Context: an optimization exercise on an open-source flow, tuned for small area, a short achievable clock period and few clock cycles. The choices shown serve that exercise and are no tape-out recipe. Function was checked by simulation only, so behaviour that the tests miss may differ from the original. The series may have gaps, and a smaller design here may also do less where the tests do not look.

==> flow/design.v, too long to show whole: its modules and the start of the top module <==
// module fmul2: 54 lines
// module fsub2: 75 lines
// module ksadd: 26 lines
// module ksinc: 22 lines
// module mant_mul_and: 1110 lines
// module dstep4: 14 lines
// module dstep2: 10 lines
// module fdiv_it: 57 lines
// module MyDesign: 444 lines
module MyDesign (clock, reset, go, rdAddress, wrAddress, WE, readbus, writebus, overflow, finished);
  // ...
==> flow/run.sh <==
#!/bin/bash
# synth_recipe.tcl (not shown) runs the flow's synth.tcl, then flattens the netlist and writes it again
# the make line also repeats each setting of config.mk as NAME=value (left out here)
make -C /OpenROAD-flow-scripts/flow DESIGN_CONFIG=/design/flow/config.mk WORK_HOME=/design/flow/orfs CLKGATE_MAP_FILE= SYNTH_SCRIPT=/design/flow/synth_recipe.tcl finish
==> flow/config.mk <==
export PLATFORM = sky130hd
export DESIGN_NAME = MyDesign
export DESIGN_NICKNAME = MyDesign
export VERILOG_FILES = /design/flow/design.v
export SDC_FILE = /design/flow/constraint.sdc
export NUM_CORES = 8
export LEC_CHECK = 0
export CAP_MARGIN = 20
export CORE_MARGIN = 2
export CORE_UTILIZATION = 35
export PLACE_DENSITY = 0.45
export SLEW_MARGIN = 20
==> flow/constraint.sdc <==
create_clock -name core_clock -period 30.0 [get_ports {clock}]
set_input_delay 6.0000 -clock core_clock [delete_from_list [all_inputs] [get_ports {clock}]]
set_output_delay 6.0000 -clock core_clock [all_outputs]
set_load 0.01 [all_outputs]
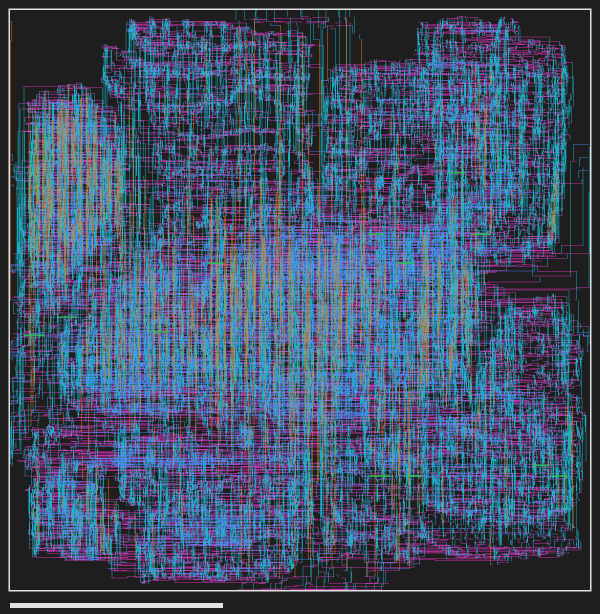
run_1/metal_stack.png
The bar under the picture is 200 microns long.
[orange] met4 | wire length: 31.0 mm
[green] met5 | wire length: 185 microns
[magenta] met1 | wire length: 195 mm
[cyan] met2 | wire length: 209 mm
[blue] met3 | wire length: 49.1 mm

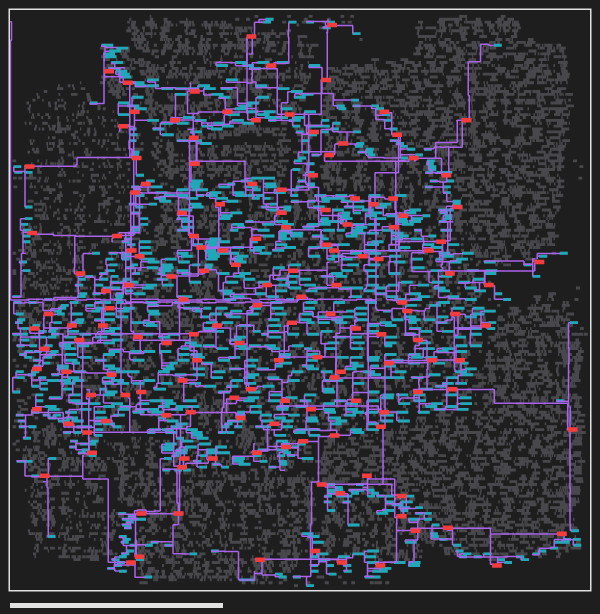
run_1/clock_map.png
The bar under the picture is 200 microns long.
[red] cells driving clock nets | count: 151
[purple] clock wires | length: 19,800 microns
[cyan] flip-flops | count: 1,100
routed clock nets: 152

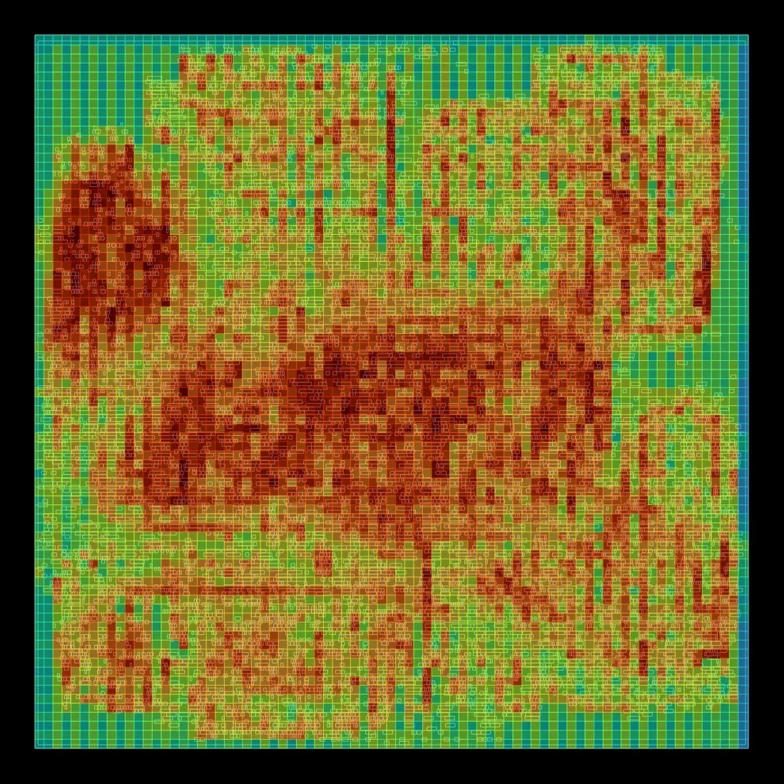
run_1/final_congestion.png
GRT met1 Usage: 41.9%
WL/cell: 31.6 microns
grt peak-use layer: met2

==> key figures, run 1 <==
Run status
  • Outcome: complete, no violations

Routing
  • First DRT Iteration DRCs: 11,500
  • Via count: 92,000
  • Routed Wire Length: 485,000 microns
  • Antenna-violating nets left: 0
  • Detailed Routing Iterations Pass 1: 11
  • Post-route DRC: 0
  • Via-to-Cell Ratio: 6.00

CTS
  • CTS tree: done
  • H-tree Lvls: 4
  • Clk latency of the worst-skew pair: 0.88 ns
  • Clock slew at reported path FFs: 0.05 ns
  • CTS root buf: clkbuf_16
  • CTS max path bufs: 4
  • Sink Count: 1,100
  • CTS resizes: 0
  • Total CTS buffers: 151
  • Postcts setup bufs: 0
  • Cts hold-fix bufs: 0

Logic synthesis
  • Synth top area cells: edfxtp_1 (19%), fa_1 (19%), dfxtp_1 (8.6%)
  • Yosys reg bits: 1,100
  • Yosys top cell area share: 19.3%
  • Sequential area share after synthesis: 27.9%
  • Syn Area/Cell: 9.01 sq um
  • Mapped Cells: 11,400
  • Cell taking the most area after synthesis: edfxtp_1
  • Syn nets: 12,900
  • Post-synth top flop: edfxtp_1
  • Count leader, synth: inv_1
  • Syn Std Cell Area: 103,000 sq um
  • Synth unique cells: 107
  • Asr flop ratio synth: 0%
  • Post-synth EDFFs: 661
  • Post-synth top cells: inv_1 (1,677), nor2_1 (1,311), fa_1 (982)
  • Syn. warnings: 7

Floorplan
  • # IOs: 84
  • Die ar.: 298,000 sq um
  • Die H: 546 microns
  • Row count: 198
  • Initial Util: 35.2%
  • Die W: 546 microns
  • Placeable Area: 292,000 sq um

STA
  • Clock Skews: 0.0961 ns
  • Fin crit period: 10.01 ns
  • Actual slew at the worst max-slew pin: 1.18 ns
  • Endpoints failing hold: 0
  • Max Freq: 99.9 MHz
  • Setup ws final: 19.99 ns
  • Final slew viol count: 0
  • RSZ-0062 raised after global routing: no
  • Setup TNS: 0 ns
  • Fin crit share: 33.4%
  • Slew headroom: 19.4%
  • Final setup vio count: 0

Finish
  • Final #Nets: 12,800
  • Syn-to-layout area delta: 10.9%
  • Design area: 114,000 sq um
  • Footprint of the multi-input gates: 65,300 sq um
  • Most frequent cells in the layout: inv_1 (1,677), nor2_1 (1,303), fa_1 (982), edfxtp_1 (661), nand2_1 (634)
  • Final non-filler cell total: 15,300
  • Reg area: 28,700 sq um
  • Layout cells sized above 1: 7.62%
  • Fillers: 29,300
  • Most common cell after layout, fill and taps aside: inv_1

Critical path
  • CP required: 30.59 ns
  • Crit path max fanout: 44
  • Critical-path top delay cell: edfxtp_1
  • Critical path arrival: 10.60 ns
  • Crit-path max cell delay: 0.61 ns
  • Stages on worst setup path: 38
  • Worst setup path category: register to register
  • Sum of buffers and inverters on the critical path: 4
  • Crit path launch type: register
  • Critical path's top delay family: compound AO/OA/AOI/OAI gates
  • Reg2reg setup slack: 19.99 ns
  • CP Capture Type: register
  • R2r worst-path depth: 38
  • Critical path's most frequent cell: o21ai_0

Placed design
  • GPL Wtd Cong: 0.970
  • PortBufs: 83
  • Hpwl dp: 339,000 microns
  • DP Area: 109,000 sq um
  • Place WS: 20.33 ns
  • Placed insts: 15,000

Global routing
  • Total grt overflow: 0
  • Total track usage: 31.8%
  • Initial antenna violation count: 38
  • First-pass GRT wire length: 689,000 microns
  • Largest net degree at the start of global routing: 65
  • Vias in the first global route: 93,100

Worst hold path
  • Worst min path class: register to register
  • WHS Path Cells: 0

Job
  • Max-cap check violation count: 0
Testbench counts for the RTL of run 1, summed over its fixed seeds: cycles 9,928.
-- run 1: routing by layer --
| layer | vias to the layer above | wire, microns | track usage [%] |
|---|---|---|---|
| met5 | - | 184 | 0 |
| met2 | 5276 | 209000 | 48.1 |
| met3 | 1260 | 49100 | 7.25 |
| met4 | 24 | 31000 | 17.6 |
| met1 | 46500 | 195000 | 41.9 |
| li1 | 39000 | - | - |
-- run 1: layout make-up --
type	count	share of cell area (%)
multi-input combinational	7863	57.2
sequential	1100	25.2
inverter	1696	5.58
tap	3900	4.28
clock buffer	205	3.78
timing repair buffer	470	3.30
clock inverter	71	0.570
antenna	29	0.0637
-- run 1: cell families after synthesis --
logic type      count (synthesis)  synth area share [%]
compound gates               2688                  18.6
xor+xnor                      393                  3.36
fa+ha+maj                    1501                  25.4
buf+inv                      2449                  9.00
flops                        1100                  27.9
mux                           141                  1.47
simple gates                 3140                  14.2
-- run 1: stage by stage --
step           hold slack (ns)  utilization, %
2_1_floorplan            0.310               -
3_3_place_gp             0.321            37.4
3_5_place_dp             0.316            37.4
4_1_cts                  0.336            39.1
5_1_grt                  0.349            39.1
6_report                 0.334            39.1
## Run 2: large edit since run 1, in outline
flow/design.v: 1812 -> 1499 lines; modules unchanged: 4
  fmul2: edited, 54 -> 54 lines
  mant_mul: new, 789 lines
  dstep4: edited, 14 -> 16 lines
  dstep2: edited, 10 -> 10 lines
  fdiv_it: edited, 57 -> 63 lines
  removed: mant_mul_and
==> module dstep4 as of run 2 <==
module dstep4 (r_in, d1, d2, d3, r_out, q);
input  [23:0] r_in;       
input  [23:0] d1;
input  [24:0] d2;
input  [25:0] d3;
output [23:0] r_out;
output [1:0]  q;
wire   [25:0] x = {r_in, 2'b00};
wire   [25:0] t1, t2, t3;
wire          g1, g2, g3;
ksadd #(.N(26)) a1 (.a(x), .b(~{2'b00, d1}), .ci(1'b1), .s(t1), .co(g1));
ksadd #(.N(26)) a2 (.a(x), .b(~{1'b0, d2}), .ci(1'b1), .s(t2), .co(g2));
ksadd #(.N(26)) a3 (.a(x), .b(~d3), .ci(1'b1), .s(t3), .co(g3));
assign q = g3 ? 2'd3 : g2 ? 2'd2 : g1 ? 2'd1 : 2'd0;
assign r_out = g3 ? t3[23:0] : g2 ? t2[23:0] : g1 ? t1[23:0] : x[23:0];
endmodule
==> module dstep2 as of run 2 <==
module dstep2 (r_in, d1, r_out, q);
input  [23:0] r_in;       
input  [23:0] d1;
output [23:0] r_out;
output        q;
wire   [24:0] x = {r_in, 1'b0};
wire   [24:0] t1;
ksadd #(.N(25)) a1 (.a(x), .b(~{1'b0, d1}), .ci(1'b1), .s(t1), .co(q));
assign r_out = q ? t1[23:0] : x[23:0];
endmodule
==> module fmul2 as of run 2 <==
module fmul2 (clock, a, b, en2, z);
input         clock;
input  [31:0] a, b;
input         en2;
output reg [31:0] z;
wire [7:0]  ea = a[30:23], eb = b[30:23];
wire        za = (ea == 8'd0), zb = (eb == 8'd0);
wire        ia = (ea == 8'hff), ib = (eb == 8'hff);
wire        na = ia & (a[22:0] != 23'd0), nb = ib & (b[22:0] != 23'd0);
wire [1:0]  cls = (na | nb | (ia & zb) | (ib & za)) ? 2'd3 :
                  (ia | ib) ? 2'd2 : (za | zb) ? 2'd1 : 2'd0;
wire [47:0] ps, pc;
mant_mul mm (.a({1'b1, a[22:0]}), .b({1'b1, b[22:0]}), .s(ps), .c(pc));
wire [21:0] lsum;
wire        lco;
ksadd #(.N(22)) lo (.a(ps[21:0]), .b(pc[21:0]), .ci(1'b0), .s(lsum), .co(lco));
wire [21:0] zx = (ps[21:0] ^ pc[21:0]) ^ {(ps[20:0] | pc[20:0]), 1'b0};
wire        lz = (zx == 22'd0);
reg [25:0] s1, c1;
reg        co1, lz1;
reg [9:0]  e1;
reg        sz1;
reg [1:0]  cl1;
always @(posedge clock) begin
	s1 <= ps[47:22]; c1 <= pc[47:22]; co1 <= lco; lz1 <= lz;
	e1 <= {2'b0, ea} + {2'b0, eb} - 10'd127;
	sz1 <= a[31] ^ b[31];
	cl1 <= cls;
end
wire [25:0] p;
wire        pco;
ksadd #(.N(26)) hi (.a(s1), .b(c1), .ci(co1), .s(p), .co(pco));
wire        n1 = p[25];
wire [23:0] m0 = n1 ? p[25:2] : p[24:1];
wire        g  = n1 ? p[1] : p[0];
wire        st = n1 ? (p[0] | ~lz1) : ~lz1;
wire        up = g & (st | m0[0]);
wire [23:0] mi;
wire        mco;
ksinc #(.N(24)) inc (.a(m0), .ci(up), .s(mi), .co(mco));
wire [9:0]  e0 = e1 + {9'd0, n1} + {9'd0, mco};
wire [22:0] mf = mco ? 23'd0 : mi[22:0];
reg  [31:0] zr;
always @(*) begin
	if (cl1 == 2'd3)                       zr = 32'h7fc00000;
	else if (cl1 == 2'd2)                  zr = {sz1, 8'hff, 23'd0};
	else if (cl1 == 2'd1)                  zr = {sz1, 31'd0};
	else if (e0[9])                        zr = {sz1, 31'd0};
	else if (e0[8] | (e0[7:0] == 8'hff))   zr = {sz1, 8'hff, 23'd0};
	else if (e0[7:0] == 8'd0)              zr = {sz1, 31'd0};
	else                                   zr = {sz1, e0[7:0], mf};
end
always @(posedge clock) if (en2) z <= zr;
endmodule
==> module fdiv_it as of run 2 <==
module fdiv_it (clock, go, a, b, z);
input         clock, go;
input  [31:0] a, b;
output reg [31:0] z;
wire        sa = a[31], sb = b[31];
wire [7:0]  ea = a[30:23], eb = b[30:23];
wire        za = (ea == 8'd0), zb = (eb == 8'd0);
wire        ia = (ea == 8'hff), ib = (eb == 8'hff);
wire        na = ia & (a[22:0] != 23'd0), nb = ib & (b[22:0] != 23'd0);
wire [23:0] ma = {1'b1, a[22:0]};
wire [23:0] mb = {1'b1, b[22:0]};
wire [23:0] ltd;
wire        ge;
ksadd #(.N(24)) cmp (.a(ma), .b(~mb), .ci(1'b1), .s(ltd), .co(ge));
wire        lt = ~ge;
wire [9:0]  x0 = {2'b0, ea} - {2'b0, eb} + 10'd127 - {9'd0, lt};
wire [1:0]  c0 = (na | nb | (za & zb) | (ia & ib)) ? 2'd3 :
                 (ia | zb) ? 2'd2 :
                 (za | ib) ? 2'd1 : 2'd0;
wire [24:0] r1a, r1b;
wire        r1ac, r1bc;
ksadd #(.N(25)) sub1a (.a({1'b0, ma}), .b(~{1'b0, mb}), .ci(1'b1), .s(r1a), .co(r1ac));
ksadd #(.N(25)) sub1b (.a({ma, 1'b0}), .b(~{1'b0, mb}), .ci(1'b1), .s(r1b), .co(r1bc));
wire [24:0] r1 = lt ? r1b : r1a;
reg [23:0] r, d1;
reg [25:0] d3;
reg [24:0] q;
reg [9:0]  x;
reg        s;
reg [1:0]  c;
reg [3:0]  n;
reg        rnd;
wire [23:0] ra, rb;
wire [1:0]  qa;
wire        qb;
dstep4 sa_ (r,  d1, {d1, 1'b0}, d3, ra, qa);
dstep2 sb_ (ra, d1, rb, qb);
always @(posedge clock) begin
	if (go) begin
		r <= r1[23:0]; d1 <= mb; d3 <= {1'b0, mb, 1'b0} + {2'b00, mb};
		q <= 25'd1;
		x <= x0; s <= sa ^ sb; c <= c0;
		n <= 4'd8;
	end else if (n != 4'd0) begin
		r <= rb; q <= {q[21:0], qa, qb};
		n <= n - 4'd1;
	end
	rnd <= (n == 4'd1) & ~go;
end
wire        stk = (r != 24'd0);
wire        up = q[0] & (stk | q[1]);
wire [24:0] mr = {1'b0, q[24:1]} + {24'd0, up};
wire [9:0]  xr = x + {9'd0, mr[24]};
wire [22:0] mf = mr[24] ? mr[23:1] : mr[22:0];
always @(posedge clock) if (rnd) begin
	if (c == 2'd3)                        z <= 32'h7fc00000;
	else if (c == 2'd2)                   z <= {s, 8'hff, 23'd0};
	else if (c == 2'd1)                   z <= {s, 31'd0};
	else if (xr[9] | (xr[8:0] == 9'd0))   z <= {s, 31'd0};
	else if (xr[8] | (xr[7:0] == 8'hff))  z <= {s, 8'hff, 23'd0};
	else                                  z <= {s, xr[7:0], mf};
end
endmodule
--- a/flow/config.mk
+++ b/flow/config.mk
@@ -6,7 +6,8 @@
 export NUM_CORES = 8
 export LEC_CHECK = 0
-export CAP_MARGIN = 20
+export ABC_AREA = 1
+export CAP_MARGIN = 30
 export CORE_MARGIN = 2
 export CORE_UTILIZATION = 35
 export PLACE_DENSITY = 0.45
-export SLEW_MARGIN = 20
+export SLEW_MARGIN = 30
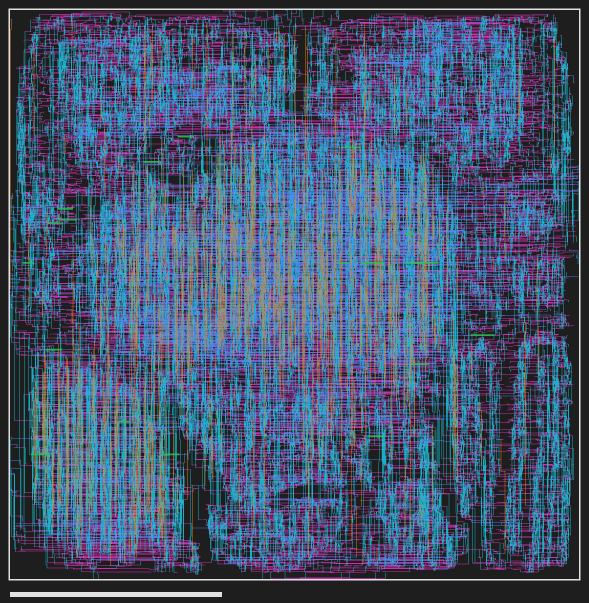
run_2/metal_stack.png
The bar under the picture is 200 microns long.
[green] met5 | wire length: 269 microns
[magenta] met1 | wire length: 219 mm
[blue] met3 | wire length: 57.4 mm
[orange] met4 | wire length: 33.5 mm
[cyan] met2 | wire length: 222 mm

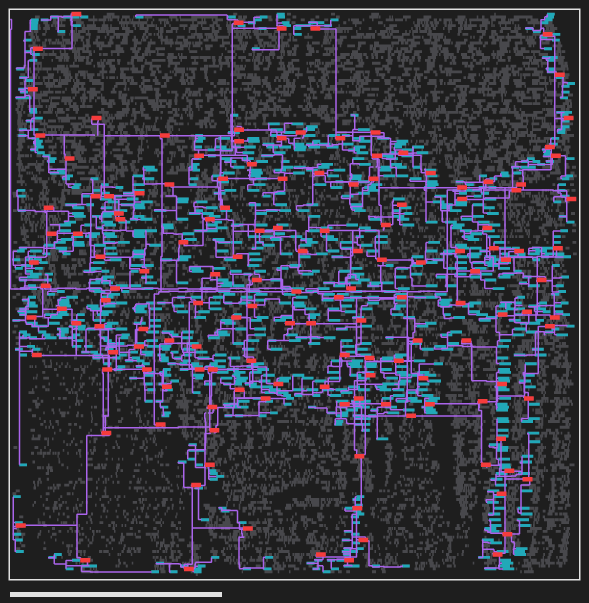
run_2/clock_map.png
The bar under the picture is 200 microns long.
[purple] clock wires | length: 19,100 microns
[cyan] flip-flops | count: 1,106
[red] cells driving clock nets | count: 147
routed clock nets: 148

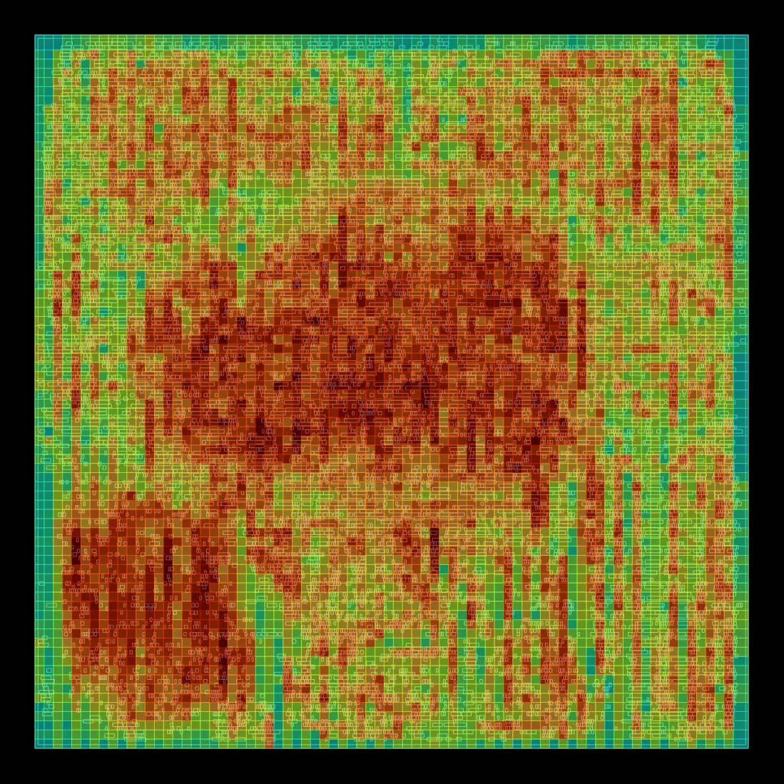
run_2/final_congestion.png
met2 Use GR: 53.2%
met3 Track Usage GR: 10.4%
total track usage: 36.1%

==> run 2 against run 1 <==
Effect of this change: still clean on timing, DRC and antenna; via count grew 6.8%; routed wire length grew 9.8%; non-clock buffer count shrank 19; synthesized cell count grew 12%; worst hold slack lost 0.0026 ns; largest cell class unchanged; highest routed layer unchanged.
==> key figures, run 2 <==
STA
  • RSZ-0062 raised after global routing: no
  • Fin crit share: 31.3% (-2.1 points)
  • Max Freq: 107 MHz (+6.7%)
  • Slew headroom: 23.2% (+3.8 points)
  • Fin crit period: 9.38 ns (-0.625 ns)
  • Setup TNS: 0 ns (unchanged)
  • Final slew viol count: 0 (unchanged)
  • Final setup vio count: 0 (unchanged)
  • Setup ws final: 20.62 ns (+0.625 ns)
  • WHS: 0.331 ns (-0.00262 ns)
  • Clock Skews: 0.0569 ns (-0.0393 ns)
  • Endpoints failing hold: 0 (unchanged)
  • Actual slew at the worst max-slew pin: 1.15 ns (-0.0258 ns)

Logic synthesis
  • Syn Area/Cell: 7.75 sq um (-14%)
  • Syn nets: 13,900 (+7.1%)
  • Mapped Cells: 12,800 (+12%)
  • Cell taking the most area after synthesis: edfxtp_1
  • Syn Std Cell Area: 98,900 sq um (-3.7%)
  • Post-synth EDFFs: 661 (unchanged)
  • Sequential area share after synthesis: 29.1% (+1.2 points)
  • Post-synth top flop: edfxtp_1
  • Syn. warnings: 9 (+2)
  • Synth top area cells: edfxtp_1 (20%), fa_1 (10%), dfxtp_1 (9.0%)
  • Count leader, synth: nand2_1
  • Synth unique cells: 80 (-25%)
  • Post-synth top cells: nand2_1 (2,167), inv_1 (2,095), o22ai_1 (919)
  • Yosys reg bits: 1,106 (+0.55%)
  • Asr flop ratio synth: 0% (unchanged)
  • Yosys top cell area share: 20.1% (+0.75 points)

Finish
  • Design area: 110,000 sq um (-3.2%)
  • Syn-to-layout area delta: 11.6%
  • Layout cells sized above 1: 6.75% (-0.87 points)
  • Fillers: 29,300 (+0.0034%)
  • Final non-filler cell total: 16,600 (+8.2%)
  • Final #Nets: 13,800 (+7.8%)
  • Most common cell after layout, fill and taps aside: nand2_1
  • Most frequent cells in the layout: nand2_1 (2,165), inv_1 (2,089), o22ai_1 (915), nor2_1 (820), xor2_1 (735)
  • Final Util: 39.2% (+0.069 points)

CTS
  • Cts hold-fix bufs: 0 (unchanged)
  • Postcts setup bufs: 0 (unchanged)
  • CTS root buf: clkbuf_16
  • Clk latency of the worst-skew pair: 0.88 ns (about the same)
  • CTS max path bufs: 4 (unchanged)
  • CTS tree: done
  • Total CTS buffers: 147 (-2.6%)
  • H-tree Lvls: 4 (unchanged)
  • Clock slew at reported path FFs: 0.06 ns (about the same)
  • CTS resizes: 0 (unchanged)
  • Sink Count: 1,106 (+0.55%)

Floorplan
  • # IOs: 84 (unchanged)
  • Die H: 536 microns (-1.9%)
  • Placeable Area: 282,000 sq um (-3.4%)
  • Die ar.: 287,000 sq um (-3.7%)
  • Row count: 195 (-1.5%)
  • Die W: 536 microns (-1.9%)
  • Initial Util: 35.1% (-0.14 points)

Critical path
  • Crit path launch type: register
  • Critical path arrival: 10.16 ns (-0.44 ns)
  • Crit-path max cell delay: 0.68 ns (+0.07 ns)
  • CP Capture Type: register
  • Reg2reg setup slack: 20.62 ns (+0.62 ns)
  • Critical path's most frequent cell: fa_1
  • R2r worst-path depth: 24 (-37%)
  • Worst setup path category: register to register
  • CP required: 30.78 ns (+0.19 ns)
  • Critical-path top delay cell: a2111oi_0
  • Worst-path cell chain: buf_4 -> inv_2 -> buf_4 -> buf_4 -> o21ai_0 -> nor4_4 -> buf_4 -> inv_1 -> o21ai_0 -> nand2_1 -> o22ai_1 -> xor2_1 -> fa_1 -> fa_1 -> fa_1 -> fa_1 -> inv_1 -> fa_1 -> ha_1 -> inv_1 -> or2_2 -> a2111oi_0 -> o2111ai_1 -> a221oi_1
  • Crit path max fanout: 34 (-23%)

Global routing
  • First-pass GRT wire length: 738,000 microns (+7.1%)
  • Total grt overflow: 0 (unchanged)
  • Vias in the first global route: 95,000 (+2.0%)
  • Initial antenna violation count: 44 (+16%)
  • Largest net degree at the start of global routing: 96 (+48%)

Placed design
  • Place WS: 20.87 ns (+0.539 ns)
  • Placed insts: 16,300 (+8.5%)
  • DP Area: 105,000 sq um (-3.4%)
  • GPL Wtd Cong: 1.03 (+6.5%)
  • PortBufs: 83 (unchanged)
  • Hpwl dp: 399,000 microns (+18%)

Run status
  • Outcome: complete, no violations

Routing
  • Via count: 98,300 (+6.8%)
  • First DRT Iteration DRCs: 13,000 (+13%)
  • Antenna-violating nets left: 0 (unchanged)
  • Via-to-Cell Ratio: 5.93 (-1.3%)
  • WL/cell: 32.1 microns (+1.4%)
  • Post-route DRC: 0 (unchanged)
  • Detailed Routing Iterations Pass 1: 8 (-3)
  • Routed Wire Length: 532,000 microns (+9.8%)

Worst hold path
  • WHS Path Cells: 0 (unchanged)
  • Worst min path class: register to register

Job
  • Max-cap check violation count: 0 (unchanged)
Testbench counts for the RTL of run 2, summed over its fixed seeds: cycles 9,928.
==> run 2: cell types whose count changed after synthesis, moves of 191 or more <==
| cell | delta |
|---|---|
| o21ai_0 | +191 |
| inv_1 | +418 |
| nand2_1 | +1533 |
| nand3_1 | +287 |
| fa_1 | -482 |
| nor2_1 | -482 |
| a22oi_1 | -436 |
| xor2_1 | +584 |
| o22ai_1 | +886 |
| a22o_1 | -365 |
==> run 2: cells by family after synthesis <==
kind of cell               share of synthesized area, %
and+or+nand+nor                                    18.0
buffers and inverters                              10.9
AOI/OAI and AO/OA                                  17.0
DFF                                                29.1
adders and majority gates                          17.3
xor gates and xnor gates                           7.62
muxes                                             0.142
==> run 2: worst max-delay path: cells and delay by family (launching register included) <==
kind | cells | cell delay [ns]
flip-flops | 1 | 0.30
adder cells (fa/ha/maj) | 6 | 2.84
AO/OA/AOI/OAI | 6 | 2.13
XOR/XNOR | 1 | 0.25
buffers and inverters | 8 | 2.52
AND/OR/NAND/NOR | 3 | 1.10
==> run 2: area by class of cell <==
| class | instances | area, sq um | share of cell area [%] |
|---|---|---|---|
| Multi-Input combinational cell | 8849 | 60100 | 54.4 |
| Sequential cell | 1106 | 28800 | 26.1 |
| Inverter | 2163 | 8120 | 7.36 |
| Tap cell | 3743 | 4680 | 4.24 |
| Clock buffer | 183 | 4030 | 3.65 |
| Timing Repair Buffer | 451 | 3630 | 3.29 |
| Clock inverter | 82 | 967 | 0.876 |
| Antenna cell | 19 | 47.5 | 0.0431 |
==> run 2: per-layer routing <==
layer / GRT usage [%] / up-vias / wire (microns)
met4: 19.4 / 38 / 33500
li1: - / 42900 / -
met2: 53.2 / 5670 / 222000
met1: 47.4 / 48300 / 219000
met5: 0 / - / 268
met3: 10.4 / 1411 / 57400
## Run 3: large edit since run 2, in outline
flow/design.v: 1499 -> 1505 lines; modules unchanged: 6
  fmul2: edited, 54 -> 56 lines
  fsub2: edited, 75 -> 80 lines
  MyDesign: edited, 444 -> 443 lines
==> module fsub2 as of run 3 <==
module fsub2 (clock, a, b, en2, z, zn);
input         clock;
input  [31:0] a, b;
input         en2;
output reg [31:0] z;
output     [31:0] zn;       
wire        sa = a[31], sb = ~b[31];
wire [7:0]  ea = a[30:23], eb = b[30:23];
wire        za = (ea == 8'd0), zb = (eb == 8'd0);
wire        ia = (ea == 8'hff), ib = (eb == 8'hff);
wire        na = ia & (a[22:0] != 23'd0), nb = ib & (b[22:0] != 23'd0);
wire [8:0]  dab = {1'b0, ea} - {1'b0, eb};
wire [7:0]  dba = eb - ea;
wire        egt = ~dab[8] & (dab[7:0] != 8'd0);      
wire        elt = dab[8];                             
wire        mlt = a[22:0] < b[22:0];                  
wire        swap = elt | (~egt & mlt);
wire        sl = swap ? sb : sa;
wire [7:0]  el = elt ? eb : ea;
wire [7:0]  d  = elt ? dba : dab[7:0];
wire [23:0] mx = elt ? {1'b1, b[22:0]} : {1'b1, a[22:0]};
wire [23:0] my = elt ? {1'b1, a[22:0]} : {1'b1, b[22:0]};
wire        sub = sa ^ sb;
wire        big = (d > 8'd26);
wire [4:0]  dc = d[4:0];
wire [26:0] yx = {my, 3'b000};
wire [26:0] ysh = yx >> dc;
wire [26:0] ymask = ~(27'h7ffffff << dc);
wire        ystk = (yx & ymask) != 27'd0;
wire [26:0] ay = big ? 27'd1 : {ysh[26:1], ysh[0] | ystk};
wire [26:0] lx = {mx, 3'b000};
wire [27:0] sumf = sub ? ({1'b0, lx} - {1'b0, ay}) : ({1'b0, lx} + {1'b0, ay});
wire [23:0] mdr = {1'b1, b[22:0]} - {1'b1, a[22:0]};
wire        rev = ~egt & ~elt & sub & mlt;
wire [27:0] sum = rev ? {1'b0, mdr, 3'b000} : sumf;
reg  [31:0] spv;
reg         spf;
always @(*) begin
	spf = 1'b1;
	if (na | nb | (ia & ib & (sa ^ sb))) spv = 32'h7fc00000;
	else if (ia)        spv = {sa, 8'hff, 23'd0};
	else if (ib)        spv = {sb, 8'hff, 23'd0};
	else if (za & zb)   spv = {sa & sb, 31'd0};
	else if (za)        spv = {sb, b[30:0]};
	else if (zb)        spv = a;
	else begin          spv = 32'd0; spf = 1'b0; end
end
reg [27:0] sum1;
reg [7:0]  el1;
reg        sl1, spf1;
reg [31:0] spv1;
always @(posedge clock) begin
	sum1 <= sum; el1 <= el; sl1 <= sl; spf1 <= spf; spv1 <= spv;
end
reg  [4:0]  lz;
integer     i;
always @(*) begin
	lz = 5'd27;
	for (i = 0; i <= 26; i = i + 1)
		if (sum1[i]) lz = 26 - i;
end
wire [26:0] nl = sum1[26:0] << lz;
wire [26:0] nr = {sum1[27:2], sum1[1] | sum1[0]};
wire [26:0] nm = sum1[27] ? nr : nl;
wire [9:0]  e1 = sum1[27] ? ({2'b0, el1} + 10'd1) : ({2'b0, el1} - {5'd0, lz});
wire        up = nm[2] & (nm[1] | nm[0] | nm[3]);
wire [24:0] mr = {1'b0, nm[26:3]} + {24'd0, up};
wire [9:0]  e2 = e1 + {9'd0, mr[24]};
wire [22:0] mf = mr[24] ? mr[23:1] : mr[22:0];
reg  [31:0] zr;
always @(*) begin
	if (spf1)                              zr = spv1;
	else if (sum1 == 28'd0)                zr = 32'd0;
	else if (e2[9] | (e2[8:0] == 9'd0))    zr = {sl1, 31'd0};
	else if (e2[8] | (e2[7:0] == 8'hff))   zr = {sl1, 8'hff, 23'd0};
	else                                   zr = {sl1, e2[7:0], mf};
end
assign zn = zr;
always @(posedge clock) if (en2) z <= zr;
endmodule
==> module fmul2 as of run 3 <==
module fmul2 (clock, a, b, en2, z, zn);
input         clock;
input  [31:0] a, b;
input         en2;
output reg [31:0] z;
output     [31:0] zn;       
wire [7:0]  ea = a[30:23], eb = b[30:23];
wire        za = (ea == 8'd0), zb = (eb == 8'd0);
wire        ia = (ea == 8'hff), ib = (eb == 8'hff);
wire        na = ia & (a[22:0] != 23'd0), nb = ib & (b[22:0] != 23'd0);
wire [1:0]  cls = (na | nb | (ia & zb) | (ib & za)) ? 2'd3 :
                  (ia | ib) ? 2'd2 : (za | zb) ? 2'd1 : 2'd0;
wire [47:0] ps, pc;
mant_mul mm (.a({1'b1, a[22:0]}), .b({1'b1, b[22:0]}), .s(ps), .c(pc));
wire [21:0] lsum;
wire        lco;
ksadd #(.N(22)) lo (.a(ps[21:0]), .b(pc[21:0]), .ci(1'b0), .s(lsum), .co(lco));
wire [21:0] zx = (ps[21:0] ^ pc[21:0]) ^ {(ps[20:0] | pc[20:0]), 1'b0};
wire        lz = (zx == 22'd0);
reg [25:0] s1, c1;
reg        co1, lz1;
reg [9:0]  e1;
reg        sz1;
reg [1:0]  cl1;
always @(posedge clock) begin
	s1 <= ps[47:22]; c1 <= pc[47:22]; co1 <= lco; lz1 <= lz;
	e1 <= {2'b0, ea} + {2'b0, eb} - 10'd127;
	sz1 <= a[31] ^ b[31];
	cl1 <= cls;
end
wire [25:0] p;
wire        pco;
ksadd #(.N(26)) hi (.a(s1), .b(c1), .ci(co1), .s(p), .co(pco));
wire        n1 = p[25];
wire [23:0] m0 = n1 ? p[25:2] : p[24:1];
wire        g  = n1 ? p[1] : p[0];
wire        st = n1 ? (p[0] | ~lz1) : ~lz1;
wire        up = g & (st | m0[0]);
wire [23:0] mi;
wire        mco;
ksinc #(.N(24)) inc (.a(m0), .ci(up), .s(mi), .co(mco));
wire [9:0]  e0 = e1 + {9'd0, n1} + {9'd0, mco};
wire [22:0] mf = mco ? 23'd0 : mi[22:0];
reg  [31:0] zr;
always @(*) begin
	if (cl1 == 2'd3)                       zr = 32'h7fc00000;
	else if (cl1 == 2'd2)                  zr = {sz1, 8'hff, 23'd0};
	else if (cl1 == 2'd1)                  zr = {sz1, 31'd0};
	else if (e0[9])                        zr = {sz1, 31'd0};
	else if (e0[8] | (e0[7:0] == 8'hff))   zr = {sz1, 8'hff, 23'd0};
	else if (e0[7:0] == 8'd0)              zr = {sz1, 31'd0};
	else                                   zr = {sz1, e0[7:0], mf};
end
assign zn = zr;
always @(posedge clock) if (en2) z <= zr;
endmodule
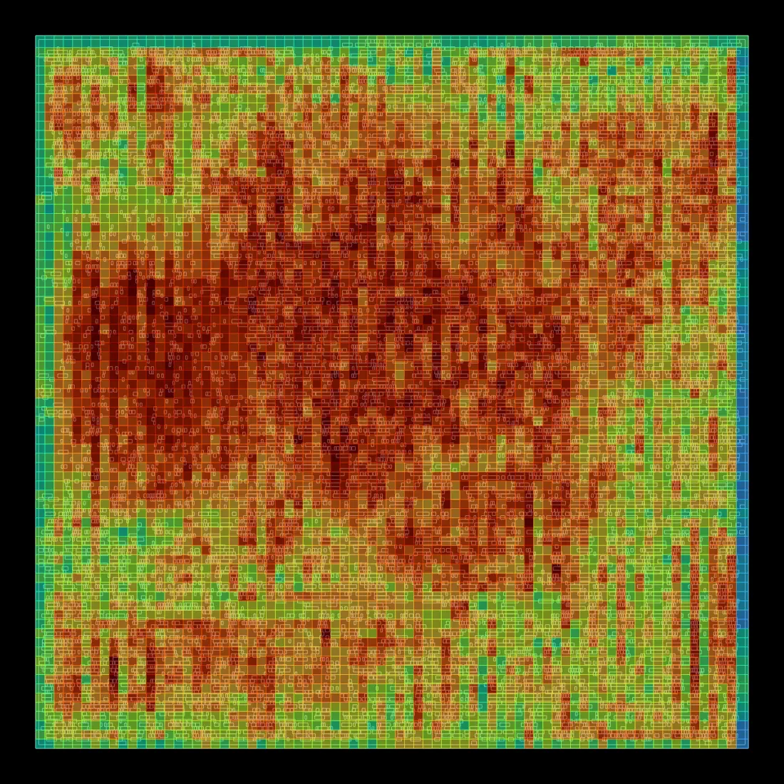
run_3/final_congestion.png
total track usage: 39.4%
Final Util: 39.2%
met3 Track Usage GR: 10.8%

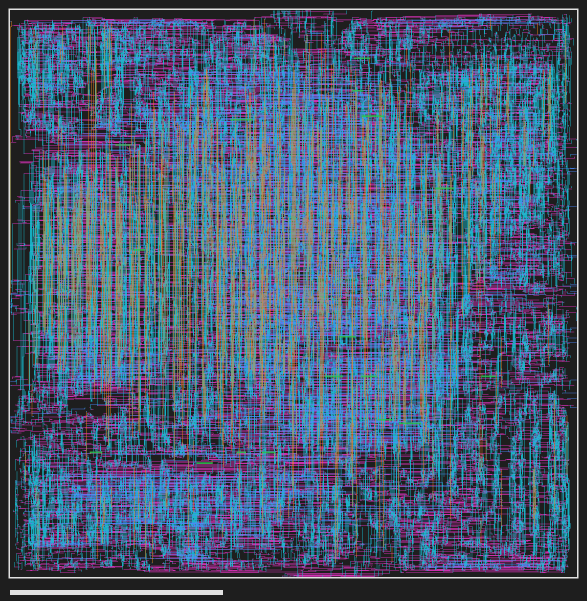
run_3/metal_stack.png
The bar under the picture is 200 microns long.
[cyan] met2 | wire length: 242 mm
[blue] met3 | wire length: 59.8 mm
[green] met5 | wire length: 230 microns
[orange] met4 | wire length: 47.6 mm
[magenta] met1 | wire length: 228 mm

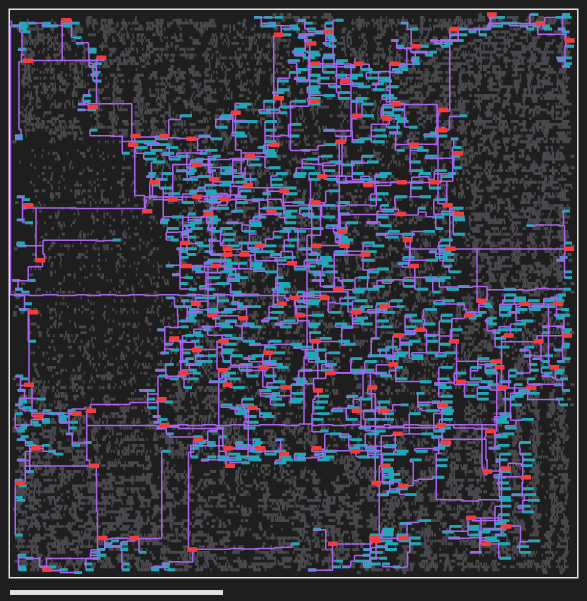
run_3/clock_map.png
The bar under the picture is 200 microns long.
[purple] clock wires | length: 19,800 microns
[red] cells driving clock nets | count: 152
[cyan] flip-flops | count: 1,105
flops lie: spread over the die
routed clock nets: 153

==> run 3 against run 2 <==
Effect of this change: sequential cell count is 1 lower; cell count is 0.78% lower; design area is 0.83% lower; non-clock buffer count is 29 lower; first-iteration DRC count is 4.6% higher; sequential share of layout area is 0.21 points higher; synthesized cell count is 1.3% lower; largest cell class unchanged.
==> key figures, run 3 <==
Run status
  • Outcome: complete, no violations

Floorplan
  • Die ar.: 284,000 sq um (-0.88%)
  • Die W: 533 microns (-0.44%)
  • Row count: 194 (-0.51%)
  • # IOs: 84 (unchanged)
  • Initial Util: 35.2% (+0.052 points)

Critical path
  • Sum of buffers and inverters on the critical path: 8 (unchanged)
  • Reg2reg setup slack: 20.75 ns (+0.14 ns)
  • Critical path's most frequent cell: fa_1
  • Stages on worst setup path: 25 (+4.2%)
  • Critical path's top delay family: buffers and inverters
  • Critical path arrival: 9.96 ns (-0.20 ns)
  • Crit path launch type: register
  • Worst setup path category: register to register
  • Crit-path max cell delay: 0.70 ns (+0.02 ns)
  • R2r worst-path depth: 25 (+4.2%)

Logic synthesis
  • Asr flop ratio synth: 0% (unchanged)
  • Synth top area cells: edfxtp_1 (20%), fa_1 (10%), dfxtp_1 (9.1%)
  • Post-synth EDFFs: 661 (unchanged)
  • Syn Area/Cell: 7.78 sq um (+0.44%)
  • Adder-Cell Fraction of Synth Area: 17.4% (+0.088 points)
  • Largest family of logic cells by synthesized area: simple AND/OR/NAND/NOR gates
  • Mux share of post-synthesis cell area: 0.102% (-0.040 points)
  • Post-synth top flop: edfxtp_1
  • Mapped Cells: 12,600 (-1.3%)
  • Sequential area share after synthesis: 29.3% (+0.24 points)
  • Compound-Gate Fraction of Synth Area: 16.9% (-0.069 points)
  • Syn. warnings: 9 (unchanged)
  • Syn Std Cell Area: 98,000 sq um (-0.88%)
  • Post-synth top cells: nand2_1 (2,264), inv_1 (1,887), nor2_1 (889)
  • Yosys top cell area share: 20.2% (+0.18 points)

Global routing
  • First-pass GRT wire length: 786,000 microns (+6.6%)
  • Vias in the first global route: 95,900 (+1.0%)
  • Initial antenna violation count: 53 (+20%)

STA
  • RSZ-0062 raised after global routing: no
  • Setup TNS: 0 ns (unchanged)
  • Actual slew at the worst max-slew pin: 1.17 ns (+0.0129 ns)
  • Final slew viol count: 0 (unchanged)
  • Fin crit period: 9.25 ns (-0.136 ns)
  • Max Freq: 108 MHz (+1.5%)
  • WHS: 0.323 ns (-0.00806 ns)
  • Endpoints failing hold: 0 (unchanged)
  • Fin crit share: 30.8% (-0.45 points)
  • Slew headroom: 22.3% (-0.86 points)

CTS
  • CTS root buf: clkbuf_16
  • Clock slew at reported path FFs: 0.06 ns (about the same)
  • CTS resizes: 0 (unchanged)
  • Clk latency of the worst-skew pair: 0.89 ns (about the same)
  • Postcts setup bufs: 0 (unchanged)
  • CTS max path bufs: 4 (unchanged)
  • Sink Count: 1,105 (-0.090%)

Routing
  • Top sig layer: met5
  • Antenna-violating nets left: 0 (unchanged)
  • Via count: 99,400 (+1.1%)
  • Routed Wire Length: 578,000 microns (+8.5%)
  • Metal3 WL: 59,800 microns (+4.2%)
  • First DRT Iteration DRCs: 13,600 (+4.6%)
  • Detailed Routing Iterations Pass 1: 9 (+1)
  • Via-to-Cell Ratio: 6.03 (+1.8%)
  • Metal2 WL: 242,000 microns (+8.9%)
  • WL/cell: 35.1 microns (+9.4%)

Finish
  • Final #Nets: 13,700 (-1.1%)
  • Most frequent cells in the layout: nand2_1 (2,259), inv_1 (1,868), nor2_1 (876), o22ai_1 (844), xor2_1 (745)
  • Most common cell after layout, fill and taps aside: nand2_1

Placed design
  • Place WS: 21.04 ns (+0.170 ns)
  • Hpwl dp: 434,000 microns (+8.8%)
  • PortBufs: 83 (unchanged)

Worst hold path
  • WHS Path Cells: 0 (unchanged)
  • Worst min path class: register to register

Job
  • Max-cap check violation count: 0 (unchanged)
Testbench counts for the RTL of run 3, summed over its fixed seeds: cycles 9,928.
## run 3: metrics by stage
| stage | cell area (sq um) | cells |
|---|---|---|
| 3_3_place_gp | 104000 | 16100 |
| 6_report | 109000 | 16500 |
| 3_5_place_dp | 104000 | 16100 |
| 2_1_floorplan | 98000 | 12600 |
| 4_1_cts | 109000 | 16400 |
| 5_1_grt | 109000 | 16400 |
## run 3: kinds of logic (layout without fill, tap and decap cells)
family,count (synthesis),after routing
compound gates,2712,2712
other cells,0,51
buf+inv,2605,2694
simple gates,4239,4239
flops,1105,1105
mux,10,10
fa+ha+maj,1061,1061
xor+xnor,871,871
## run 3: metal layers
metal	vias to the layer above	global-route usage (%)
met2	6191	58.2
met3	1585	10.8
met4	34	26.9
li1	42500	-
met1	49000	49.8
met5	-	0
## run 3: cell type report
type                       count  area, sq um
sequential                  1105        28800
inverter                    1996         7520
clock buffer                 225         4470
clock inverter                51          537
antenna                       51          128
multi-input combinational   8893        59900
fill                       28800       169000
timing repair buffer         422         3430
tap                         3724         4660
## Run 4: what changed since run 3
--- a/flow/design.v
+++ b/flow/design.v
@@ -13,23 +13,22 @@
 wire [47:0] ps, pc;
 mant_mul mm (.a({1'b1, a[22:0]}), .b({1'b1, b[22:0]}), .s(ps), .c(pc));
-wire [21:0] lsum;
-wire        lco;
-ksadd #(.N(22)) lo (.a(ps[21:0]), .b(pc[21:0]), .ci(1'b0), .s(lsum), .co(lco));
-wire [21:0] zx = (ps[21:0] ^ pc[21:0]) ^ {(ps[20:0] | pc[20:0]), 1'b0};
-wire        lz = (zx == 22'd0);
-reg [25:0] s1, c1;
-reg        co1, lz1;
+reg [47:0] s1, c1;
 reg [9:0]  e1;
 reg        sz1;
 reg [1:0]  cl1;
 always @(posedge clock) begin
-	s1 <= ps[47:22]; c1 <= pc[47:22]; co1 <= lco; lz1 <= lz;
+	s1 <= ps; c1 <= pc;
 	e1 <= {2'b0, ea} + {2'b0, eb} - 10'd127;
 	sz1 <= a[31] ^ b[31];
 	cl1 <= cls;
 end
+wire [21:0] lsum;
+wire        co1;
+ksadd #(.N(22)) lo (.a(s1[21:0]), .b(c1[21:0]), .ci(1'b0), .s(lsum), .co(co1));
+wire [21:0] zx = (s1[21:0] ^ c1[21:0]) ^ {(s1[20:0] | c1[20:0]), 1'b0};
+wire        lz1 = (zx == 22'd0);
 wire [25:0] p;
 wire        pco;
-ksadd #(.N(26)) hi (.a(s1), .b(c1), .ci(co1), .s(p), .co(pco));
+ksadd #(.N(26)) hi (.a(s1[47:22]), .b(c1[47:22]), .ci(co1), .s(p), .co(pco));
 wire        n1 = p[25];
 wire [23:0] m0 = n1 ? p[25:2] : p[24:1];
@@ -109,11 +108,27 @@
 	sum1 <= sum; el1 <= el; sl1 <= sl; spf1 <= spf; spv1 <= spv;
 end
-reg  [4:0]  lz;
-integer     i;
-always @(*) begin
-	lz = 5'd27;
-	for (i = 0; i <= 26; i = i + 1)
-		if (sum1[i]) lz = 26 - i;
+wire [31:0] lzx = {sum1[26:0], 1'b1, 4'b0000};
+wire [15:0] z1;  wire [15:0] c1z;           
+wire [7:0]  z2;  wire [15:0] c2z;           
+wire [3:0]  z3;  wire [11:0] c3z;           
+wire [1:0]  z4;  wire [7:0]  c4z;           
+genvar gi;
+generate for (gi = 0; gi < 16; gi = gi + 1) begin : l1
+	assign z1[gi]  = ~(lzx[2*gi+1] | lzx[2*gi]);
+	assign c1z[gi] = ~lzx[2*gi+1];
+end
+for (gi = 0; gi < 8; gi = gi + 1) begin : l2
+	assign z2[gi] = z1[2*gi+1] & z1[2*gi];
+	assign c2z[2*gi+1:2*gi] = z1[2*gi+1] ? {1'b1, c1z[2*gi]} : {1'b0, c1z[2*gi+1]};
+end
+for (gi = 0; gi < 4; gi = gi + 1) begin : l3
+	assign z3[gi] = z2[2*gi+1] & z2[2*gi];
+	assign c3z[3*gi+2:3*gi] = z2[2*gi+1] ? {1'b1, c2z[4*gi+1:4*gi]} : {1'b0, c2z[4*gi+3:4*gi+2]};
 end
+for (gi = 0; gi < 2; gi = gi + 1) begin : l4
+	assign z4[gi] = z3[2*gi+1] & z3[2*gi];
+	assign c4z[4*gi+3:4*gi] = z3[2*gi+1] ? {1'b1, c3z[6*gi+2:6*gi]} : {1'b0, c3z[6*gi+5:6*gi+3]};
+end endgenerate
+wire [4:0]  lz = z4[1] ? {1'b1, c4z[3:0]} : {1'b0, c4z[7:4]};
 wire [26:0] nl = sum1[26:0] << lz;
 wire [26:0] nr = {sum1[27:2], sum1[1] | sum1[0]};
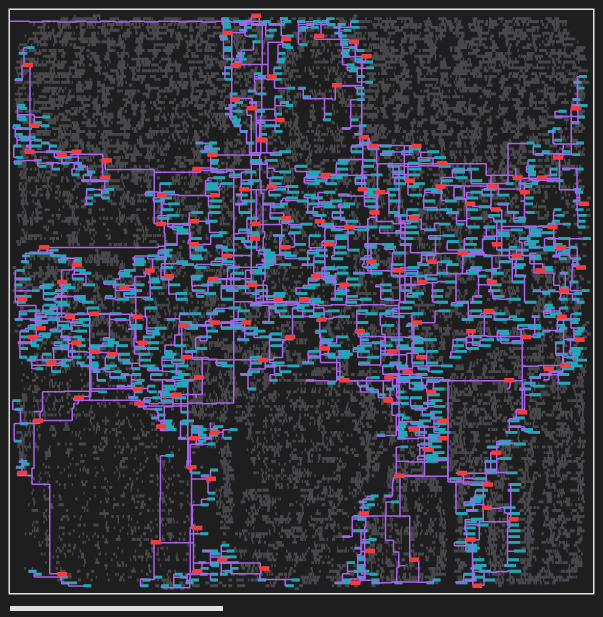
run_4/clock_map.png
The bar under the picture is 200 microns long.
[purple] clock wires | length: 20.4 mm
[cyan] flip-flops | count: 1,187
[red] cells driving clock nets | count: 153
routed clock nets: 154

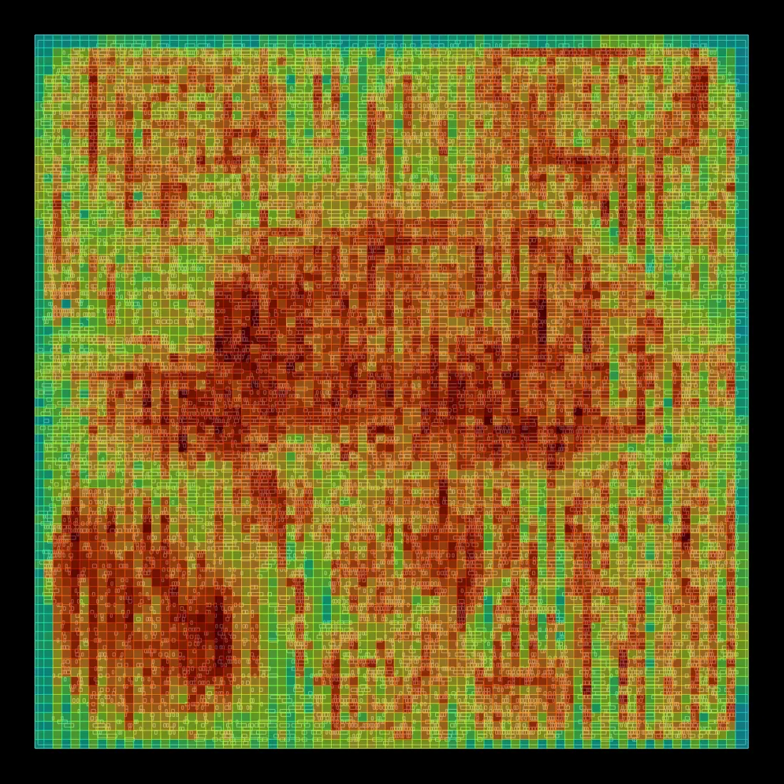
run_4/final_congestion.png
met3 Track Usage GR: 10.1%
GRT met1 Usage: 48.6%
WL/cell: 32.1 microns
met2 Use GR: 55.1%

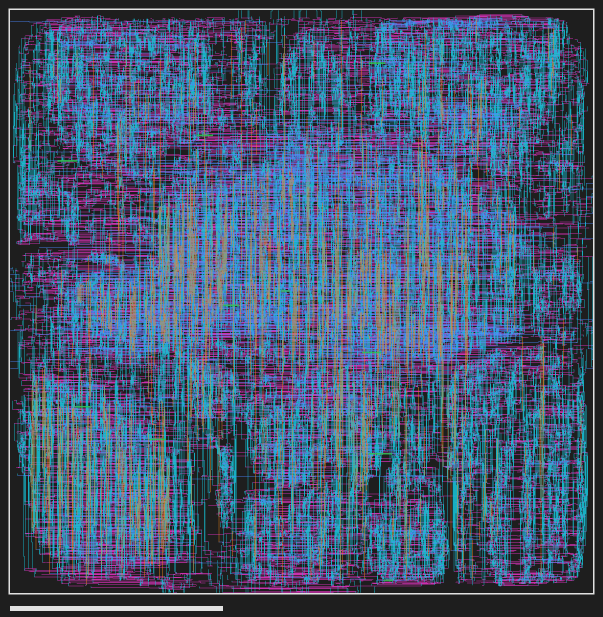
run_4/metal_stack.png
The bar under the picture is 200 microns long.
[magenta] met1 | wire length: 231 mm
[blue] met3 | wire length: 64.1 mm
[green] met5 | wire length: 137 microns
[orange] met4 | wire length: 35.4 mm
[cyan] met2 | wire length: 241 mm

==> run 4 against run 3 <==
Effect of this change: sequential share of layout area grew 0.20 points; still clean; largest cell class unchanged; clock skew is 0.032 ns lower; worst hold slack improved by 0.0064 ns; die area grew 5.6%; first-iteration DRC count up 12%.
==> key figures, run 4 <==
Routing
  • Post-route DRC: 0
  • Via count: 106,000 (+6.5%)
  • Antenna-violating nets left: 0 (unchanged)
  • Routed Wire Length: 572,000 microns (-1.0%)
  • First DRT Iteration DRCs: 15,300 (+12%)
  • Detailed Routing Iterations Pass 1: 10 (+1)
  • Via-to-Cell Ratio: 5.95 (-1.5%)

Logic synthesis
  • Syn Area/Cell: 7.53 sq um (-3.2%)
  • Post-synth top cells: nand2_1 (2,897), inv_1 (2,075), nor2_1 (984)
  • Post-synth top flop: edfxtp_1
  • Sequential area share after synthesis: 29.3% (about the same)
  • Post-synth EDFFs: 661 (unchanged)
  • Asr flop ratio synth: 0% (unchanged)
  • Syn Std Cell Area: 104,000 sq um (+5.7%)
  • Syn. warnings: 9 (unchanged)
  • Largest family of logic cells by synthesized area: simple AND/OR/NAND/NOR gates
  • Synth top area cells: edfxtp_1 (19%), nand2_1 (10%), dfxtp_1 (10%)
  • Yosys top cell area share: 19.2% (-1.1 points)
  • Count leader, synth: nand2_1
  • Synth Area in XOR/XNOR: 6.59%
  • Mux share of post-synthesis cell area: 0.0302% (-0.072 points)
  • Syn nets: 14,900
  • Yosys reg bits: 1,187
  • Synth unique cells: 75
  • Compound-Gate Fraction of Synth Area: 15.2% (-1.7 points)
  • Simple-Gate Fraction of Synth Area: 22.2%
  • Cell taking the most area after synthesis: edfxtp_1
  • Adder-Cell Fraction of Synth Area: 16.5% (-0.89 points)
  • Mapped Cells: 13,800 (+9.2%)

Global routing
  • Vias in the first global route: 102,000 (+6.1%)
  • Total grt overflow: 0
  • Total track usage: 36.9% (-2.5 points)
  • First-pass GRT wire length: 792,000 microns (+0.67%)
  • Largest net degree at the start of global routing: 78
  • Initial antenna violation count: 51 (-3.8%)

CTS
  • Clock slew at reported path FFs: 0.06 ns (about the same)
  • Clk latency of the worst-skew pair: 0.91 ns (+0.02 ns)
  • H-tree Lvls: 4
  • Cts hold-fix bufs: 0
  • CTS resizes: 0 (unchanged)
  • CTS root buf: clkbuf_16
  • CTS tree: done
  • Postcts setup bufs: 0 (unchanged)
  • Sink Count: 1,187 (+7.4%)
  • CTS max path bufs: 4 (unchanged)
  • Total CTS buffers: 153

Floorplan
  • # IOs: 84 (unchanged)
  • Initial Util: 35.2% (+0.048 points)
  • Die W: 548 microns (+2.8%)
  • Die ar.: 300,000 sq um (+5.6%)
  • Die H: 548 microns
  • Row count: 199 (+2.6%)
  • Placeable Area: 294,000 sq um

Critical path
  • Crit-path max cell delay: 0.74 ns (+0.04 ns)
  • Worst setup path category: register to register
  • CP Capture Type: register
  • Critical-path top delay cell: fa_1
  • Critical path's most frequent cell: nand2_1
  • Reg2reg setup slack: 21.64 ns (+0.89 ns)
  • R2r worst-path depth: 38 (+52%)
  • CP required: 30.76 ns
  • Crit path max fanout: 31
  • Crit path launch type: register
  • Critical path arrival: 9.13 ns (-0.83 ns)

STA
  • Clock Skews: 0.0557 ns
  • Fin crit share: 27.9% (-3.0 points)
  • Final slew viol count: 0 (unchanged)
  • WHS: 0.330 ns (+0.00636 ns)
  • Setup TNS: 0 ns (unchanged)
  • Endpoints failing hold: 0 (unchanged)
  • Slew headroom: 23.4% (+1.1 points)
  • Fin crit period: 8.36 ns (-0.886 ns)
  • Setup ws final: 21.64 ns
  • Final setup vio count: 0
  • Max Freq: 120 MHz (+11%)
  • Actual slew at the worst max-slew pin: 1.15 ns (-0.0203 ns)
  • RSZ-0062 raised after global routing: no

Finish
  • Final non-filler cell total: 17,800 (+8.1%)
  • Final #Nets: 14,800 (+8.4%)
  • Design area: 115,000 sq um (+5.0%)
  • Layout cells sized above 1: 6.14%
  • Most common cell after layout, fill and taps aside: nand2_1
  • Syn-to-layout area delta: 11.0%
  • Most frequent cells in the layout: nand2_1 (2,894), inv_1 (2,063), nor2_1 (975), o22ai_1 (797), nand3_1 (750)

Placed design
  • GPL Wtd Cong: 1.02
  • Placed insts: 17,500 (+8.3%)
  • PortBufs: 83 (unchanged)
  • DP Area: 110,000 sq um (+5.4%)
  • Hpwl dp: 429,000 microns (-1.2%)
  • Place WS: 21.70 ns (+0.668 ns)

Run status
  • Outcome: complete, no violations

Worst hold path
  • Worst min path class: register to register
  • WHS Path Cells: 0 (unchanged)

Job
  • Max-cap check violation count: 0 (unchanged)
Testbench counts for the RTL of run 4, summed over its fixed seeds: cycles 9,928.
## run 4: changes by cell type after synthesis, sizes merged, moves of 16 or more
cell | previous run | this run
nand2 | 2281 | 2920
nand3 | 434 | 762
inv | 1929 | 2109
nor2 | 913 | 1012
o21ai | 695 | 602
xor2 | 747 | 660
dfxtp | 444 | 526
o22ai | 844 | 797
o221ai | 56 | 80
buf | 116 | 138
nand3b | 14 | 31
or2 | 22 | 39
clkbuf | 493 | 477
## run 4: final cells by class
cell class	count	area (sq um)
Fill cell	31100	179000
Multi-Input combinational cell	9786	63100
Sequential cell	1187	30500
Inverter	2169	8150
Tap cell	3919	4900
Clock buffer	200	4290
Timing Repair Buffer	416	3360
Clock inverter	77	633
Antenna cell	40	100
## run 4: logic make-up (layout without fill, tap and decap cells)
kind of cell / count (synthesis) / after routing
AOI/OAI and AO/OA: 2581 / 2581
and+or+nand+nor: 5359 / 5359
other: 0 / 40
buffers and inverters: 2784 / 2862
adders and majority gates: 1064 / 1064
muxes: 3 / 3
DFF: 1187 / 1187
xor gates and xnor gates: 779 / 779
## run 4: metrics by stage
step	utilization [%]
after floorplan	-
after global placement	37.3
after detailed placement	37.3
after CTS	39.0
after global routing	39.0
final	39.1
## run 4: worst max-delay path, delay by kind of cell, from the launching register on
family	cells	cell delay [ns]
XOR/XNOR	1	0.18
AND/OR/NAND/NOR	26	4.87
buffers and inverters	5	0.44
flip-flops	1	0.35
AO/OA/AOI/OAI	2	0.75
adder cells (fa/ha/maj)	4	1.65
## run 4: routing by layer
layer | track usage [%] | part of all wire (%)
met5 | 0 | 0.024
met4 | 19.0 | 6.2
met3 | 10.1 | 11
met2 | 55.1 | 42
met1 | 48.6 | 40
--- run 5: outline of the changes from run 4 ---
flow/design.v: 1520 -> 1362 lines; modules unchanged: 8
  MyDesign: edited, 443 -> 285 lines
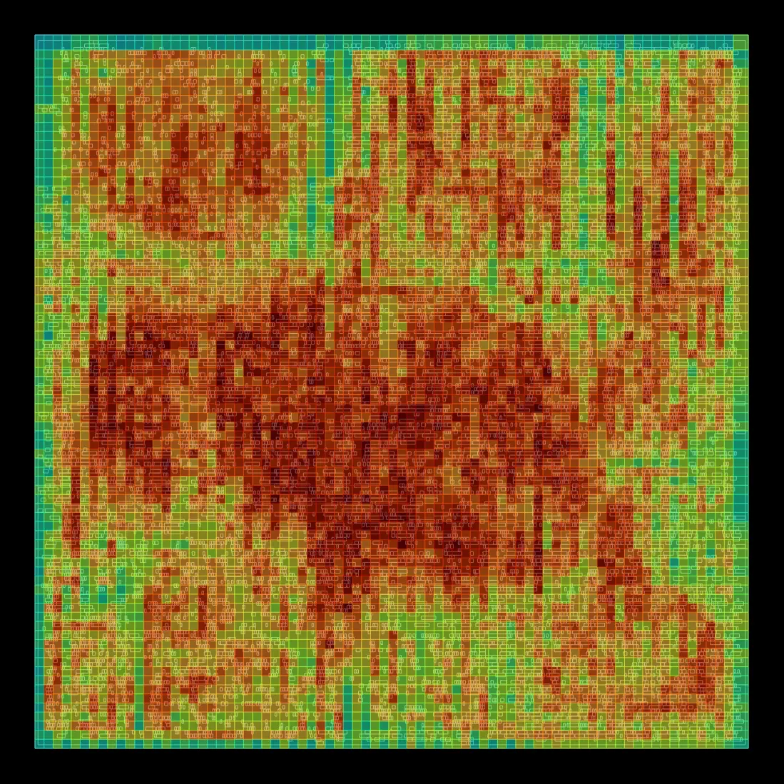
run_5/final_congestion.png
total track usage: 38.9%
met2 Use GR: 58.0%

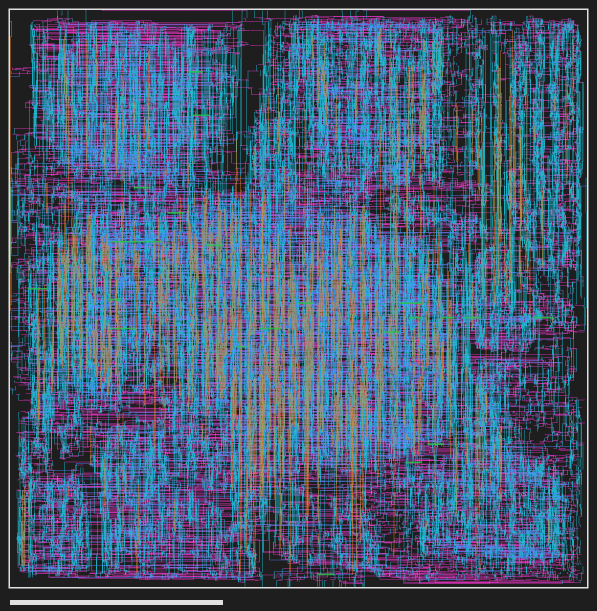
run_5/metal_stack.png
The bar under the picture is 200 microns long.
[magenta] met1 | wire length: 233 mm
[cyan] met2 | wire length: 249 mm
[blue] met3 | wire length: 65.2 mm
[green] met5 | wire length: 329 microns
[orange] met4 | wire length: 42.9 mm

==> run 5 against run 4 <==
Effect of this change: critical endpoint is now XR[22]; design area fell by 1.7%; setup slack got worse by 0.40 ns; first-iteration DRC count fell by 2.7%; register-to-register slack got worse by 0.40 ns.
==> key figures, run 5 <==
Run status
  • Outcome: complete, no violations

CTS
  • Postcts setup bufs: 0 (unchanged)
  • Sink Count: 1,138 (-4.1%)
  • Clock slew at reported path FFs: 0.07 ns (about the same)
  • Cts hold-fix bufs: 0 (unchanged)
  • Clk latency of the worst-skew pair: 0.88 ns (-0.03 ns)
  • Total CTS buffers: 151 (-1.3%)
  • CTS resizes: 0 (unchanged)
  • H-tree Lvls: 4 (unchanged)
  • CTS tree: done
  • CTS max path bufs: 4 (unchanged)
  • CTS root buf: clkbuf_16

Logic synthesis
  • Sequential area share after synthesis: 28.9% (-0.38 points)
  • Count leader, synth: nand2_1
  • Syn Area/Cell: 7.63 sq um (+1.3%)
  • Syn. warnings: 9 (unchanged)
  • Syn Std Cell Area: 102,000 sq um (-2.0%)
  • Post-synth top cells: nand2_1 (2,632), inv_1 (1,988), nor2_1 (939)
  • Post-synth top flop: edfxtp_1
  • Syn nets: 14,400 (-3.0%)
  • Post-synth EDFFs: 661 (unchanged)
  • Mapped Cells: 13,300 (-3.2%)
  • Yosys top cell area share: 19.5% (+0.38 points)
  • Asr flop ratio synth: 0% (unchanged)
  • Cell taking the most area after synthesis: edfxtp_1
  • Yosys reg bits: 1,138 (-4.1%)
  • Synth unique cells: 83 (+11%)
  • Synth top area cells: edfxtp_1 (20%), fa_1 (9.9%), nand2_1 (9.7%)

Global routing
  • Initial antenna violation count: 57 (+12%)
  • Total grt overflow: 0 (unchanged)
  • First-pass GRT wire length: 810,000 microns (+2.3%)
  • Vias in the first global route: 101,000 (-0.33%)
  • Largest net degree at the start of global routing: 73 (-6.4%)

Critical path
  • Critical path arrival: 9.49 ns (+0.36 ns)
  • Crit path max fanout: 30 (-3.2%)
  • Crit-path max cell delay: 0.69 ns (-0.05 ns)
  • CP required: 30.73 ns (-0.03 ns)
  • CP Capture Type: register
  • Stages on worst setup path: 37 (-2.6%)
  • Crit path launch type: register
  • Critical-path top delay cell: fa_1
  • Reg2reg setup slack: 21.23 ns (-0.40 ns)
  • R2r worst-path depth: 37 (-2.6%)
  • Worst setup path category: register to register
  • Critical path's most frequent cell: nand2_1
  • Sum of buffers and inverters on the critical path: 5 (unchanged)
  • Critical path's top delay family: simple AND/OR/NAND/NOR gates

Routing
  • Antenna-violating nets left: 0 (unchanged)
  • First DRT Iteration DRCs: 14,900 (-2.7%)
  • Via count: 106,000 (-0.19%)
  • Via-to-Cell Ratio: 6.13 (+3.1%)
  • Post-route DRC: 0 (unchanged)
  • Routed Wire Length: 590,000 microns (+3.2%)
  • WL/cell: 34.2 microns (+6.6%)
  • Detailed Routing Iterations Pass 1: 7 (-3)

Floorplan
  • Die W: 543 microns (-0.98%)
  • Row count: 197 (-1.0%)
  • Die ar.: 294,000 sq um (-2.0%)
  • # IOs: 84 (unchanged)
  • Die H: 543 microns (-0.98%)
  • Placeable Area: 288,000 sq um (-2.0%)
  • Initial Util: 35.2% (about the same)

STA
  • WHS: 0.457 ns (+0.128 ns)
  • Actual slew at the worst max-slew pin: 1.24 ns (+0.0941 ns)
  • Setup TNS: 0 ns (unchanged)
  • Endpoints failing hold: 0 (unchanged)
  • Fin crit share: 29.2% (+1.3 points)
  • Slew headroom: 16.5% (-6.9 points)
  • Max Freq: 114 MHz (-4.6%)
  • Fin crit period: 8.77 ns (+0.405 ns)
  • Final slew viol count: 0 (unchanged)
  • RSZ-0062 raised after global routing: no
  • Clock Skews: 0.0556 ns (-0.000122 ns)
  • Final setup vio count: 0 (unchanged)

Worst hold path
  • WHS Path Cells: 0 (unchanged)
  • Worst min path class: register to register

Placed design
  • DP Area: 108,000 sq um (-1.7%)
  • PortBufs: 83 (unchanged)
  • Hpwl dp: 437,000 microns (+1.9%)
  • GPL Wtd Cong: 1.05 (+3.2%)

Job
  • Max-cap check violation count: 0 (unchanged)

Finish
  • Most common cell after layout, fill and taps aside: nand2_1
  • Syn-to-layout area delta: 11.3%
  • Final #Nets: 14,400 (-2.8%)
  • Layout cells sized above 1: 6.46% (+0.32 points)
  • Fillers: 30,100 (-3.2%)
  • Most frequent cells in the layout: nand2_1 (2,620), inv_1 (1,981), nor2_1 (931), o22ai_1 (847), xor2_1 (680)
  • Final Util: 39.2% (+0.13 points)
  • Design area: 113,000 sq um (-1.7%)
Testbench counts for the RTL of run 5, summed over its fixed seeds: cycles 9,928.
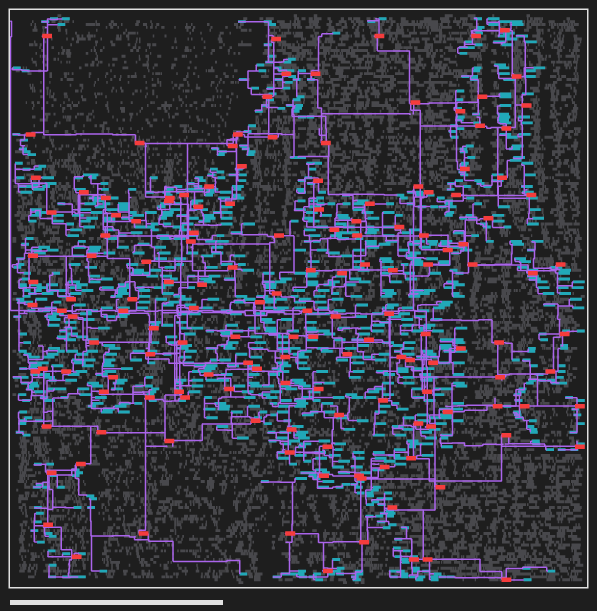
run_5/clock_map.png
The bar under the picture is 200 microns long.
[purple] clock wires | length: 21.0 mm
[cyan] flip-flops | count: 1,138
[red] cells driving clock nets | count: 151
routed clock nets: 152

run 5: cell types whose count changed after synthesis, moves of 49 or more:
cell / change
nand3_1: -162
a21oi_1: -63
nand2_1: -265
inv_1: -87
o22ai_1: +50
dfxtp_1: -49
run 5: area by class of cell:
cell class	count	area, sq um	share of cell area, %
clock buffer	197	4230	3.74
multi-input combinational	9454	62300	55.1
timing repair buffer	460	3690	3.26
clock inverter	77	691	0.611
antenna	35	87.6	0.0775
sequential	1138	29400	26.0
inverter	2093	7870	6.96
tap	3781	4730	4.19
run 5: cells by family after synthesis:
logic type                 Yosys count  share of synthesized area, %
AOI/OAI and AO/OA                 2715                          16.6
xor gates and xnor gates           788                          6.80
adders and majority gates         1064                          16.8
buffers and inverters             2723                          10.2
DFF                               1138                          28.9
muxes                                3                        0.0308
and+or+nand+nor                   4884                          20.6
run 5: metal layers:
metal | vias to the layer above | track usage (%) | wire length, microns
met5 | - | 0.0658 | 329
li1 | 44900 | - | -
met1 | 51900 | 50.0 | 233000
met4 | 42 | 23.6 | 42900
met2 | 7013 | 58.0 | 249000
met3 | 1775 | 10.3 | 65200
run 5: metrics by stage:
stage | worst slack, ns | cells
after floorplan | 23.30 | 13300
after global placement | 21.24 | 16900
after detailed placement | 21.26 | 16900
after CTS | 21.22 | 17200
after global routing | 20.73 | 17200
final | 21.23 | 17200
run 5: worst register-to-register path: cells and delay by family, from the launching register on:
family / cells / cell delay [ns]
AOI/OAI and AO/OA: 4 / 1.12
xor gates and xnor gates: 1 / 0.17
adders and majority gates: 4 / 1.92
buffers and inverters: 5 / 0.82
DFF: 1 / 0.33
and+or+nand+nor: 23 / 4.30
==> run 6: too many edits to list; what changed since run 5 <==
flow/design.v: 1362 -> 1360 lines; modules unchanged: 8
  MyDesign: edited, 285 -> 283 lines
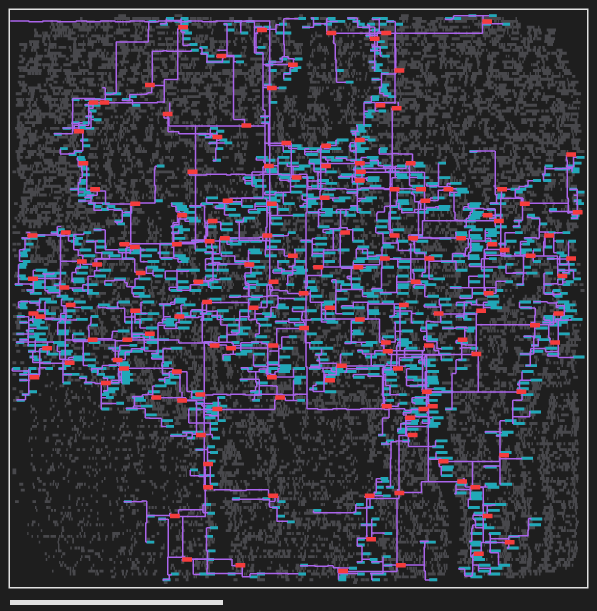
run_6/clock_map.png
The bar under the picture is 200 microns long.
[red] cells driving clock nets | count: 151
[cyan] flip-flops | count: 1,138
[purple] clock wires | length: 20,000 microns
routed clock nets: 152

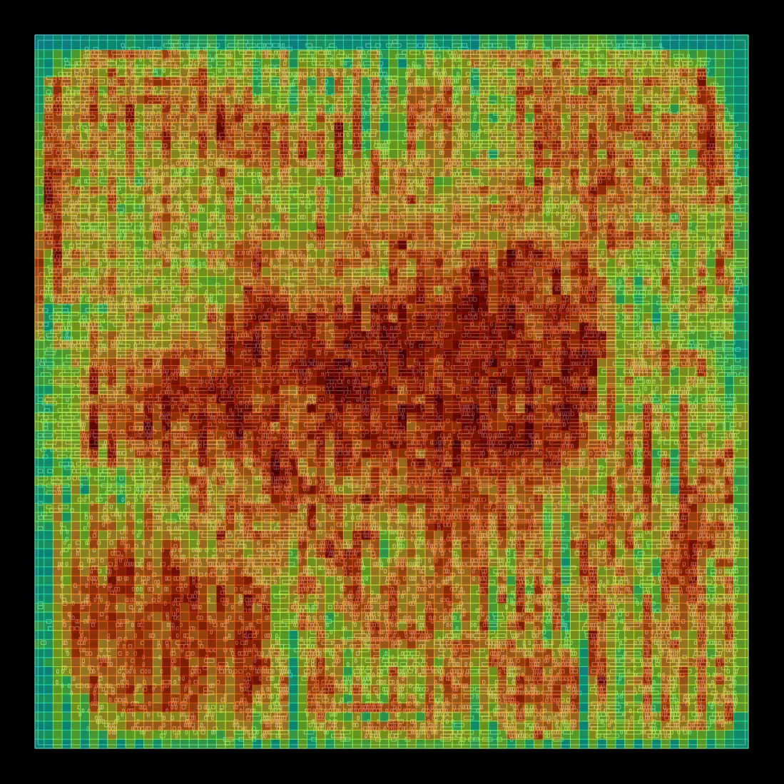
run_6/final_congestion.png
met2 Use GR: 56.0%
WL/cell: 32.6 microns
GRT met1 Usage: 48.0%
total track usage: 37.1%
Final Util: 39.2%

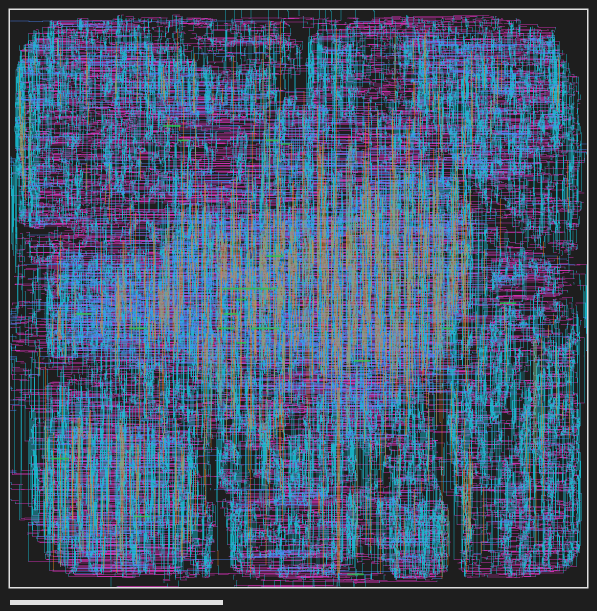
run_6/metal_stack.png
The bar under the picture is 200 microns long.
[cyan] met2 | wire length: 238 mm
[orange] met4 | wire length: 36.5 mm
[green] met5 | wire length: 276 microns
[blue] met3 | wire length: 59.7 mm
[magenta] met1 | wire length: 227 mm

==> run 6 against run 5 <==
Effect of this change: largest cell class unchanged; die area barely moved; via count fell by 2.0%; critical path type unchanged; clock skew rose by 0.0087 ns; sequential cell count did not move; still clean; worst hold slack improved by 0.039 ns; sequential share of layout area barely moved; highest routed layer unchanged; synthesized area barely moved.
==> key figures, run 6 <==
Floorplan
  • Die W: 542 microns (about the same)
  • Placeable Area: 288,000 sq um (about the same)
  • Row count: 197 (unchanged)
  • Die H: 542 microns (about the same)
  • Die ar.: 294,000 sq um (about the same)
  • # IOs: 84 (unchanged)
  • Initial Util: 35.2% (about the same)

Logic synthesis
  • Syn Area/Cell: 7.62 sq um (-0.10%)
  • Post-synth top cells: nand2_1 (2,618), inv_1 (2,006), nor2_1 (958)
  • Sequential area share after synthesis: 29.0% (about the same)
  • Yosys top cell area share: 19.6% (about the same)
  • Yosys reg bits: 1,138 (unchanged)
  • Cell taking the most area after synthesis: edfxtp_1
  • Syn. warnings: 9 (unchanged)
  • Mapped Cells: 13,300 (+0.023%)
  • Post-synth EDFFs: 661 (unchanged)
  • Synth top area cells: edfxtp_1 (20%), fa_1 (9.9%), nand2_1 (9.7%)
  • Syn Std Cell Area: 101,000 sq um (about the same)
  • Post-synth top flop: edfxtp_1

CTS
  • CTS max path bufs: 4 (unchanged)
  • Postcts setup bufs: 0 (unchanged)
  • CTS root buf: clkbuf_16
  • CTS resizes: 0 (unchanged)
  • Sink Count: 1,138 (unchanged)
  • Clock slew at reported path FFs: 0.06 ns (about the same)
  • Clk latency of the worst-skew pair: 0.87 ns (about the same)
  • Total CTS buffers: 151 (unchanged)
  • H-tree Lvls: 4 (unchanged)
  • Cts hold-fix bufs: 0 (unchanged)

Finish
  • Most common cell after layout, fill and taps aside: nand2_1
  • Most frequent cells in the layout: nand2_1 (2,609), inv_1 (1,990), nor2_1 (944), o22ai_1 (835), xor2_1 (690)
  • Syn-to-layout area delta: 11.2% (about the same)
  • Final #Nets: 14,400 (+0.021%)
  • Final non-filler cell total: 17,200 (-0.081%)
  • Layout cells sized above 1: 6.15% (-0.31 points)

Global routing
  • First-pass GRT wire length: 779,000 microns (-3.8%)
  • Vias in the first global route: 99,800 (-1.6%)
  • Total grt overflow: 0 (unchanged)
  • Initial antenna violation count: 50 (-12%)
  • Largest net degree at the start of global routing: 69 (-5.5%)

STA
  • Max Freq: 116 MHz (+1.9%)
  • Slew headroom: 23.4% (+6.9 points)
  • Fin crit period: 8.60 ns (-0.167 ns)
  • Fin crit share: 28.7% (-0.56 points)
  • Final setup vio count: 0 (unchanged)
  • RSZ-0062 raised after global routing: no
  • Final slew viol count: 0 (unchanged)
  • Clock Skews: 0.0643 ns (+0.00867 ns)
  • Setup TNS: 0 ns (unchanged)
  • Endpoints failing hold: 0 (unchanged)
  • Setup ws final: 21.40 ns (+0.167 ns)
  • Actual slew at the worst max-slew pin: 1.15 ns (-0.0897 ns)

Critical path
  • Critical path arrival: 9.32 ns (-0.17 ns)
  • CP required: 30.72 ns (about the same)
  • Reg2reg setup slack: 21.40 ns (+0.17 ns)
  • R2r worst-path depth: 42 (+14%)
  • Worst setup path category: register to register
  • Crit path launch type: register
  • Crit path max fanout: 30 (unchanged)
  • Critical-path top delay cell: fa_1
  • Crit-path max cell delay: 0.72 ns (+0.03 ns)

Run status
  • Outcome: complete, no violations

Routing
  • Routed Wire Length: 562,000 microns (-4.8%)
  • Antenna-violating nets left: 0 (unchanged)
  • Via count: 103,000 (-2.0%)
  • Detailed Routing Iterations Pass 1: 11 (+4)
  • Post-route DRC: 0 (unchanged)
  • First DRT Iteration DRCs: 14,000 (-5.7%)
  • Via-to-Cell Ratio: 6.01 (-2.0%)

Placed design
  • Placed insts: 16,900 (+0.0059%)
  • GPL Wtd Cong: 1.02 (-2.7%)
  • Place WS: 21.55 ns (+0.292 ns)
  • Hpwl dp: 419,000 microns (-4.1%)
  • PortBufs: 83 (unchanged)

Worst hold path
  • Worst min path class: register to register
  • WHS Path Cells: 0 (unchanged)

Job
  • Max-cap check violation count: 0 (unchanged)
Testbench counts for the RTL of run 6, summed over its fixed seeds: cycles 9,864.
==> run 6: cell type report <==
class	instances	area, sq um
Multi-Input combinational cell	9470	62200
Tap cell	3781	4730
Fill cell	30000	175000
Sequential cell	1138	29400
Inverter	2088	7840
Clock buffer	190	4110
Clock inverter	79	883
Antenna cell	24	60.1
Timing Repair Buffer	451	3610
==> run 6: through the flow <==
| step | util [%] | hold slack (ns) | area, sq um |
|---|---|---|---|
| detailed placement | 37.4 | 0.483 | 108000 |
| global placement | 37.4 | 0.473 | 108000 |
| global route | 39.2 | 0.518 | 113000 |
| CTS | 39.1 | 0.496 | 113000 |
| finish | 39.2 | 0.496 | 113000 |
| floorplan | - | 0.391 | 101000 |
==> run 6: metal layers <==
layer / vias to the layer above / share of wire [%] / global-route usage (%)
met3: 1574 / 11 / 10.3
met4: 38 / 6.5 / 19.6
li1: 44800 / - / -
met2: 6243 / 42 / 56.0
met1: 50800 / 40 / 48.0
met5: - / 0.049 / 0
==> run 6: cell families after synthesis <==
group,after synthesis,share of synthesized area (%)
flip-flops,1138,29.0
AND/OR/NAND/NOR,4934,20.9
buffers and inverters,2710,10.2
multiplexers,2,0.0210
adder cells (fa/ha/maj),1066,16.8
AO/OA/AOI/OAI,2669,16.1
XOR/XNOR,799,6.90
==> run 6: worst max-delay path, delay by kind of cell (launching register included) <==
| kind | cells | cell delay, ns |
|---|---|---|
| compound gates | 3 | 0.41 |
| xor+xnor | 1 | 0.12 |
| fa+ha+maj | 4 | 1.56 |
| buf+inv | 6 | 0.72 |
| flops | 1 | 0.34 |
| simple gates | 28 | 5.32 |
## Run 7: what changed since run 6
--- a/flow/design.v
+++ b/flow/design.v
@@ -1037,5 +1037,6 @@
 ksadd #(.N(25)) sub1b (.a({ma, 1'b0}), .b(~{1'b0, mb}), .ci(1'b1), .s(r1b), .co(r1bc));
 wire [24:0] r1 = lt ? r1b : r1a;
-reg [23:0] r, d1;
+reg [23:0] r;
+wire [23:0] d1 = mb;    
 reg [25:0] d3;
 reg [24:0] q;
@@ -1052,5 +1053,5 @@
 always @(posedge clock) begin
 	if (go) begin
-		r <= r1[23:0]; d1 <= mb; d3 <= {1'b0, mb, 1'b0} + {2'b00, mb};
+		r <= r1[23:0]; d3 <= {1'b0, mb, 1'b0} + {2'b00, mb};
 		q <= 25'd1;
 		x <= x0; s <= sa ^ sb; c <= c0;
--- a/flow/config.mk
+++ b/flow/config.mk
@@ -10,4 +10,5 @@
 export CORE_MARGIN = 2
 export CORE_UTILIZATION = 35
+export CTS_BUF_LIST = sky130_fd_sc_hd__clkbuf_8
 export PLACE_DENSITY = 0.45
 export SLEW_MARGIN = 30
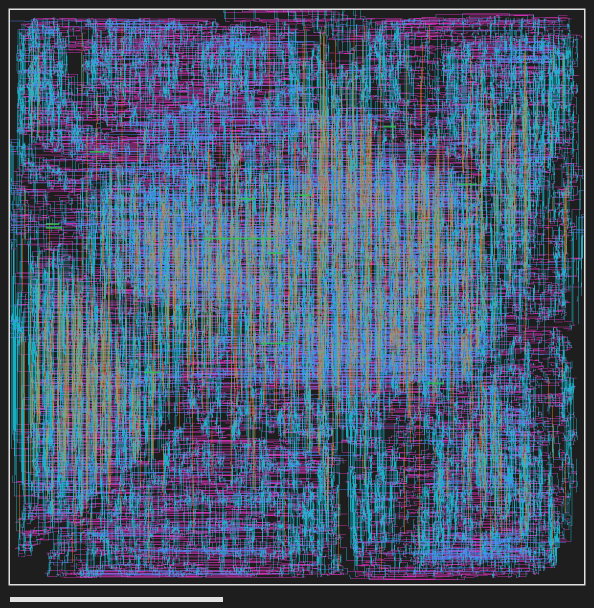
run_7/metal_stack.png
The bar under the picture is 200 microns long.
[orange] met4 | wire length: 45.4 mm
[cyan] met2 | wire length: 242 mm
[magenta] met1 | wire length: 227 mm
[blue] met3 | wire length: 60.9 mm
[green] met5 | wire length: 228 microns

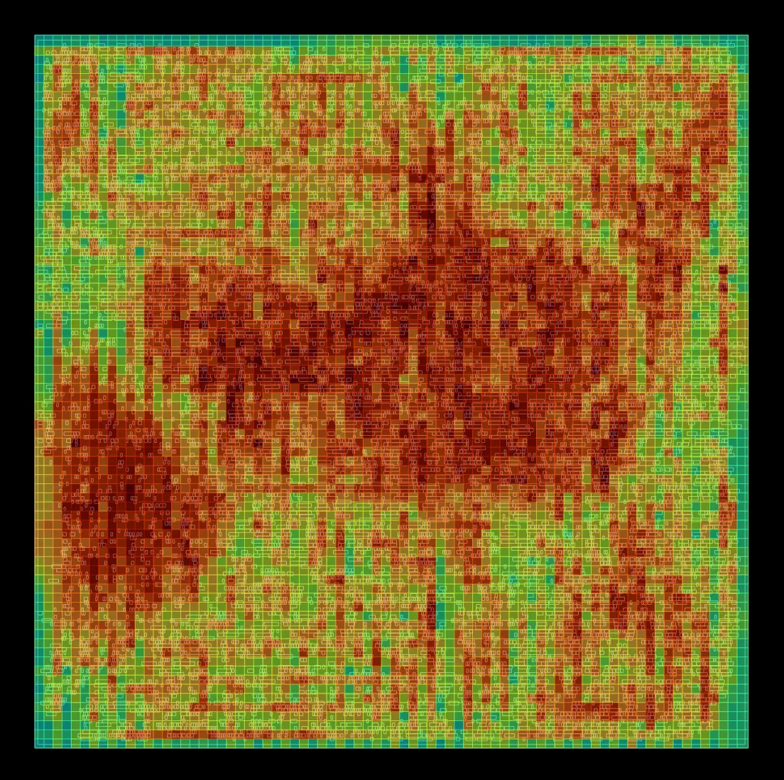
run_7/final_congestion.png
WL/cell: 33.3 microns
met2 Use GR: 56.8%
total track usage: 38.3%
GRT met1 Usage: 48.2%

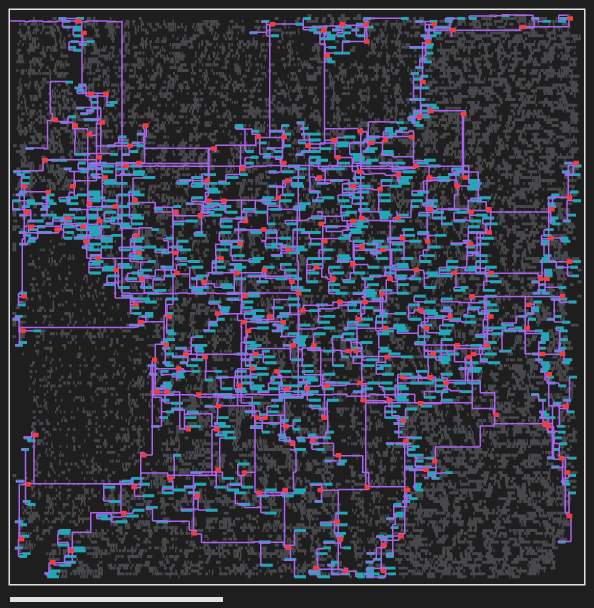
run_7/clock_map.png
The bar under the picture is 200 microns long.
[cyan] flip-flops | count: 1,116
[purple] clock wires | length: 21.7 mm
[red] cells driving clock nets | count: 223
routed clock nets: 224
flops lie: spread over the die

==> run 7 against run 6 <==
Effect of this change: first-iteration DRC count shrank 3.2%; clock skew grew 0.034 ns; non-clock buffer count grew 25; via count is essentially flat; design area shrank 0.71%; worst hold slack lost 0.10 ns; count of clock-buffer cells in the layout grew 82.
==> key figures, run 7 <==
Floorplan
  • Initial Util: 35.2% (about the same)
  • Row count: 196 (-0.51%)
  • Die W: 540 microns (-0.51%)

CTS
  • CTS resizes: 0 (unchanged)
  • Postcts setup bufs: 0 (unchanged)
  • Clock slew at reported path FFs: 0.06 ns (about the same)
  • CTS max path bufs: 4 (unchanged)
  • H-tree Lvls: 4 (unchanged)
  • Cts hold-fix bufs: 0 (unchanged)

Finish
  • Most common cell after layout, fill and taps aside: nand2_1
  • Most frequent cells in the layout: nand2_1 (2,559), inv_1 (2,033), nor2_1 (940), o22ai_1 (814), xor2_1 (668)
  • Syn-to-layout area delta: 11.6%
  • Final #Nets: 14,300 (-0.43%)
  • Layout cells sized above 1: 7.53% (+1.4 points)

Routing
  • Detailed Routing Iterations Pass 1: 9 (-2)
  • Via-to-Cell Ratio: 6.00 (-0.16%)
  • Antenna-violating nets left: 0 (unchanged)
  • Routed Wire Length: 575,000 microns (+2.3%)

STA
  • Clock Skews: 0.0978 ns (+0.0335 ns)
  • Fin crit period: 9.03 ns (+0.427 ns)
  • Final slew viol count: 0 (unchanged)
  • Actual slew at the worst max-slew pin: 1.14 ns (-0.00807 ns)
  • Setup ws final: 20.97 ns (-0.427 ns)
  • Slew headroom: 23.1% (-0.27 points)
  • Endpoints failing hold: 0 (unchanged)
  • RSZ-0062 raised after global routing: no
  • Max Freq: 111 MHz (-4.7%)
  • Fin crit share: 30.1% (+1.4 points)
  • WHS: 0.396 ns (-0.100 ns)

Critical path
  • Reg2reg setup slack: 20.97 ns (-0.43 ns)
  • Crit-path max cell delay: 0.85 ns (+0.13 ns)
  • Critical-path top delay cell: a2111oi_1
  • Worst setup path category: register to register
  • R2r worst-path depth: 39 (-7.1%)
  • CP required: 30.95 ns (+0.23 ns)
  • Critical path arrival: 9.98 ns (+0.66 ns)
  • Crit path launch type: register

Logic synthesis
  • Cell taking the most area after synthesis: edfxtp_1
  • Syn. warnings: 9 (unchanged)
  • Sequential area share after synthesis: 28.6% (-0.36 points)
  • Yosys top cell area share: 19.1% (-0.46 points)
  • Post-synth EDFFs: 639 (-3.3%)
  • Yosys reg bits: 1,116 (-1.9%)
  • Syn Std Cell Area: 100,000 sq um (-1.0%)

Run status
  • Outcome: complete, no violations

Placed design
  • GPL Wtd Cong: 1.07 (+4.8%)
  • Place WS: 21.11 ns (-0.443 ns)
  • Hpwl dp: 427,000 microns (+1.9%)

Global routing
  • Largest net degree at the start of global routing: 66 (-4.3%)
  • Initial antenna violation count: 44 (-12%)
  • Vias in the first global route: 99,800 (-0.043%)

Job
  • Max-cap check violation count: 0 (unchanged)

Worst hold path
  • Worst min path class: register to register
  • WHS Path Cells: 0 (unchanged)
Testbench counts for the RTL of run 7, summed over its fixed seeds: cycles 9,864.
## run 7: worst max-delay path, delay by kind of cell (launching register included)
family          cells  cell delay [ns]
simple gates       25             3.79
flops               1             0.34
xor+xnor            1             0.18
buf+inv             4             0.96
fa+ha+maj           4             1.66
compound gates      5             1.88
## run 7: metal layers
layer,vias to the layer above,wire length (microns),track usage (%)
met3,1652,60900,11.2
met4,24,45400,25.0
li1,44500,-,-
met2,6437,242000,56.8
met1,50700,227000,48.2
met5,-,228,0.230
## run 7: cell type report
cell class | count | area [sq um]
Antenna cell | 48 | 120
Tap cell | 3762 | 4710
Fill cell | 29900 | 173000
Clock buffer | 272 | 3740
Clock inverter | 145 | 1190
Multi-Input combinational cell | 9346 | 61900
Timing Repair Buffer | 476 | 3850
Inverter | 2074 | 7790
Sequential cell | 1116 | 28700
## run 7: kinds of logic after synthesis
kind of cell | after synthesis | synth area share (%)
mux | 4 | 0.0399
buf+inv | 2692 | 10.3
simple gates | 4789 | 20.5
xor+xnor | 811 | 7.07
flops | 1116 | 28.6
compound gates | 2676 | 16.4
fa+ha+maj | 1066 | 17.0
## run 7: per-stage QoR
step	cells	utilization, %	cell area (sq um)
after floorplan	13200	-	100000
after global placement	16800	37.4	107000
after detailed placement	16800	37.5	107000
after CTS	17200	39.2	112000
after global routing	17200	39.3	112000
final	17200	39.3	112000
## Run 8: what changed since run 7
--- a/flow/design.v
+++ b/flow/design.v
@@ -28,7 +28,7 @@
 wire [21:0] zx = (s1[21:0] ^ c1[21:0]) ^ {(s1[20:0] | c1[20:0]), 1'b0};
 wire        lz1 = (zx == 22'd0);
-wire [25:0] p;
-wire        pco;
-ksadd #(.N(26)) hi (.a(s1[47:22]), .b(c1[47:22]), .ci(co1), .s(p), .co(pco));
+wire [25:0] p0, p1;
+ksadd2 #(.N(26)) hi (.a(s1[47:22]), .b(c1[47:22]), .s0(p0), .s1(p1));
+wire [25:0] p = co1 ? p1 : p0;
 wire        n1 = p[25];
 wire [23:0] m0 = n1 ? p[25:2] : p[24:1];
@@ -36,7 +36,10 @@
 wire        st = n1 ? (p[0] | ~lz1) : ~lz1;
 wire        up = g & (st | m0[0]);
-wire [23:0] mi;
-wire        mco;
-ksinc #(.N(24)) inc (.a(m0), .ci(up), .s(mi), .co(mco));
+wire [23:0] i2, i1;
+wire        c2, c1i;
+ksinc #(.N(24)) inc2 (.a(p[25:2]), .ci(1'b1), .s(i2), .co(c2));
+ksinc #(.N(24)) inc1 (.a(p[24:1]), .ci(1'b1), .s(i1), .co(c1i));
+wire [23:0] mi = up ? (n1 ? i2 : i1) : m0;
+wire        mco = up & (n1 ? c2 : c1i);
 wire [9:0]  e0 = e1 + {9'd0, n1} + {9'd0, mco};
 wire [22:0] mf = mco ? 23'd0 : mi[22:0];
@@ -198,4 +201,28 @@
 assign co = p[LV][N];
 endmodule
+module ksadd2 (a, b, s0, s1);
+parameter N = 8;
+input  [N-1:0] a, b;
+output [N-1:0] s0, s1;
+localparam LV = 6;     
+wire [N-1:0] g [0:LV];
+wire [N-1:0] p [0:LV];
+assign g[0] = a & b;
+assign p[0] = a ^ b;
+genvar l, i;
+generate for (l = 0; l < LV; l = l + 1) begin : lv
+	for (i = 0; i < N; i = i + 1) begin : bt
+		if (i >= (1 << l)) begin : c
+			assign g[l+1][i] = g[l][i] | (p[l][i] & g[l][i - (1 << l)]);
+			assign p[l+1][i] = p[l][i] & p[l][i - (1 << l)];
+		end else begin : n
+			assign g[l+1][i] = g[l][i];
+			assign p[l+1][i] = p[l][i];
+		end
+	end
+end endgenerate
+assign s0 = (a ^ b) ^ {g[LV][N-2:0], 1'b0};
+assign s1 = (a ^ b) ^ {g[LV][N-2:0] | p[LV][N-2:0], 1'b1};
+endmodule
 module mant_mul (input [23:0] a, input [23:0] b, output [47:0] s, output [47:0] c);
 wire [25:0] bb = {2'b00, b};
--- a/flow/config.mk
+++ b/flow/config.mk
@@ -10,5 +10,4 @@
 export CORE_MARGIN = 2
 export CORE_UTILIZATION = 35
-export CTS_BUF_LIST = sky130_fd_sc_hd__clkbuf_8
 export PLACE_DENSITY = 0.45
 export SLEW_MARGIN = 30
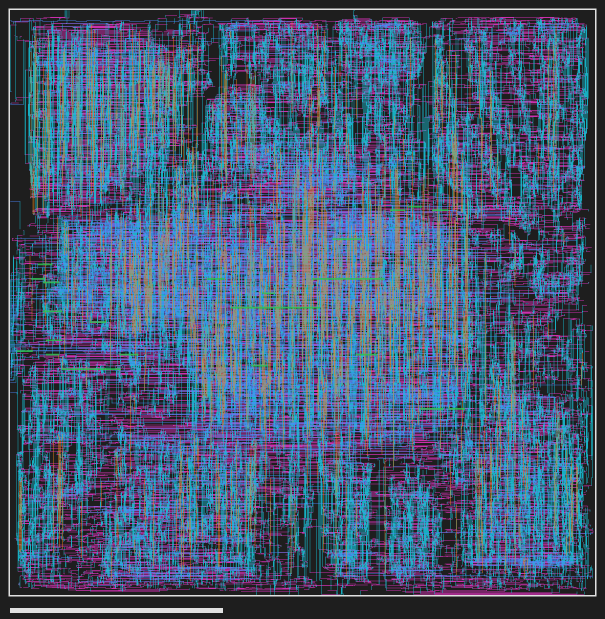
run_8/metal_stack.png
The bar under the picture is 200 microns long.
[blue] met3 | wire length: 70.8 mm
[magenta] met1 | wire length: 238 mm
[green] met5 | wire length: 482 microns
[orange] met4 | wire length: 38.9 mm
[cyan] met2 | wire length: 247 mm

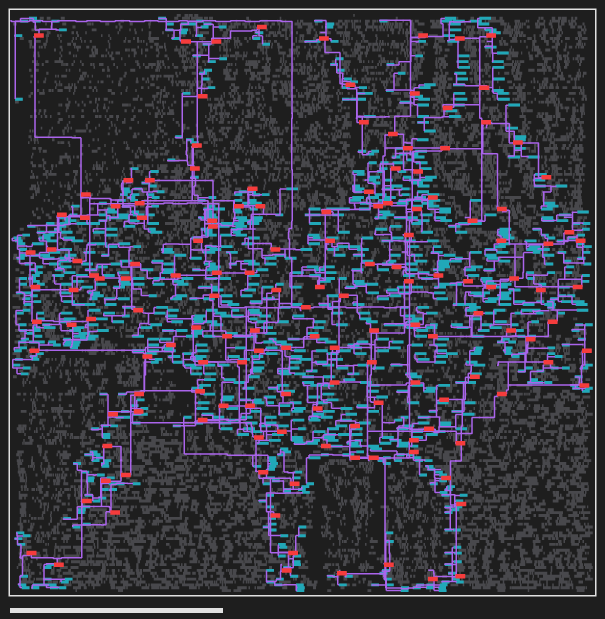
run_8/clock_map.png
The bar under the picture is 200 microns long.
[red] cells driving clock nets | count: 149
[purple] clock wires | length: 20,000 microns
[cyan] flip-flops | count: 1,116
routed clock nets: 150

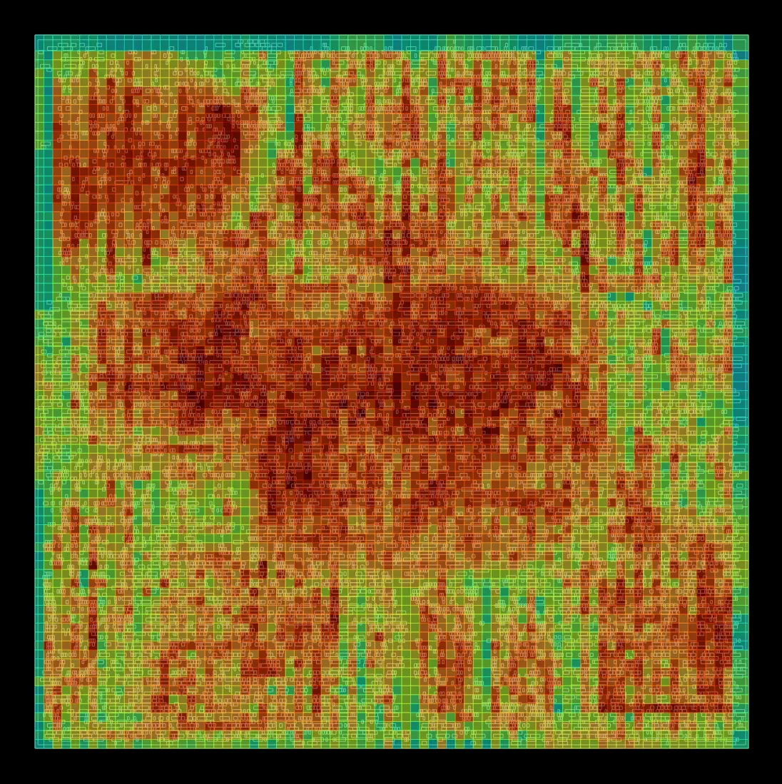
run_8/final_congestion.png
total track usage: 38.1%
GRT met1 Usage: 48.7%
met2 Use GR: 56.4%
met3 Track Usage GR: 12.8%

==> run 8 against run 7 <==
Effect of this change: still clean on timing, DRC and antenna; first-iteration DRC count rose by 9.7%; die area up 4.0%; core utilization shrank 0.12 points; clock skew fell by 0.026 ns; setup slack gained 0.66 ns; critical path depth down 8; maximum frequency increased by 7.9%; routed wire length is 3.7% higher.
==> key figures, run 8 <==
Global routing
  • Total grt overflow: 0
  • Largest net degree at the start of global routing: 66 (unchanged)
  • Vias in the first global route: 106,000 (+5.9%)
  • Initial antenna violation count: 48 (+9.1%)
  • First-pass GRT wire length: 821,000 microns

CTS
  • H-tree Lvls: 4 (unchanged)
  • CTS max path bufs: 4 (unchanged)
  • Cts hold-fix bufs: 0 (unchanged)
  • Clock slew at reported path FFs: 0.06 ns (about the same)
  • Postcts setup bufs: 0 (unchanged)
  • Sink Count: 1,116
  • Clk latency of the worst-skew pair: 0.91 ns
  • CTS root buf: clkbuf_16
  • CTS resizes: 0 (unchanged)
  • CTS tree: done
  • Total CTS buffers: 149

STA
  • WHS: 0.459 ns (+0.0633 ns)
  • Endpoints failing hold: 0 (unchanged)
  • Final setup vio count: 0
  • Fin crit share: 27.9% (-2.2 points)
  • Clock Skews: 0.0713 ns (-0.0264 ns)
  • Max Freq: 120 MHz (+7.9%)
  • Actual slew at the worst max-slew pin: 1.18 ns (+0.0389 ns)
  • Final slew viol count: 0 (unchanged)
  • Fin crit period: 8.36 ns (-0.664 ns)
  • Setup ws final: 21.64 ns (+0.664 ns)
  • Slew headroom: 21.3% (-1.8 points)
  • RSZ-0062 raised after global routing: no

Logic synthesis
  • Cell taking the most area after synthesis: edfxtp_1
  • Largest family of logic cells by synthesized area: simple AND/OR/NAND/NOR gates
  • Simple-Gate Fraction of Synth Area: 23.2% (+2.7 points)
  • Compound-Gate Fraction of Synth Area: 16.1% (-0.34 points)
  • Yosys top cell area share: 18.4% (-0.74 points)
  • Adder-Cell Fraction of Synth Area: 16.4% (-0.63 points)
  • Sequential area share after synthesis: 27.5% (-1.1 points)
  • Synth top area cells: edfxtp_1 (18%), nand2_1 (11%), fa_1 (9.6%)
  • Syn Area/Cell: 7.36 sq um
  • Mapped Cells: 14,200
  • Synth Area in XOR/XNOR: 6.54% (-0.54 points)
  • Yosys reg bits: 1,116 (unchanged)
  • Syn nets: 15,300
  • Mux share of post-synthesis cell area: 0% (-0.040 points)
  • Count leader, synth: nand2_1
  • Synth unique cells: 80
  • Post-synth EDFFs: 639 (unchanged)
  • Syn. warnings: 10 (+1)
  • Syn Std Cell Area: 104,000 sq um (+4.0%)
  • Post-synth top flop: edfxtp_1

Critical path
  • Crit path max fanout: 50
  • CP Capture Type: register
  • Crit path launch type: register
  • Worst setup path category: register to register
  • Critical path arrival: 9.08 ns (-0.90 ns)
  • CP required: 30.71 ns (-0.24 ns)
  • Crit-path max cell delay: 0.59 ns (-0.26 ns)
  • R2r worst-path depth: 31 (-21%)
  • Reg2reg setup slack: 21.64 ns (+0.66 ns)
  • Critical-path top delay cell: a21oi_2

Finish
  • Most common cell after layout, fill and taps aside: nand2_1
  • Syn-to-layout area delta: 11.4%
  • Design area: 116,000 sq um (+3.8%)
  • Most frequent cells in the layout: nand2_1 (2,917), inv_1 (2,060), nor2_1 (1,140), o22ai_1 (842), nand3_1 (800)
  • Final #Nets: 15,300 (+6.5%)
  • Layout cells sized above 1: 6.20% (-1.3 points)

Routing
  • Via count: 110,000
  • Detailed Routing Iterations Pass 1: 9 (unchanged)
  • Post-route DRC: 0
  • Routed Wire Length: 596,000 microns (+3.7%)
  • WL/cell: 32.6 microns (-2.1%)
  • First DRT Iteration DRCs: 14,900
  • Via-to-Cell Ratio: 6.02 (+0.43%)
  • Antenna-violating nets left: 0 (unchanged)

Placed design
  • DP Area: 111,000 sq um (+3.9%)
  • GPL Wtd Cong: 1.05 (-2.1%)
  • PortBufs: 83
  • Place WS: 21.76 ns (+0.647 ns)
  • Hpwl dp: 445,000 microns (+4.4%)

Floorplan
  • Initial Util: 35.2% (about the same)
  • Die W: 550 microns (+2.0%)
  • Die H: 550 microns
  • # IOs: 84
  • Row count: 200 (+2.0%)

Worst hold path
  • Worst min path class: register to register
  • WHS Path Cells: 0 (unchanged)

Run status
  • Outcome: complete, no violations

Job
  • Max-cap check violation count: 0 (unchanged)
Testbench counts for the RTL of run 8, summed over its fixed seeds: cycles 9,864.
## run 8: stage by stage
stage | utilization [%] | std cells
after floorplan | - | 14200
after global placement | 37.3 | 18000
after detailed placement | 37.4 | 18000
after CTS | 39.1 | 18200
after global routing | 39.2 | 18200
final | 39.2 | 18300
## run 8: kinds of logic (layout without fill, tap and decap cells)
family | after synthesis | after routing
AND/OR/NAND/NOR | 5658 | 5658
adder cells (fa/ha/maj) | 1070 | 1070
AO/OA/AOI/OAI | 2765 | 2765
XOR/XNOR | 779 | 779
buffers and inverters | 2806 | 2902
other | 0 | 25
flip-flops | 1116 | 1116
## run 8: layout make-up
cell class              count  area [sq um]
multi-input cells       10300         65600
flip-flops and latches   1116         28700
clock inverters            68           887
inverters                2158          8110
fillers                 31200        181000
well taps                3939          4930
clock buffers             203          4280
diodes                     25          62.6
repair buffers            473          3760
## run 8: routing by layer
layer  vias up  wire length, microns  GRT usage [%]
li1      47600                     -              -
met1     53600                238000           48.7
met2      6953                247000           56.4
met3      1684                 70800           12.8
met4        44                 38900           20.6
met5         -                   482          0.782
## run 8: critical path, delay by kind of cell, from the launching register on
| kind | cells | cell delay (ns) |
|---|---|---|
| flops | 1 | 0.34 |
| xor+xnor | 1 | 0.18 |
| buf+inv | 7 | 1.79 |
| compound gates | 5 | 1.50 |
| simple gates | 15 | 3.21 |
| fa+ha+maj | 3 | 1.10 |
## Run 9: what changed since run 8
--- a/flow/design.v
+++ b/flow/design.v
@@ -14,10 +14,16 @@
 mant_mul mm (.a({1'b1, a[22:0]}), .b({1'b1, b[22:0]}), .s(ps), .c(pc));
 reg [47:0] s1, c1;
-reg [9:0]  e1;
+wire [9:0]  ek0 = {2'b0, ea} + {2'b0, eb} - 10'd127;
+wire [9:0]  ek1 = {2'b0, ea} + {2'b0, eb} - 10'd126;
+wire [9:0]  ek2 = {2'b0, ea} + {2'b0, eb} - 10'd125;
+wire [2:0]  zk = {ek2[9] | (~ek2[8] & (ek2[7:0] == 8'd0)), ek1[9] | (~ek1[8] & (ek1[7:0] == 8'd0)), ek0[9] | (~ek0[8] & (ek0[7:0] == 8'd0))};
+wire [2:0]  ik = {~ek2[9] & (ek2[8] | (ek2[7:0] == 8'hff)), ~ek1[9] & (ek1[8] | (ek1[7:0] == 8'hff)), ~ek0[9] & (ek0[8] | (ek0[7:0] == 8'hff))};
+reg [7:0]  x0, x1, x2;
+reg [2:0]  zk1, ik1;
 reg        sz1;
 reg [1:0]  cl1;
 always @(posedge clock) begin
 	s1 <= ps; c1 <= pc;
-	e1 <= {2'b0, ea} + {2'b0, eb} - 10'd127;
+	x0 <= ek0[7:0]; x1 <= ek1[7:0]; x2 <= ek2[7:0]; zk1 <= zk; ik1 <= ik;
 	sz1 <= a[31] ^ b[31];
 	cl1 <= cls;
@@ -28,7 +34,7 @@
 wire [21:0] zx = (s1[21:0] ^ c1[21:0]) ^ {(s1[20:0] | c1[20:0]), 1'b0};
 wire        lz1 = (zx == 22'd0);
-wire [25:0] p0, p1;
-ksadd2 #(.N(26)) hi (.a(s1[47:22]), .b(c1[47:22]), .s0(p0), .s1(p1));
-wire [25:0] p = co1 ? p1 : p0;
+wire [25:0] p;
+wire        pco;
+ksadd #(.N(26)) hi (.a(s1[47:22]), .b(c1[47:22]), .ci(co1), .s(p), .co(pco));
 wire        n1 = p[25];
 wire [23:0] m0 = n1 ? p[25:2] : p[24:1];
@@ -36,12 +42,12 @@
 wire        st = n1 ? (p[0] | ~lz1) : ~lz1;
 wire        up = g & (st | m0[0]);
-wire [23:0] i2, i1;
-wire        c2, c1i;
-ksinc #(.N(24)) inc2 (.a(p[25:2]), .ci(1'b1), .s(i2), .co(c2));
-ksinc #(.N(24)) inc1 (.a(p[24:1]), .ci(1'b1), .s(i1), .co(c1i));
-wire [23:0] mi = up ? (n1 ? i2 : i1) : m0;
-wire        mco = up & (n1 ? c2 : c1i);
-wire [9:0]  e0 = e1 + {9'd0, n1} + {9'd0, mco};
+wire [23:0] mi;
+wire        mco;
+ksinc #(.N(24)) inc (.a(m0), .ci(up), .s(mi), .co(mco));
 wire [22:0] mf = mco ? 23'd0 : mi[22:0];
+wire        k2 = n1 & mco, k0 = ~n1 & ~mco, k1 = ~k2 & ~k0;
+wire        ez = (k0 & zk1[0]) | (k1 & zk1[1]) | (k2 & zk1[2]);
+wire        ei = (k0 & ik1[0]) | (k1 & ik1[1]) | (k2 & ik1[2]);
+wire [7:0]  ex = ({8{k0}} & x0) | ({8{k1}} & x1) | ({8{k2}} & x2);
 reg  [31:0] zr;
 always @(*) begin
@@ -49,8 +55,7 @@
 	else if (cl1 == 2'd2)                  zr = {sz1, 8'hff, 23'd0};
 	else if (cl1 == 2'd1)                  zr = {sz1, 31'd0};
-	else if (e0[9])                        zr = {sz1, 31'd0};
-	else if (e0[8] | (e0[7:0] == 8'hff))   zr = {sz1, 8'hff, 23'd0};
-	else if (e0[7:0] == 8'd0)              zr = {sz1, 31'd0};
-	else                                   zr = {sz1, e0[7:0], mf};
+	else if (ez)                           zr = {sz1, 31'd0};
+	else if (ei)                           zr = {sz1, 8'hff, 23'd0};
+	else                                   zr = {sz1, ex, mf};
 end
 assign zn = zr;
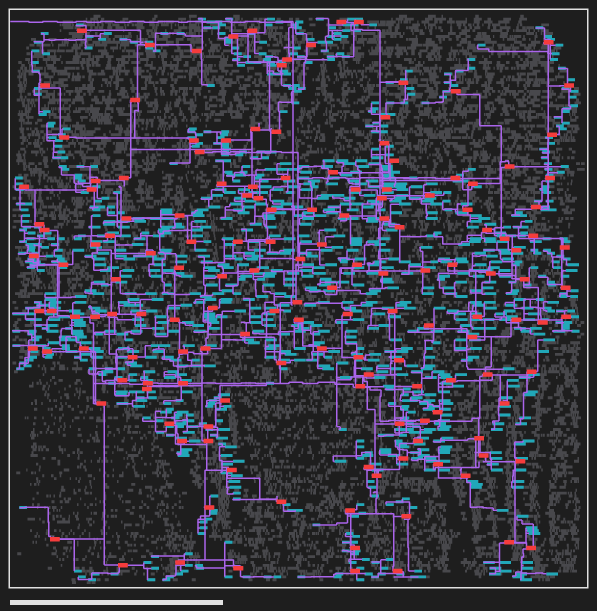
run_9/clock_map.png
The bar under the picture is 200 microns long.
[purple] clock wires | length: 20.8 mm
[red] cells driving clock nets | count: 155
[cyan] flip-flops | count: 1,154
flops lie: spread over the die

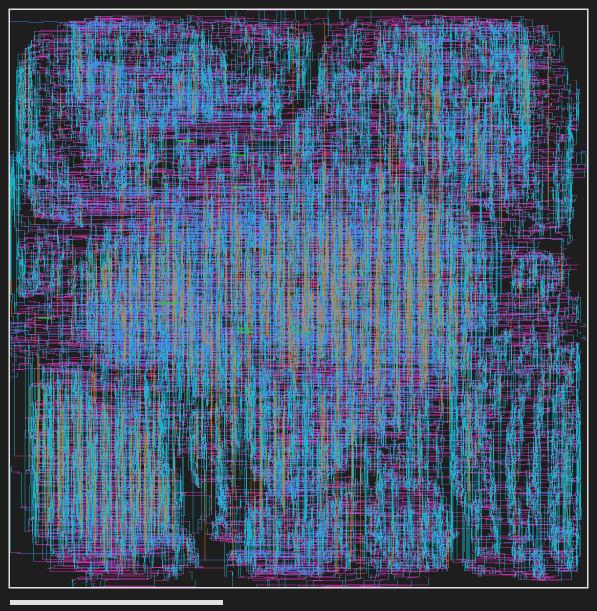
run_9/metal_stack.png
The bar under the picture is 200 microns long.
[green] met5 | wire length: 128 microns
[magenta] met1 | wire length: 223 mm
[blue] met3 | wire length: 60.6 mm
[cyan] met2 | wire length: 237 mm
[orange] met4 | wire length: 36.4 mm

==> run 9 against run 8 <==
Effect of this change: routed wire length down 6.6%; synthesized cell count down 6.5%.
==> key figures, run 9 <==
STA
  • Slew headroom: 20.7% (-0.65 points)
  • Endpoints failing hold: 0 (unchanged)
  • Fin crit period: 7.96 ns (-0.403 ns)
  • RSZ-0062 raised after global routing: no
  • Actual slew at the worst max-slew pin: 1.19 ns (+0.00573 ns)
  • Setup TNS: 0 ns
  • Final setup vio count: 0 (unchanged)
  • Setup ws final: 22.04 ns (+0.403 ns)
  • Clock Skews: 0.0769 ns (+0.00560 ns)
  • Fin crit share: 26.5% (-1.3 points)
  • Final slew viol count: 0 (unchanged)
  • Max Freq: 126 MHz (+5.1%)
  • WHS: 0.468 ns (+0.00859 ns)

Logic synthesis
  • Yosys reg bits: 1,154 (+3.4%)
  • Sequential area share after synthesis: 29.0% (+1.5 points)
  • Post-synth EDFFs: 639 (unchanged)
  • Mapped Cells: 13,300 (-6.5%)
  • Synth top area cells: edfxtp_1 (19%), dfxtp_1 (10%), fa_1 (9.8%)
  • Post-synth top cells: nand2_1 (2,556), inv_1 (1,945), nor2_1 (986)
  • Syn nets: 14,400 (-5.9%)
  • Cell taking the most area after synthesis: edfxtp_1
  • Yosys top cell area share: 18.9% (+0.51 points)
  • Count leader, synth: nand2_1
  • Asr flop ratio synth: 0%
  • Synth unique cells: 80 (unchanged)
  • Syn Area/Cell: 7.66 sq um (+4.1%)
  • Syn Std Cell Area: 102,000 sq um (-2.7%)
  • Post-synth top flop: edfxtp_1
  • Syn. warnings: 9 (-1)

Floorplan
  • Die W: 543 microns (-1.3%)
  • Initial Util: 35.2% (+0.052 points)
  • Placeable Area: 289,000 sq um
  • Row count: 197 (-1.5%)
  • Die ar.: 295,000 sq um
  • # IOs: 84 (unchanged)
  • Die H: 543 microns (-1.3%)

CTS
  • Cts hold-fix bufs: 0 (unchanged)
  • CTS tree: done
  • Postcts setup bufs: 0 (unchanged)
  • CTS resizes: 0 (unchanged)
  • Clk latency of the worst-skew pair: 0.89 ns (-0.02 ns)
  • CTS root buf: clkbuf_16
  • Sink Count: 1,154 (+3.4%)
  • Total CTS buffers: 155 (+4.0%)
  • CTS max path bufs: 4 (unchanged)
  • Clock slew at reported path FFs: 0.06 ns (about the same)
  • H-tree Lvls: 4 (unchanged)

Finish
  • Layout cells sized above 1: 6.44% (+0.24 points)
  • Fillers: 30,000 (-4.0%)
  • Syn-to-layout area delta: 11.6%
  • Final #Nets: 14,400 (-5.8%)
  • Final non-filler cell total: 17,300 (-5.2%)
  • Most frequent cells in the layout: nand2_1 (2,551), inv_1 (1,937), nor2_1 (972), o22ai_1 (823), xor2_1 (695)
  • Most common cell after layout, fill and taps aside: nand2_1

Placed design
  • Place WS: 22.19 ns (+0.439 ns)
  • GPL Wtd Cong: 1.03 (-1.6%)
  • Placed insts: 17,000 (-5.4%)
  • Hpwl dp: 420,000 microns (-5.8%)
  • PortBufs: 83 (unchanged)

Critical path
  • Crit path max fanout: 1 (-98%)
  • CP required: 24.00 ns (-6.71 ns)
  • CP Capture Type: output port
  • Critical-path top delay cell: clkdlybuf4s50_1
  • Worst-path cell chain: clkdlybuf4s50_1
  • Crit path launch type: register
  • Worst setup path category: register to output port
  • R2r worst-path depth: 23 (-26%)
  • Crit-path max cell delay: 0.64 ns (+0.05 ns)
  • Reg2reg setup slack: 22.36 ns (+0.72 ns)
  • Critical path arrival: 1.96 ns (-7.12 ns)
  • Critical path's top delay family: buffers and inverters
  • Sum of buffers and inverters on the critical path: 1 (-6)
  • Stages on worst setup path: 1 (-97%)

Routing
  • Via count: 103,000 (-6.0%)
  • First DRT Iteration DRCs: 14,300 (-4.0%)
  • Post-route DRC: 0 (unchanged)
  • Detailed Routing Iterations Pass 1: 9 (unchanged)
  • WL/cell: 32.2 microns (-1.4%)
  • Via-to-Cell Ratio: 5.97 (-0.87%)
  • Routed Wire Length: 557,000 microns (-6.6%)
  • Antenna-violating nets left: 0 (unchanged)

Global routing
  • Vias in the first global route: 101,000 (-4.6%)
  • First-pass GRT wire length: 775,000 microns (-5.7%)
  • Largest net degree at the start of global routing: 61 (-7.6%)
  • Initial antenna violation count: 41 (-15%)
  • Total track usage: 36.8% (-1.3 points)
  • Total grt overflow: 0 (unchanged)

Job
  • Max-cap check violation count: 0 (unchanged)

Worst hold path
  • WHS Path Cells: 2 (+2)
  • Worst min path class: register to register

Run status
  • Outcome: complete, no violations
Testbench counts for the RTL of run 9, summed over its fixed seeds: cycles 9,864.
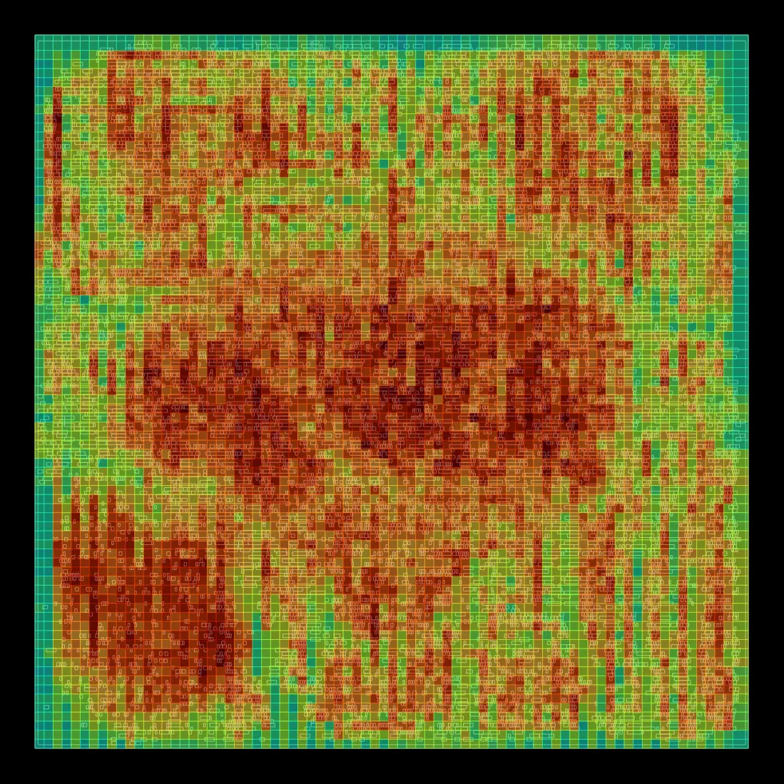
run_9/final_congestion.png
Final Util: 39.3%
GRT met1 Usage: 47.5%
met2 Use GR: 55.3%

-- run 9: cell type report --
type / instances / area, sq um / area share [%]
diodes: 17 / 42.5 / 0.0375
clock buffers: 216 / 4380 / 3.86
clock inverters: 69 / 692 / 0.610
inverters: 2034 / 7640 / 6.73
multi-input cells: 9465 / 62600 / 55.2
flip-flops and latches: 1154 / 29500 / 26.0
well taps: 3880 / 4850 / 4.28
repair buffers: 466 / 3730 / 3.28
-- run 9: per-stage QoR --
stage                     instance area (sq um)
final                                    113000
after global routing                     113000
after CTS                                113000
after detailed placement                 108000
after global placement                   108000
after floorplan                          102000
-- run 9: cell families after synthesis --
logic type,synth area share (%)
DFF,29.0
xor gates and xnor gates,6.99
adders and majority gates,17.0
muxes,0.0615
buffers and inverters,9.97
AOI/OAI and AO/OA,16.6
and+or+nand+nor,20.3
-- run 9: per-layer routing --
| metal | part of all wire, % | GRT usage (%) |
|---|---|---|
| met1 | 40 | 47.5 |
| met2 | 43 | 55.3 |
| met3 | 11 | 9.95 |
| met4 | 6.5 | 20.2 |
| met5 | 0.023 | 0 |
## Run 10: what changed since run 9
--- a/flow/config.mk
+++ b/flow/config.mk
@@ -10,4 +10,6 @@
 export CORE_MARGIN = 2
 export CORE_UTILIZATION = 35
+export CTS_CLUSTER_DIAMETER = 105
+export CTS_CLUSTER_SIZE = 20
 export PLACE_DENSITY = 0.45
 export SLEW_MARGIN = 30
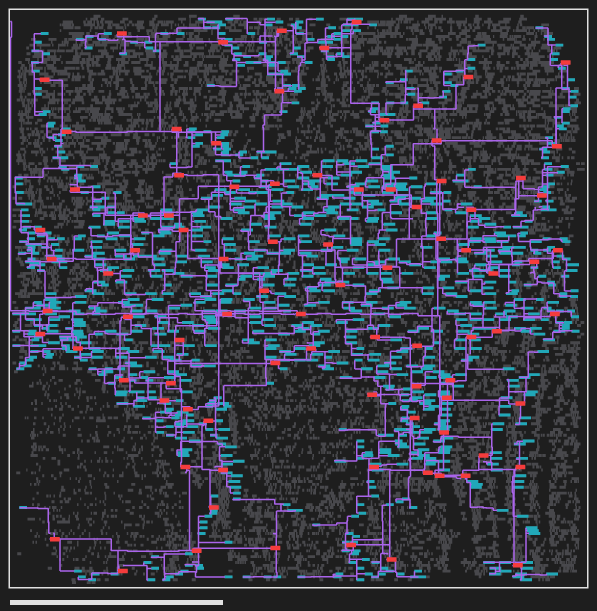
run_10/clock_map.png
The bar under the picture is 200 microns long.
[red] cells driving clock nets | count: 88
[purple] clock wires | length: 19,100 microns
[cyan] flip-flops | count: 1,154
routed clock nets: 89

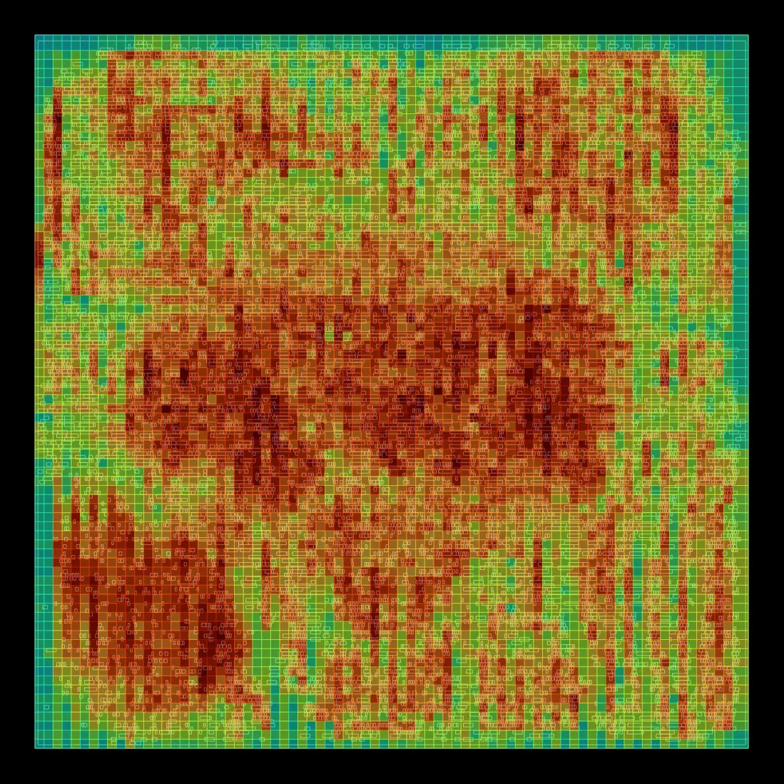
run_10/final_congestion.png
met3 Track Usage GR: 9.45%
Final Util: 38.6%

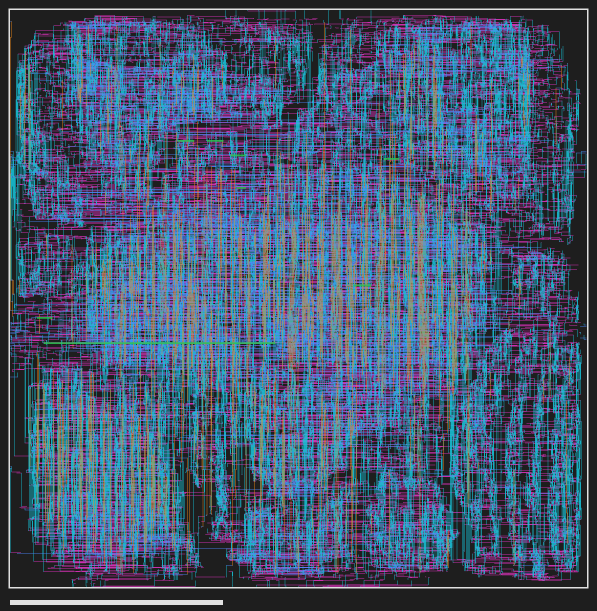
run_10/metal_stack.png
The bar under the picture is 200 microns long.
[magenta] met1 | wire length: 224 mm
[green] met5 | wire length: 305 microns
[orange] met4 | wire length: 36.7 mm
[blue] met3 | wire length: 59.1 mm
[cyan] met2 | wire length: 235 mm

==> run 10 against run 9 <==
Effect of this change: critical path type unchanged; via count is 0.40% lower; cell count is 0.71% lower; critical path depth stayed put; first-iteration DRC count is 2.8% lower; die area stayed put; highest routed layer unchanged; still clean on timing, DRC and antenna; non-clock buffer count is 1 higher.
==> key figures, run 10 <==
Run status
  • Outcome: complete, no violations

Critical path
  • Crit-path max cell delay: 0.64 ns (about the same)
  • Stages on worst setup path: 1 (unchanged)
  • Critical path's top delay family: buffers and inverters
  • Crit path launch type: register
  • Reg2reg setup slack: 22.36 ns (about the same)
  • Critical path arrival: 1.95 ns (about the same)
  • Sum of buffers and inverters on the critical path: 1 (unchanged)
  • CP required: 24.00 ns (about the same)
  • Worst-path cell chain: clkdlybuf4s50_1
  • Crit path max fanout: 1 (unchanged)
  • CP Capture Type: output port

Logic synthesis
  • Mapped Cells: 13,300 (unchanged)
  • Count leader, synth: nand2_1
  • Post-synth top flop: edfxtp_1
  • Cell taking the most area after synthesis: edfxtp_1
  • Yosys top cell area share: 18.9% (unchanged)
  • Synth top area cells: edfxtp_1 (19%), dfxtp_1 (10%), fa_1 (9.8%)
  • Syn nets: 14,400 (unchanged)
  • Post-synth top cells: nand2_1 (2,556), inv_1 (1,945), nor2_1 (986)
  • Syn. warnings: 9 (unchanged)
  • Sequential area share after synthesis: 29.0% (unchanged)
  • Synth unique cells: 80 (unchanged)
  • Syn Area/Cell: 7.66 sq um (unchanged)
  • Post-synth EDFFs: 639 (unchanged)
  • Syn Std Cell Area: 102,000 sq um (unchanged)
  • Yosys reg bits: 1,154 (unchanged)

Floorplan
  • Die H: 543 microns (unchanged)
  • Row count: 197 (unchanged)
  • Die ar.: 295,000 sq um (unchanged)
  • Placeable Area: 289,000 sq um (unchanged)
  • Initial Util: 35.2% (unchanged)
  • Die W: 543 microns (unchanged)
  • # IOs: 84 (unchanged)

Finish
  • Final non-filler cell total: 17,200 (-0.71%)
  • Most common cell after layout, fill and taps aside: nand2_1
  • Syn-to-layout area delta: 9.47%
  • Layout cells sized above 1: 5.72% (-0.72 points)
  • Final #Nets: 14,300 (-0.46%)
  • Most frequent cells in the layout: nand2_1 (2,551), inv_1 (1,938), nor2_1 (972), o22ai_1 (823), xor2_1 (695)

Worst hold path
  • Worst min path class: register to register
  • WHS Path Cells: 2 (unchanged)

Routing
  • Detailed Routing Iterations Pass 1: 7 (-2)
  • Antenna-violating nets left: 0 (unchanged)
  • Via count: 103,000 (-0.40%)
  • Post-route DRC: 0 (unchanged)
  • Via-to-Cell Ratio: 5.99 (+0.31%)
  • WL/cell: 32.3 microns (+0.49%)
  • First DRT Iteration DRCs: 13,900 (-2.8%)
  • Routed Wire Length: 555,000 microns (-0.21%)

CTS
  • Total CTS buffers: 88 (-43%)
  • CTS resizes: 0 (unchanged)
  • Cts hold-fix bufs: 0 (unchanged)
  • Clock slew at reported path FFs: 0.08 ns (+0.02 ns)
  • CTS max path bufs: 4 (unchanged)
  • Postcts setup bufs: 0 (unchanged)
  • H-tree Lvls: 3 (-1)
  • Sink Count: 1,154 (unchanged)
  • CTS root buf: clkbuf_16
  • Clk latency of the worst-skew pair: 0.93 ns (+0.04 ns)

STA
  • Actual slew at the worst max-slew pin: 1.23 ns (+0.0436 ns)
  • Max Freq: 126 MHz (about the same)
  • Endpoints failing hold: 0 (unchanged)
  • Final slew viol count: 0 (unchanged)
  • Clock Skews: 0.109 ns (+0.0324 ns)
  • Fin crit period: 7.95 ns (-0.00460 ns)
  • Fin crit share: 26.5% (about the same)
  • RSZ-0062 raised after global routing: no
  • Slew headroom: 17.3% (-3.4 points)
  • Final setup vio count: 0 (unchanged)

Global routing
  • First-pass GRT wire length: 772,000 microns (-0.35%)
  • Total track usage: 36.7% (-0.11 points)
  • Largest net degree at the start of global routing: 61 (unchanged)
  • Total grt overflow: 0 (unchanged)

Placed design
  • Placed insts: 17,000 (unchanged)
  • PortBufs: 83 (unchanged)
  • GPL Wtd Cong: 1.03 (unchanged)
  • Hpwl dp: 420,000 microns (unchanged)

Job
  • Max-cap check violation count: 0 (unchanged)
## run 10: changes by cell type in the layout (fill, tap and decap cells not counted), moves of 6 or more
cell,delta
clkinv_2,-26
bufinv_16,-6
inv_8,+7
clkbuf_16,-71
clkbuf_8,-13
clkinvlp_4,-6
clkinv_8,+7
clkbuf_1,-23
diode_2,+8
## run 10: routing by layer
metal	GRT usage (%)	vias up	wire, microns
met1	47.6	50600	224000
met4	20.2	16	36700
met3	9.45	1446	59100
met5	0	-	304
li1	-	44600	-
met2	55.2	6225	235000
## run 10: cell type report
class                   count  area [sq um]  share of cell area [%]
diodes                     25          62.6                  0.0562
repair buffers            467          3730                    3.35
well taps                3880          4850                    4.36
multi-input cells        9465         62600                    56.3
flip-flops and latches   1154         29500                    26.5
clock buffers             110          2350                    2.11
clock inverters            44           554                   0.498
inverters                2034          7640                    6.86
## run 10: cell families (layout without fill, tap and decap cells)
kind of cell	after synthesis	count (layout)	share of synthesized area, %
buffers and inverters	2653	2655	9.97
DFF	1154	1154	29.0
other	0	25	0
xor gates and xnor gates	812	812	6.99
muxes	6	6	0.0615
adders and majority gates	1082	1082	17.0
and+or+nand+nor	4812	4812	20.3
AOI/OAI and AO/OA	2753	2753	16.6
## run 10: per-stage QoR
step           worst slack, ns  area [sq um]  utilization, %  hold slack [ns]
2_1_floorplan            23.08        102000               -            0.391
3_3_place_gp             22.25        108000            37.5            0.457
3_5_place_dp             22.19        108000            37.5            0.452
4_1_cts                  21.97        111000            38.5            0.472
5_1_grt                  21.62        111000            38.6            0.521
6_report                 22.05        111000            38.6            0.469

-- static timing again, ports no longer ideal --
In the flow no input, the clock included, has a driving cell. The finished layouts below were timed again as built, in two steps.
Step 1 (the two cells are an assumption about what drives the block):
set clk [get_ports {clock}]
set_driving_cell -lib_cell sky130_fd_sc_hd__clkbuf_16 $clk
set_driving_cell -lib_cell sky130_fd_sc_hd__buf_2 [delete_from_list [all_inputs] $clk]
Step 2 adds t to the input delays and takes it off the output delays; t is the mean of the earliest and latest rising clock arrival at the registers after step 1. Input paths then give back, and output paths get back, about the clock's delay inside the block.
Three values: ideal, step 1, step 2; two values: the first two.
| run | shift t [ns] | setup slack, ns | worst hold slack (ns) | worst slew at a driven data input, ns |
|---|---|---|---|---|
| run 1 | 0.940 | 19.992 / 19.992 / 19.992 | 0.334 / 0.334 / 0.334 | 0.09 |
| run 2 | 0.955 | 20.617 / 20.617 / 20.617 | 0.331 / 0.331 / 0.331 | 0.08 |
| run 3 | 0.954 | 20.752 / 20.752 / 20.752 | 0.323 / 0.323 / 0.323 | 0.06 |
| run 4 | 0.989 | 21.638 / 21.638 / 21.638 | 0.330 / 0.330 / 0.330 | 0.07 |
| run 5 | 0.966 | 21.233 / 21.233 / 21.233 | 0.457 / 0.457 / 0.457 | 0.20 |
| run 6 | 0.949 | 21.400 / 21.400 / 21.400 | 0.496 / 0.496 / 0.496 | 0.11 |
| run 7 | 1.160 | 20.973 / 20.973 / 20.973 | 0.396 / 0.396 / 0.396 | 0.08 |
| run 8 | 0.979 | 21.638 / 21.638 / 21.638 | 0.459 / 0.459 / 0.459 | 0.12 |
| run 9 | 0.971 | 22.041 / 21.926 / 22.179 | 0.468 / 0.468 / 0.468 | 0.13 |
| run 10 | 0.982 | 22.046 / 21.934 / 22.169 | 0.469 / 0.469 / 0.469 | 0.13 |
After both steps setup and hold are still met in every run listed.
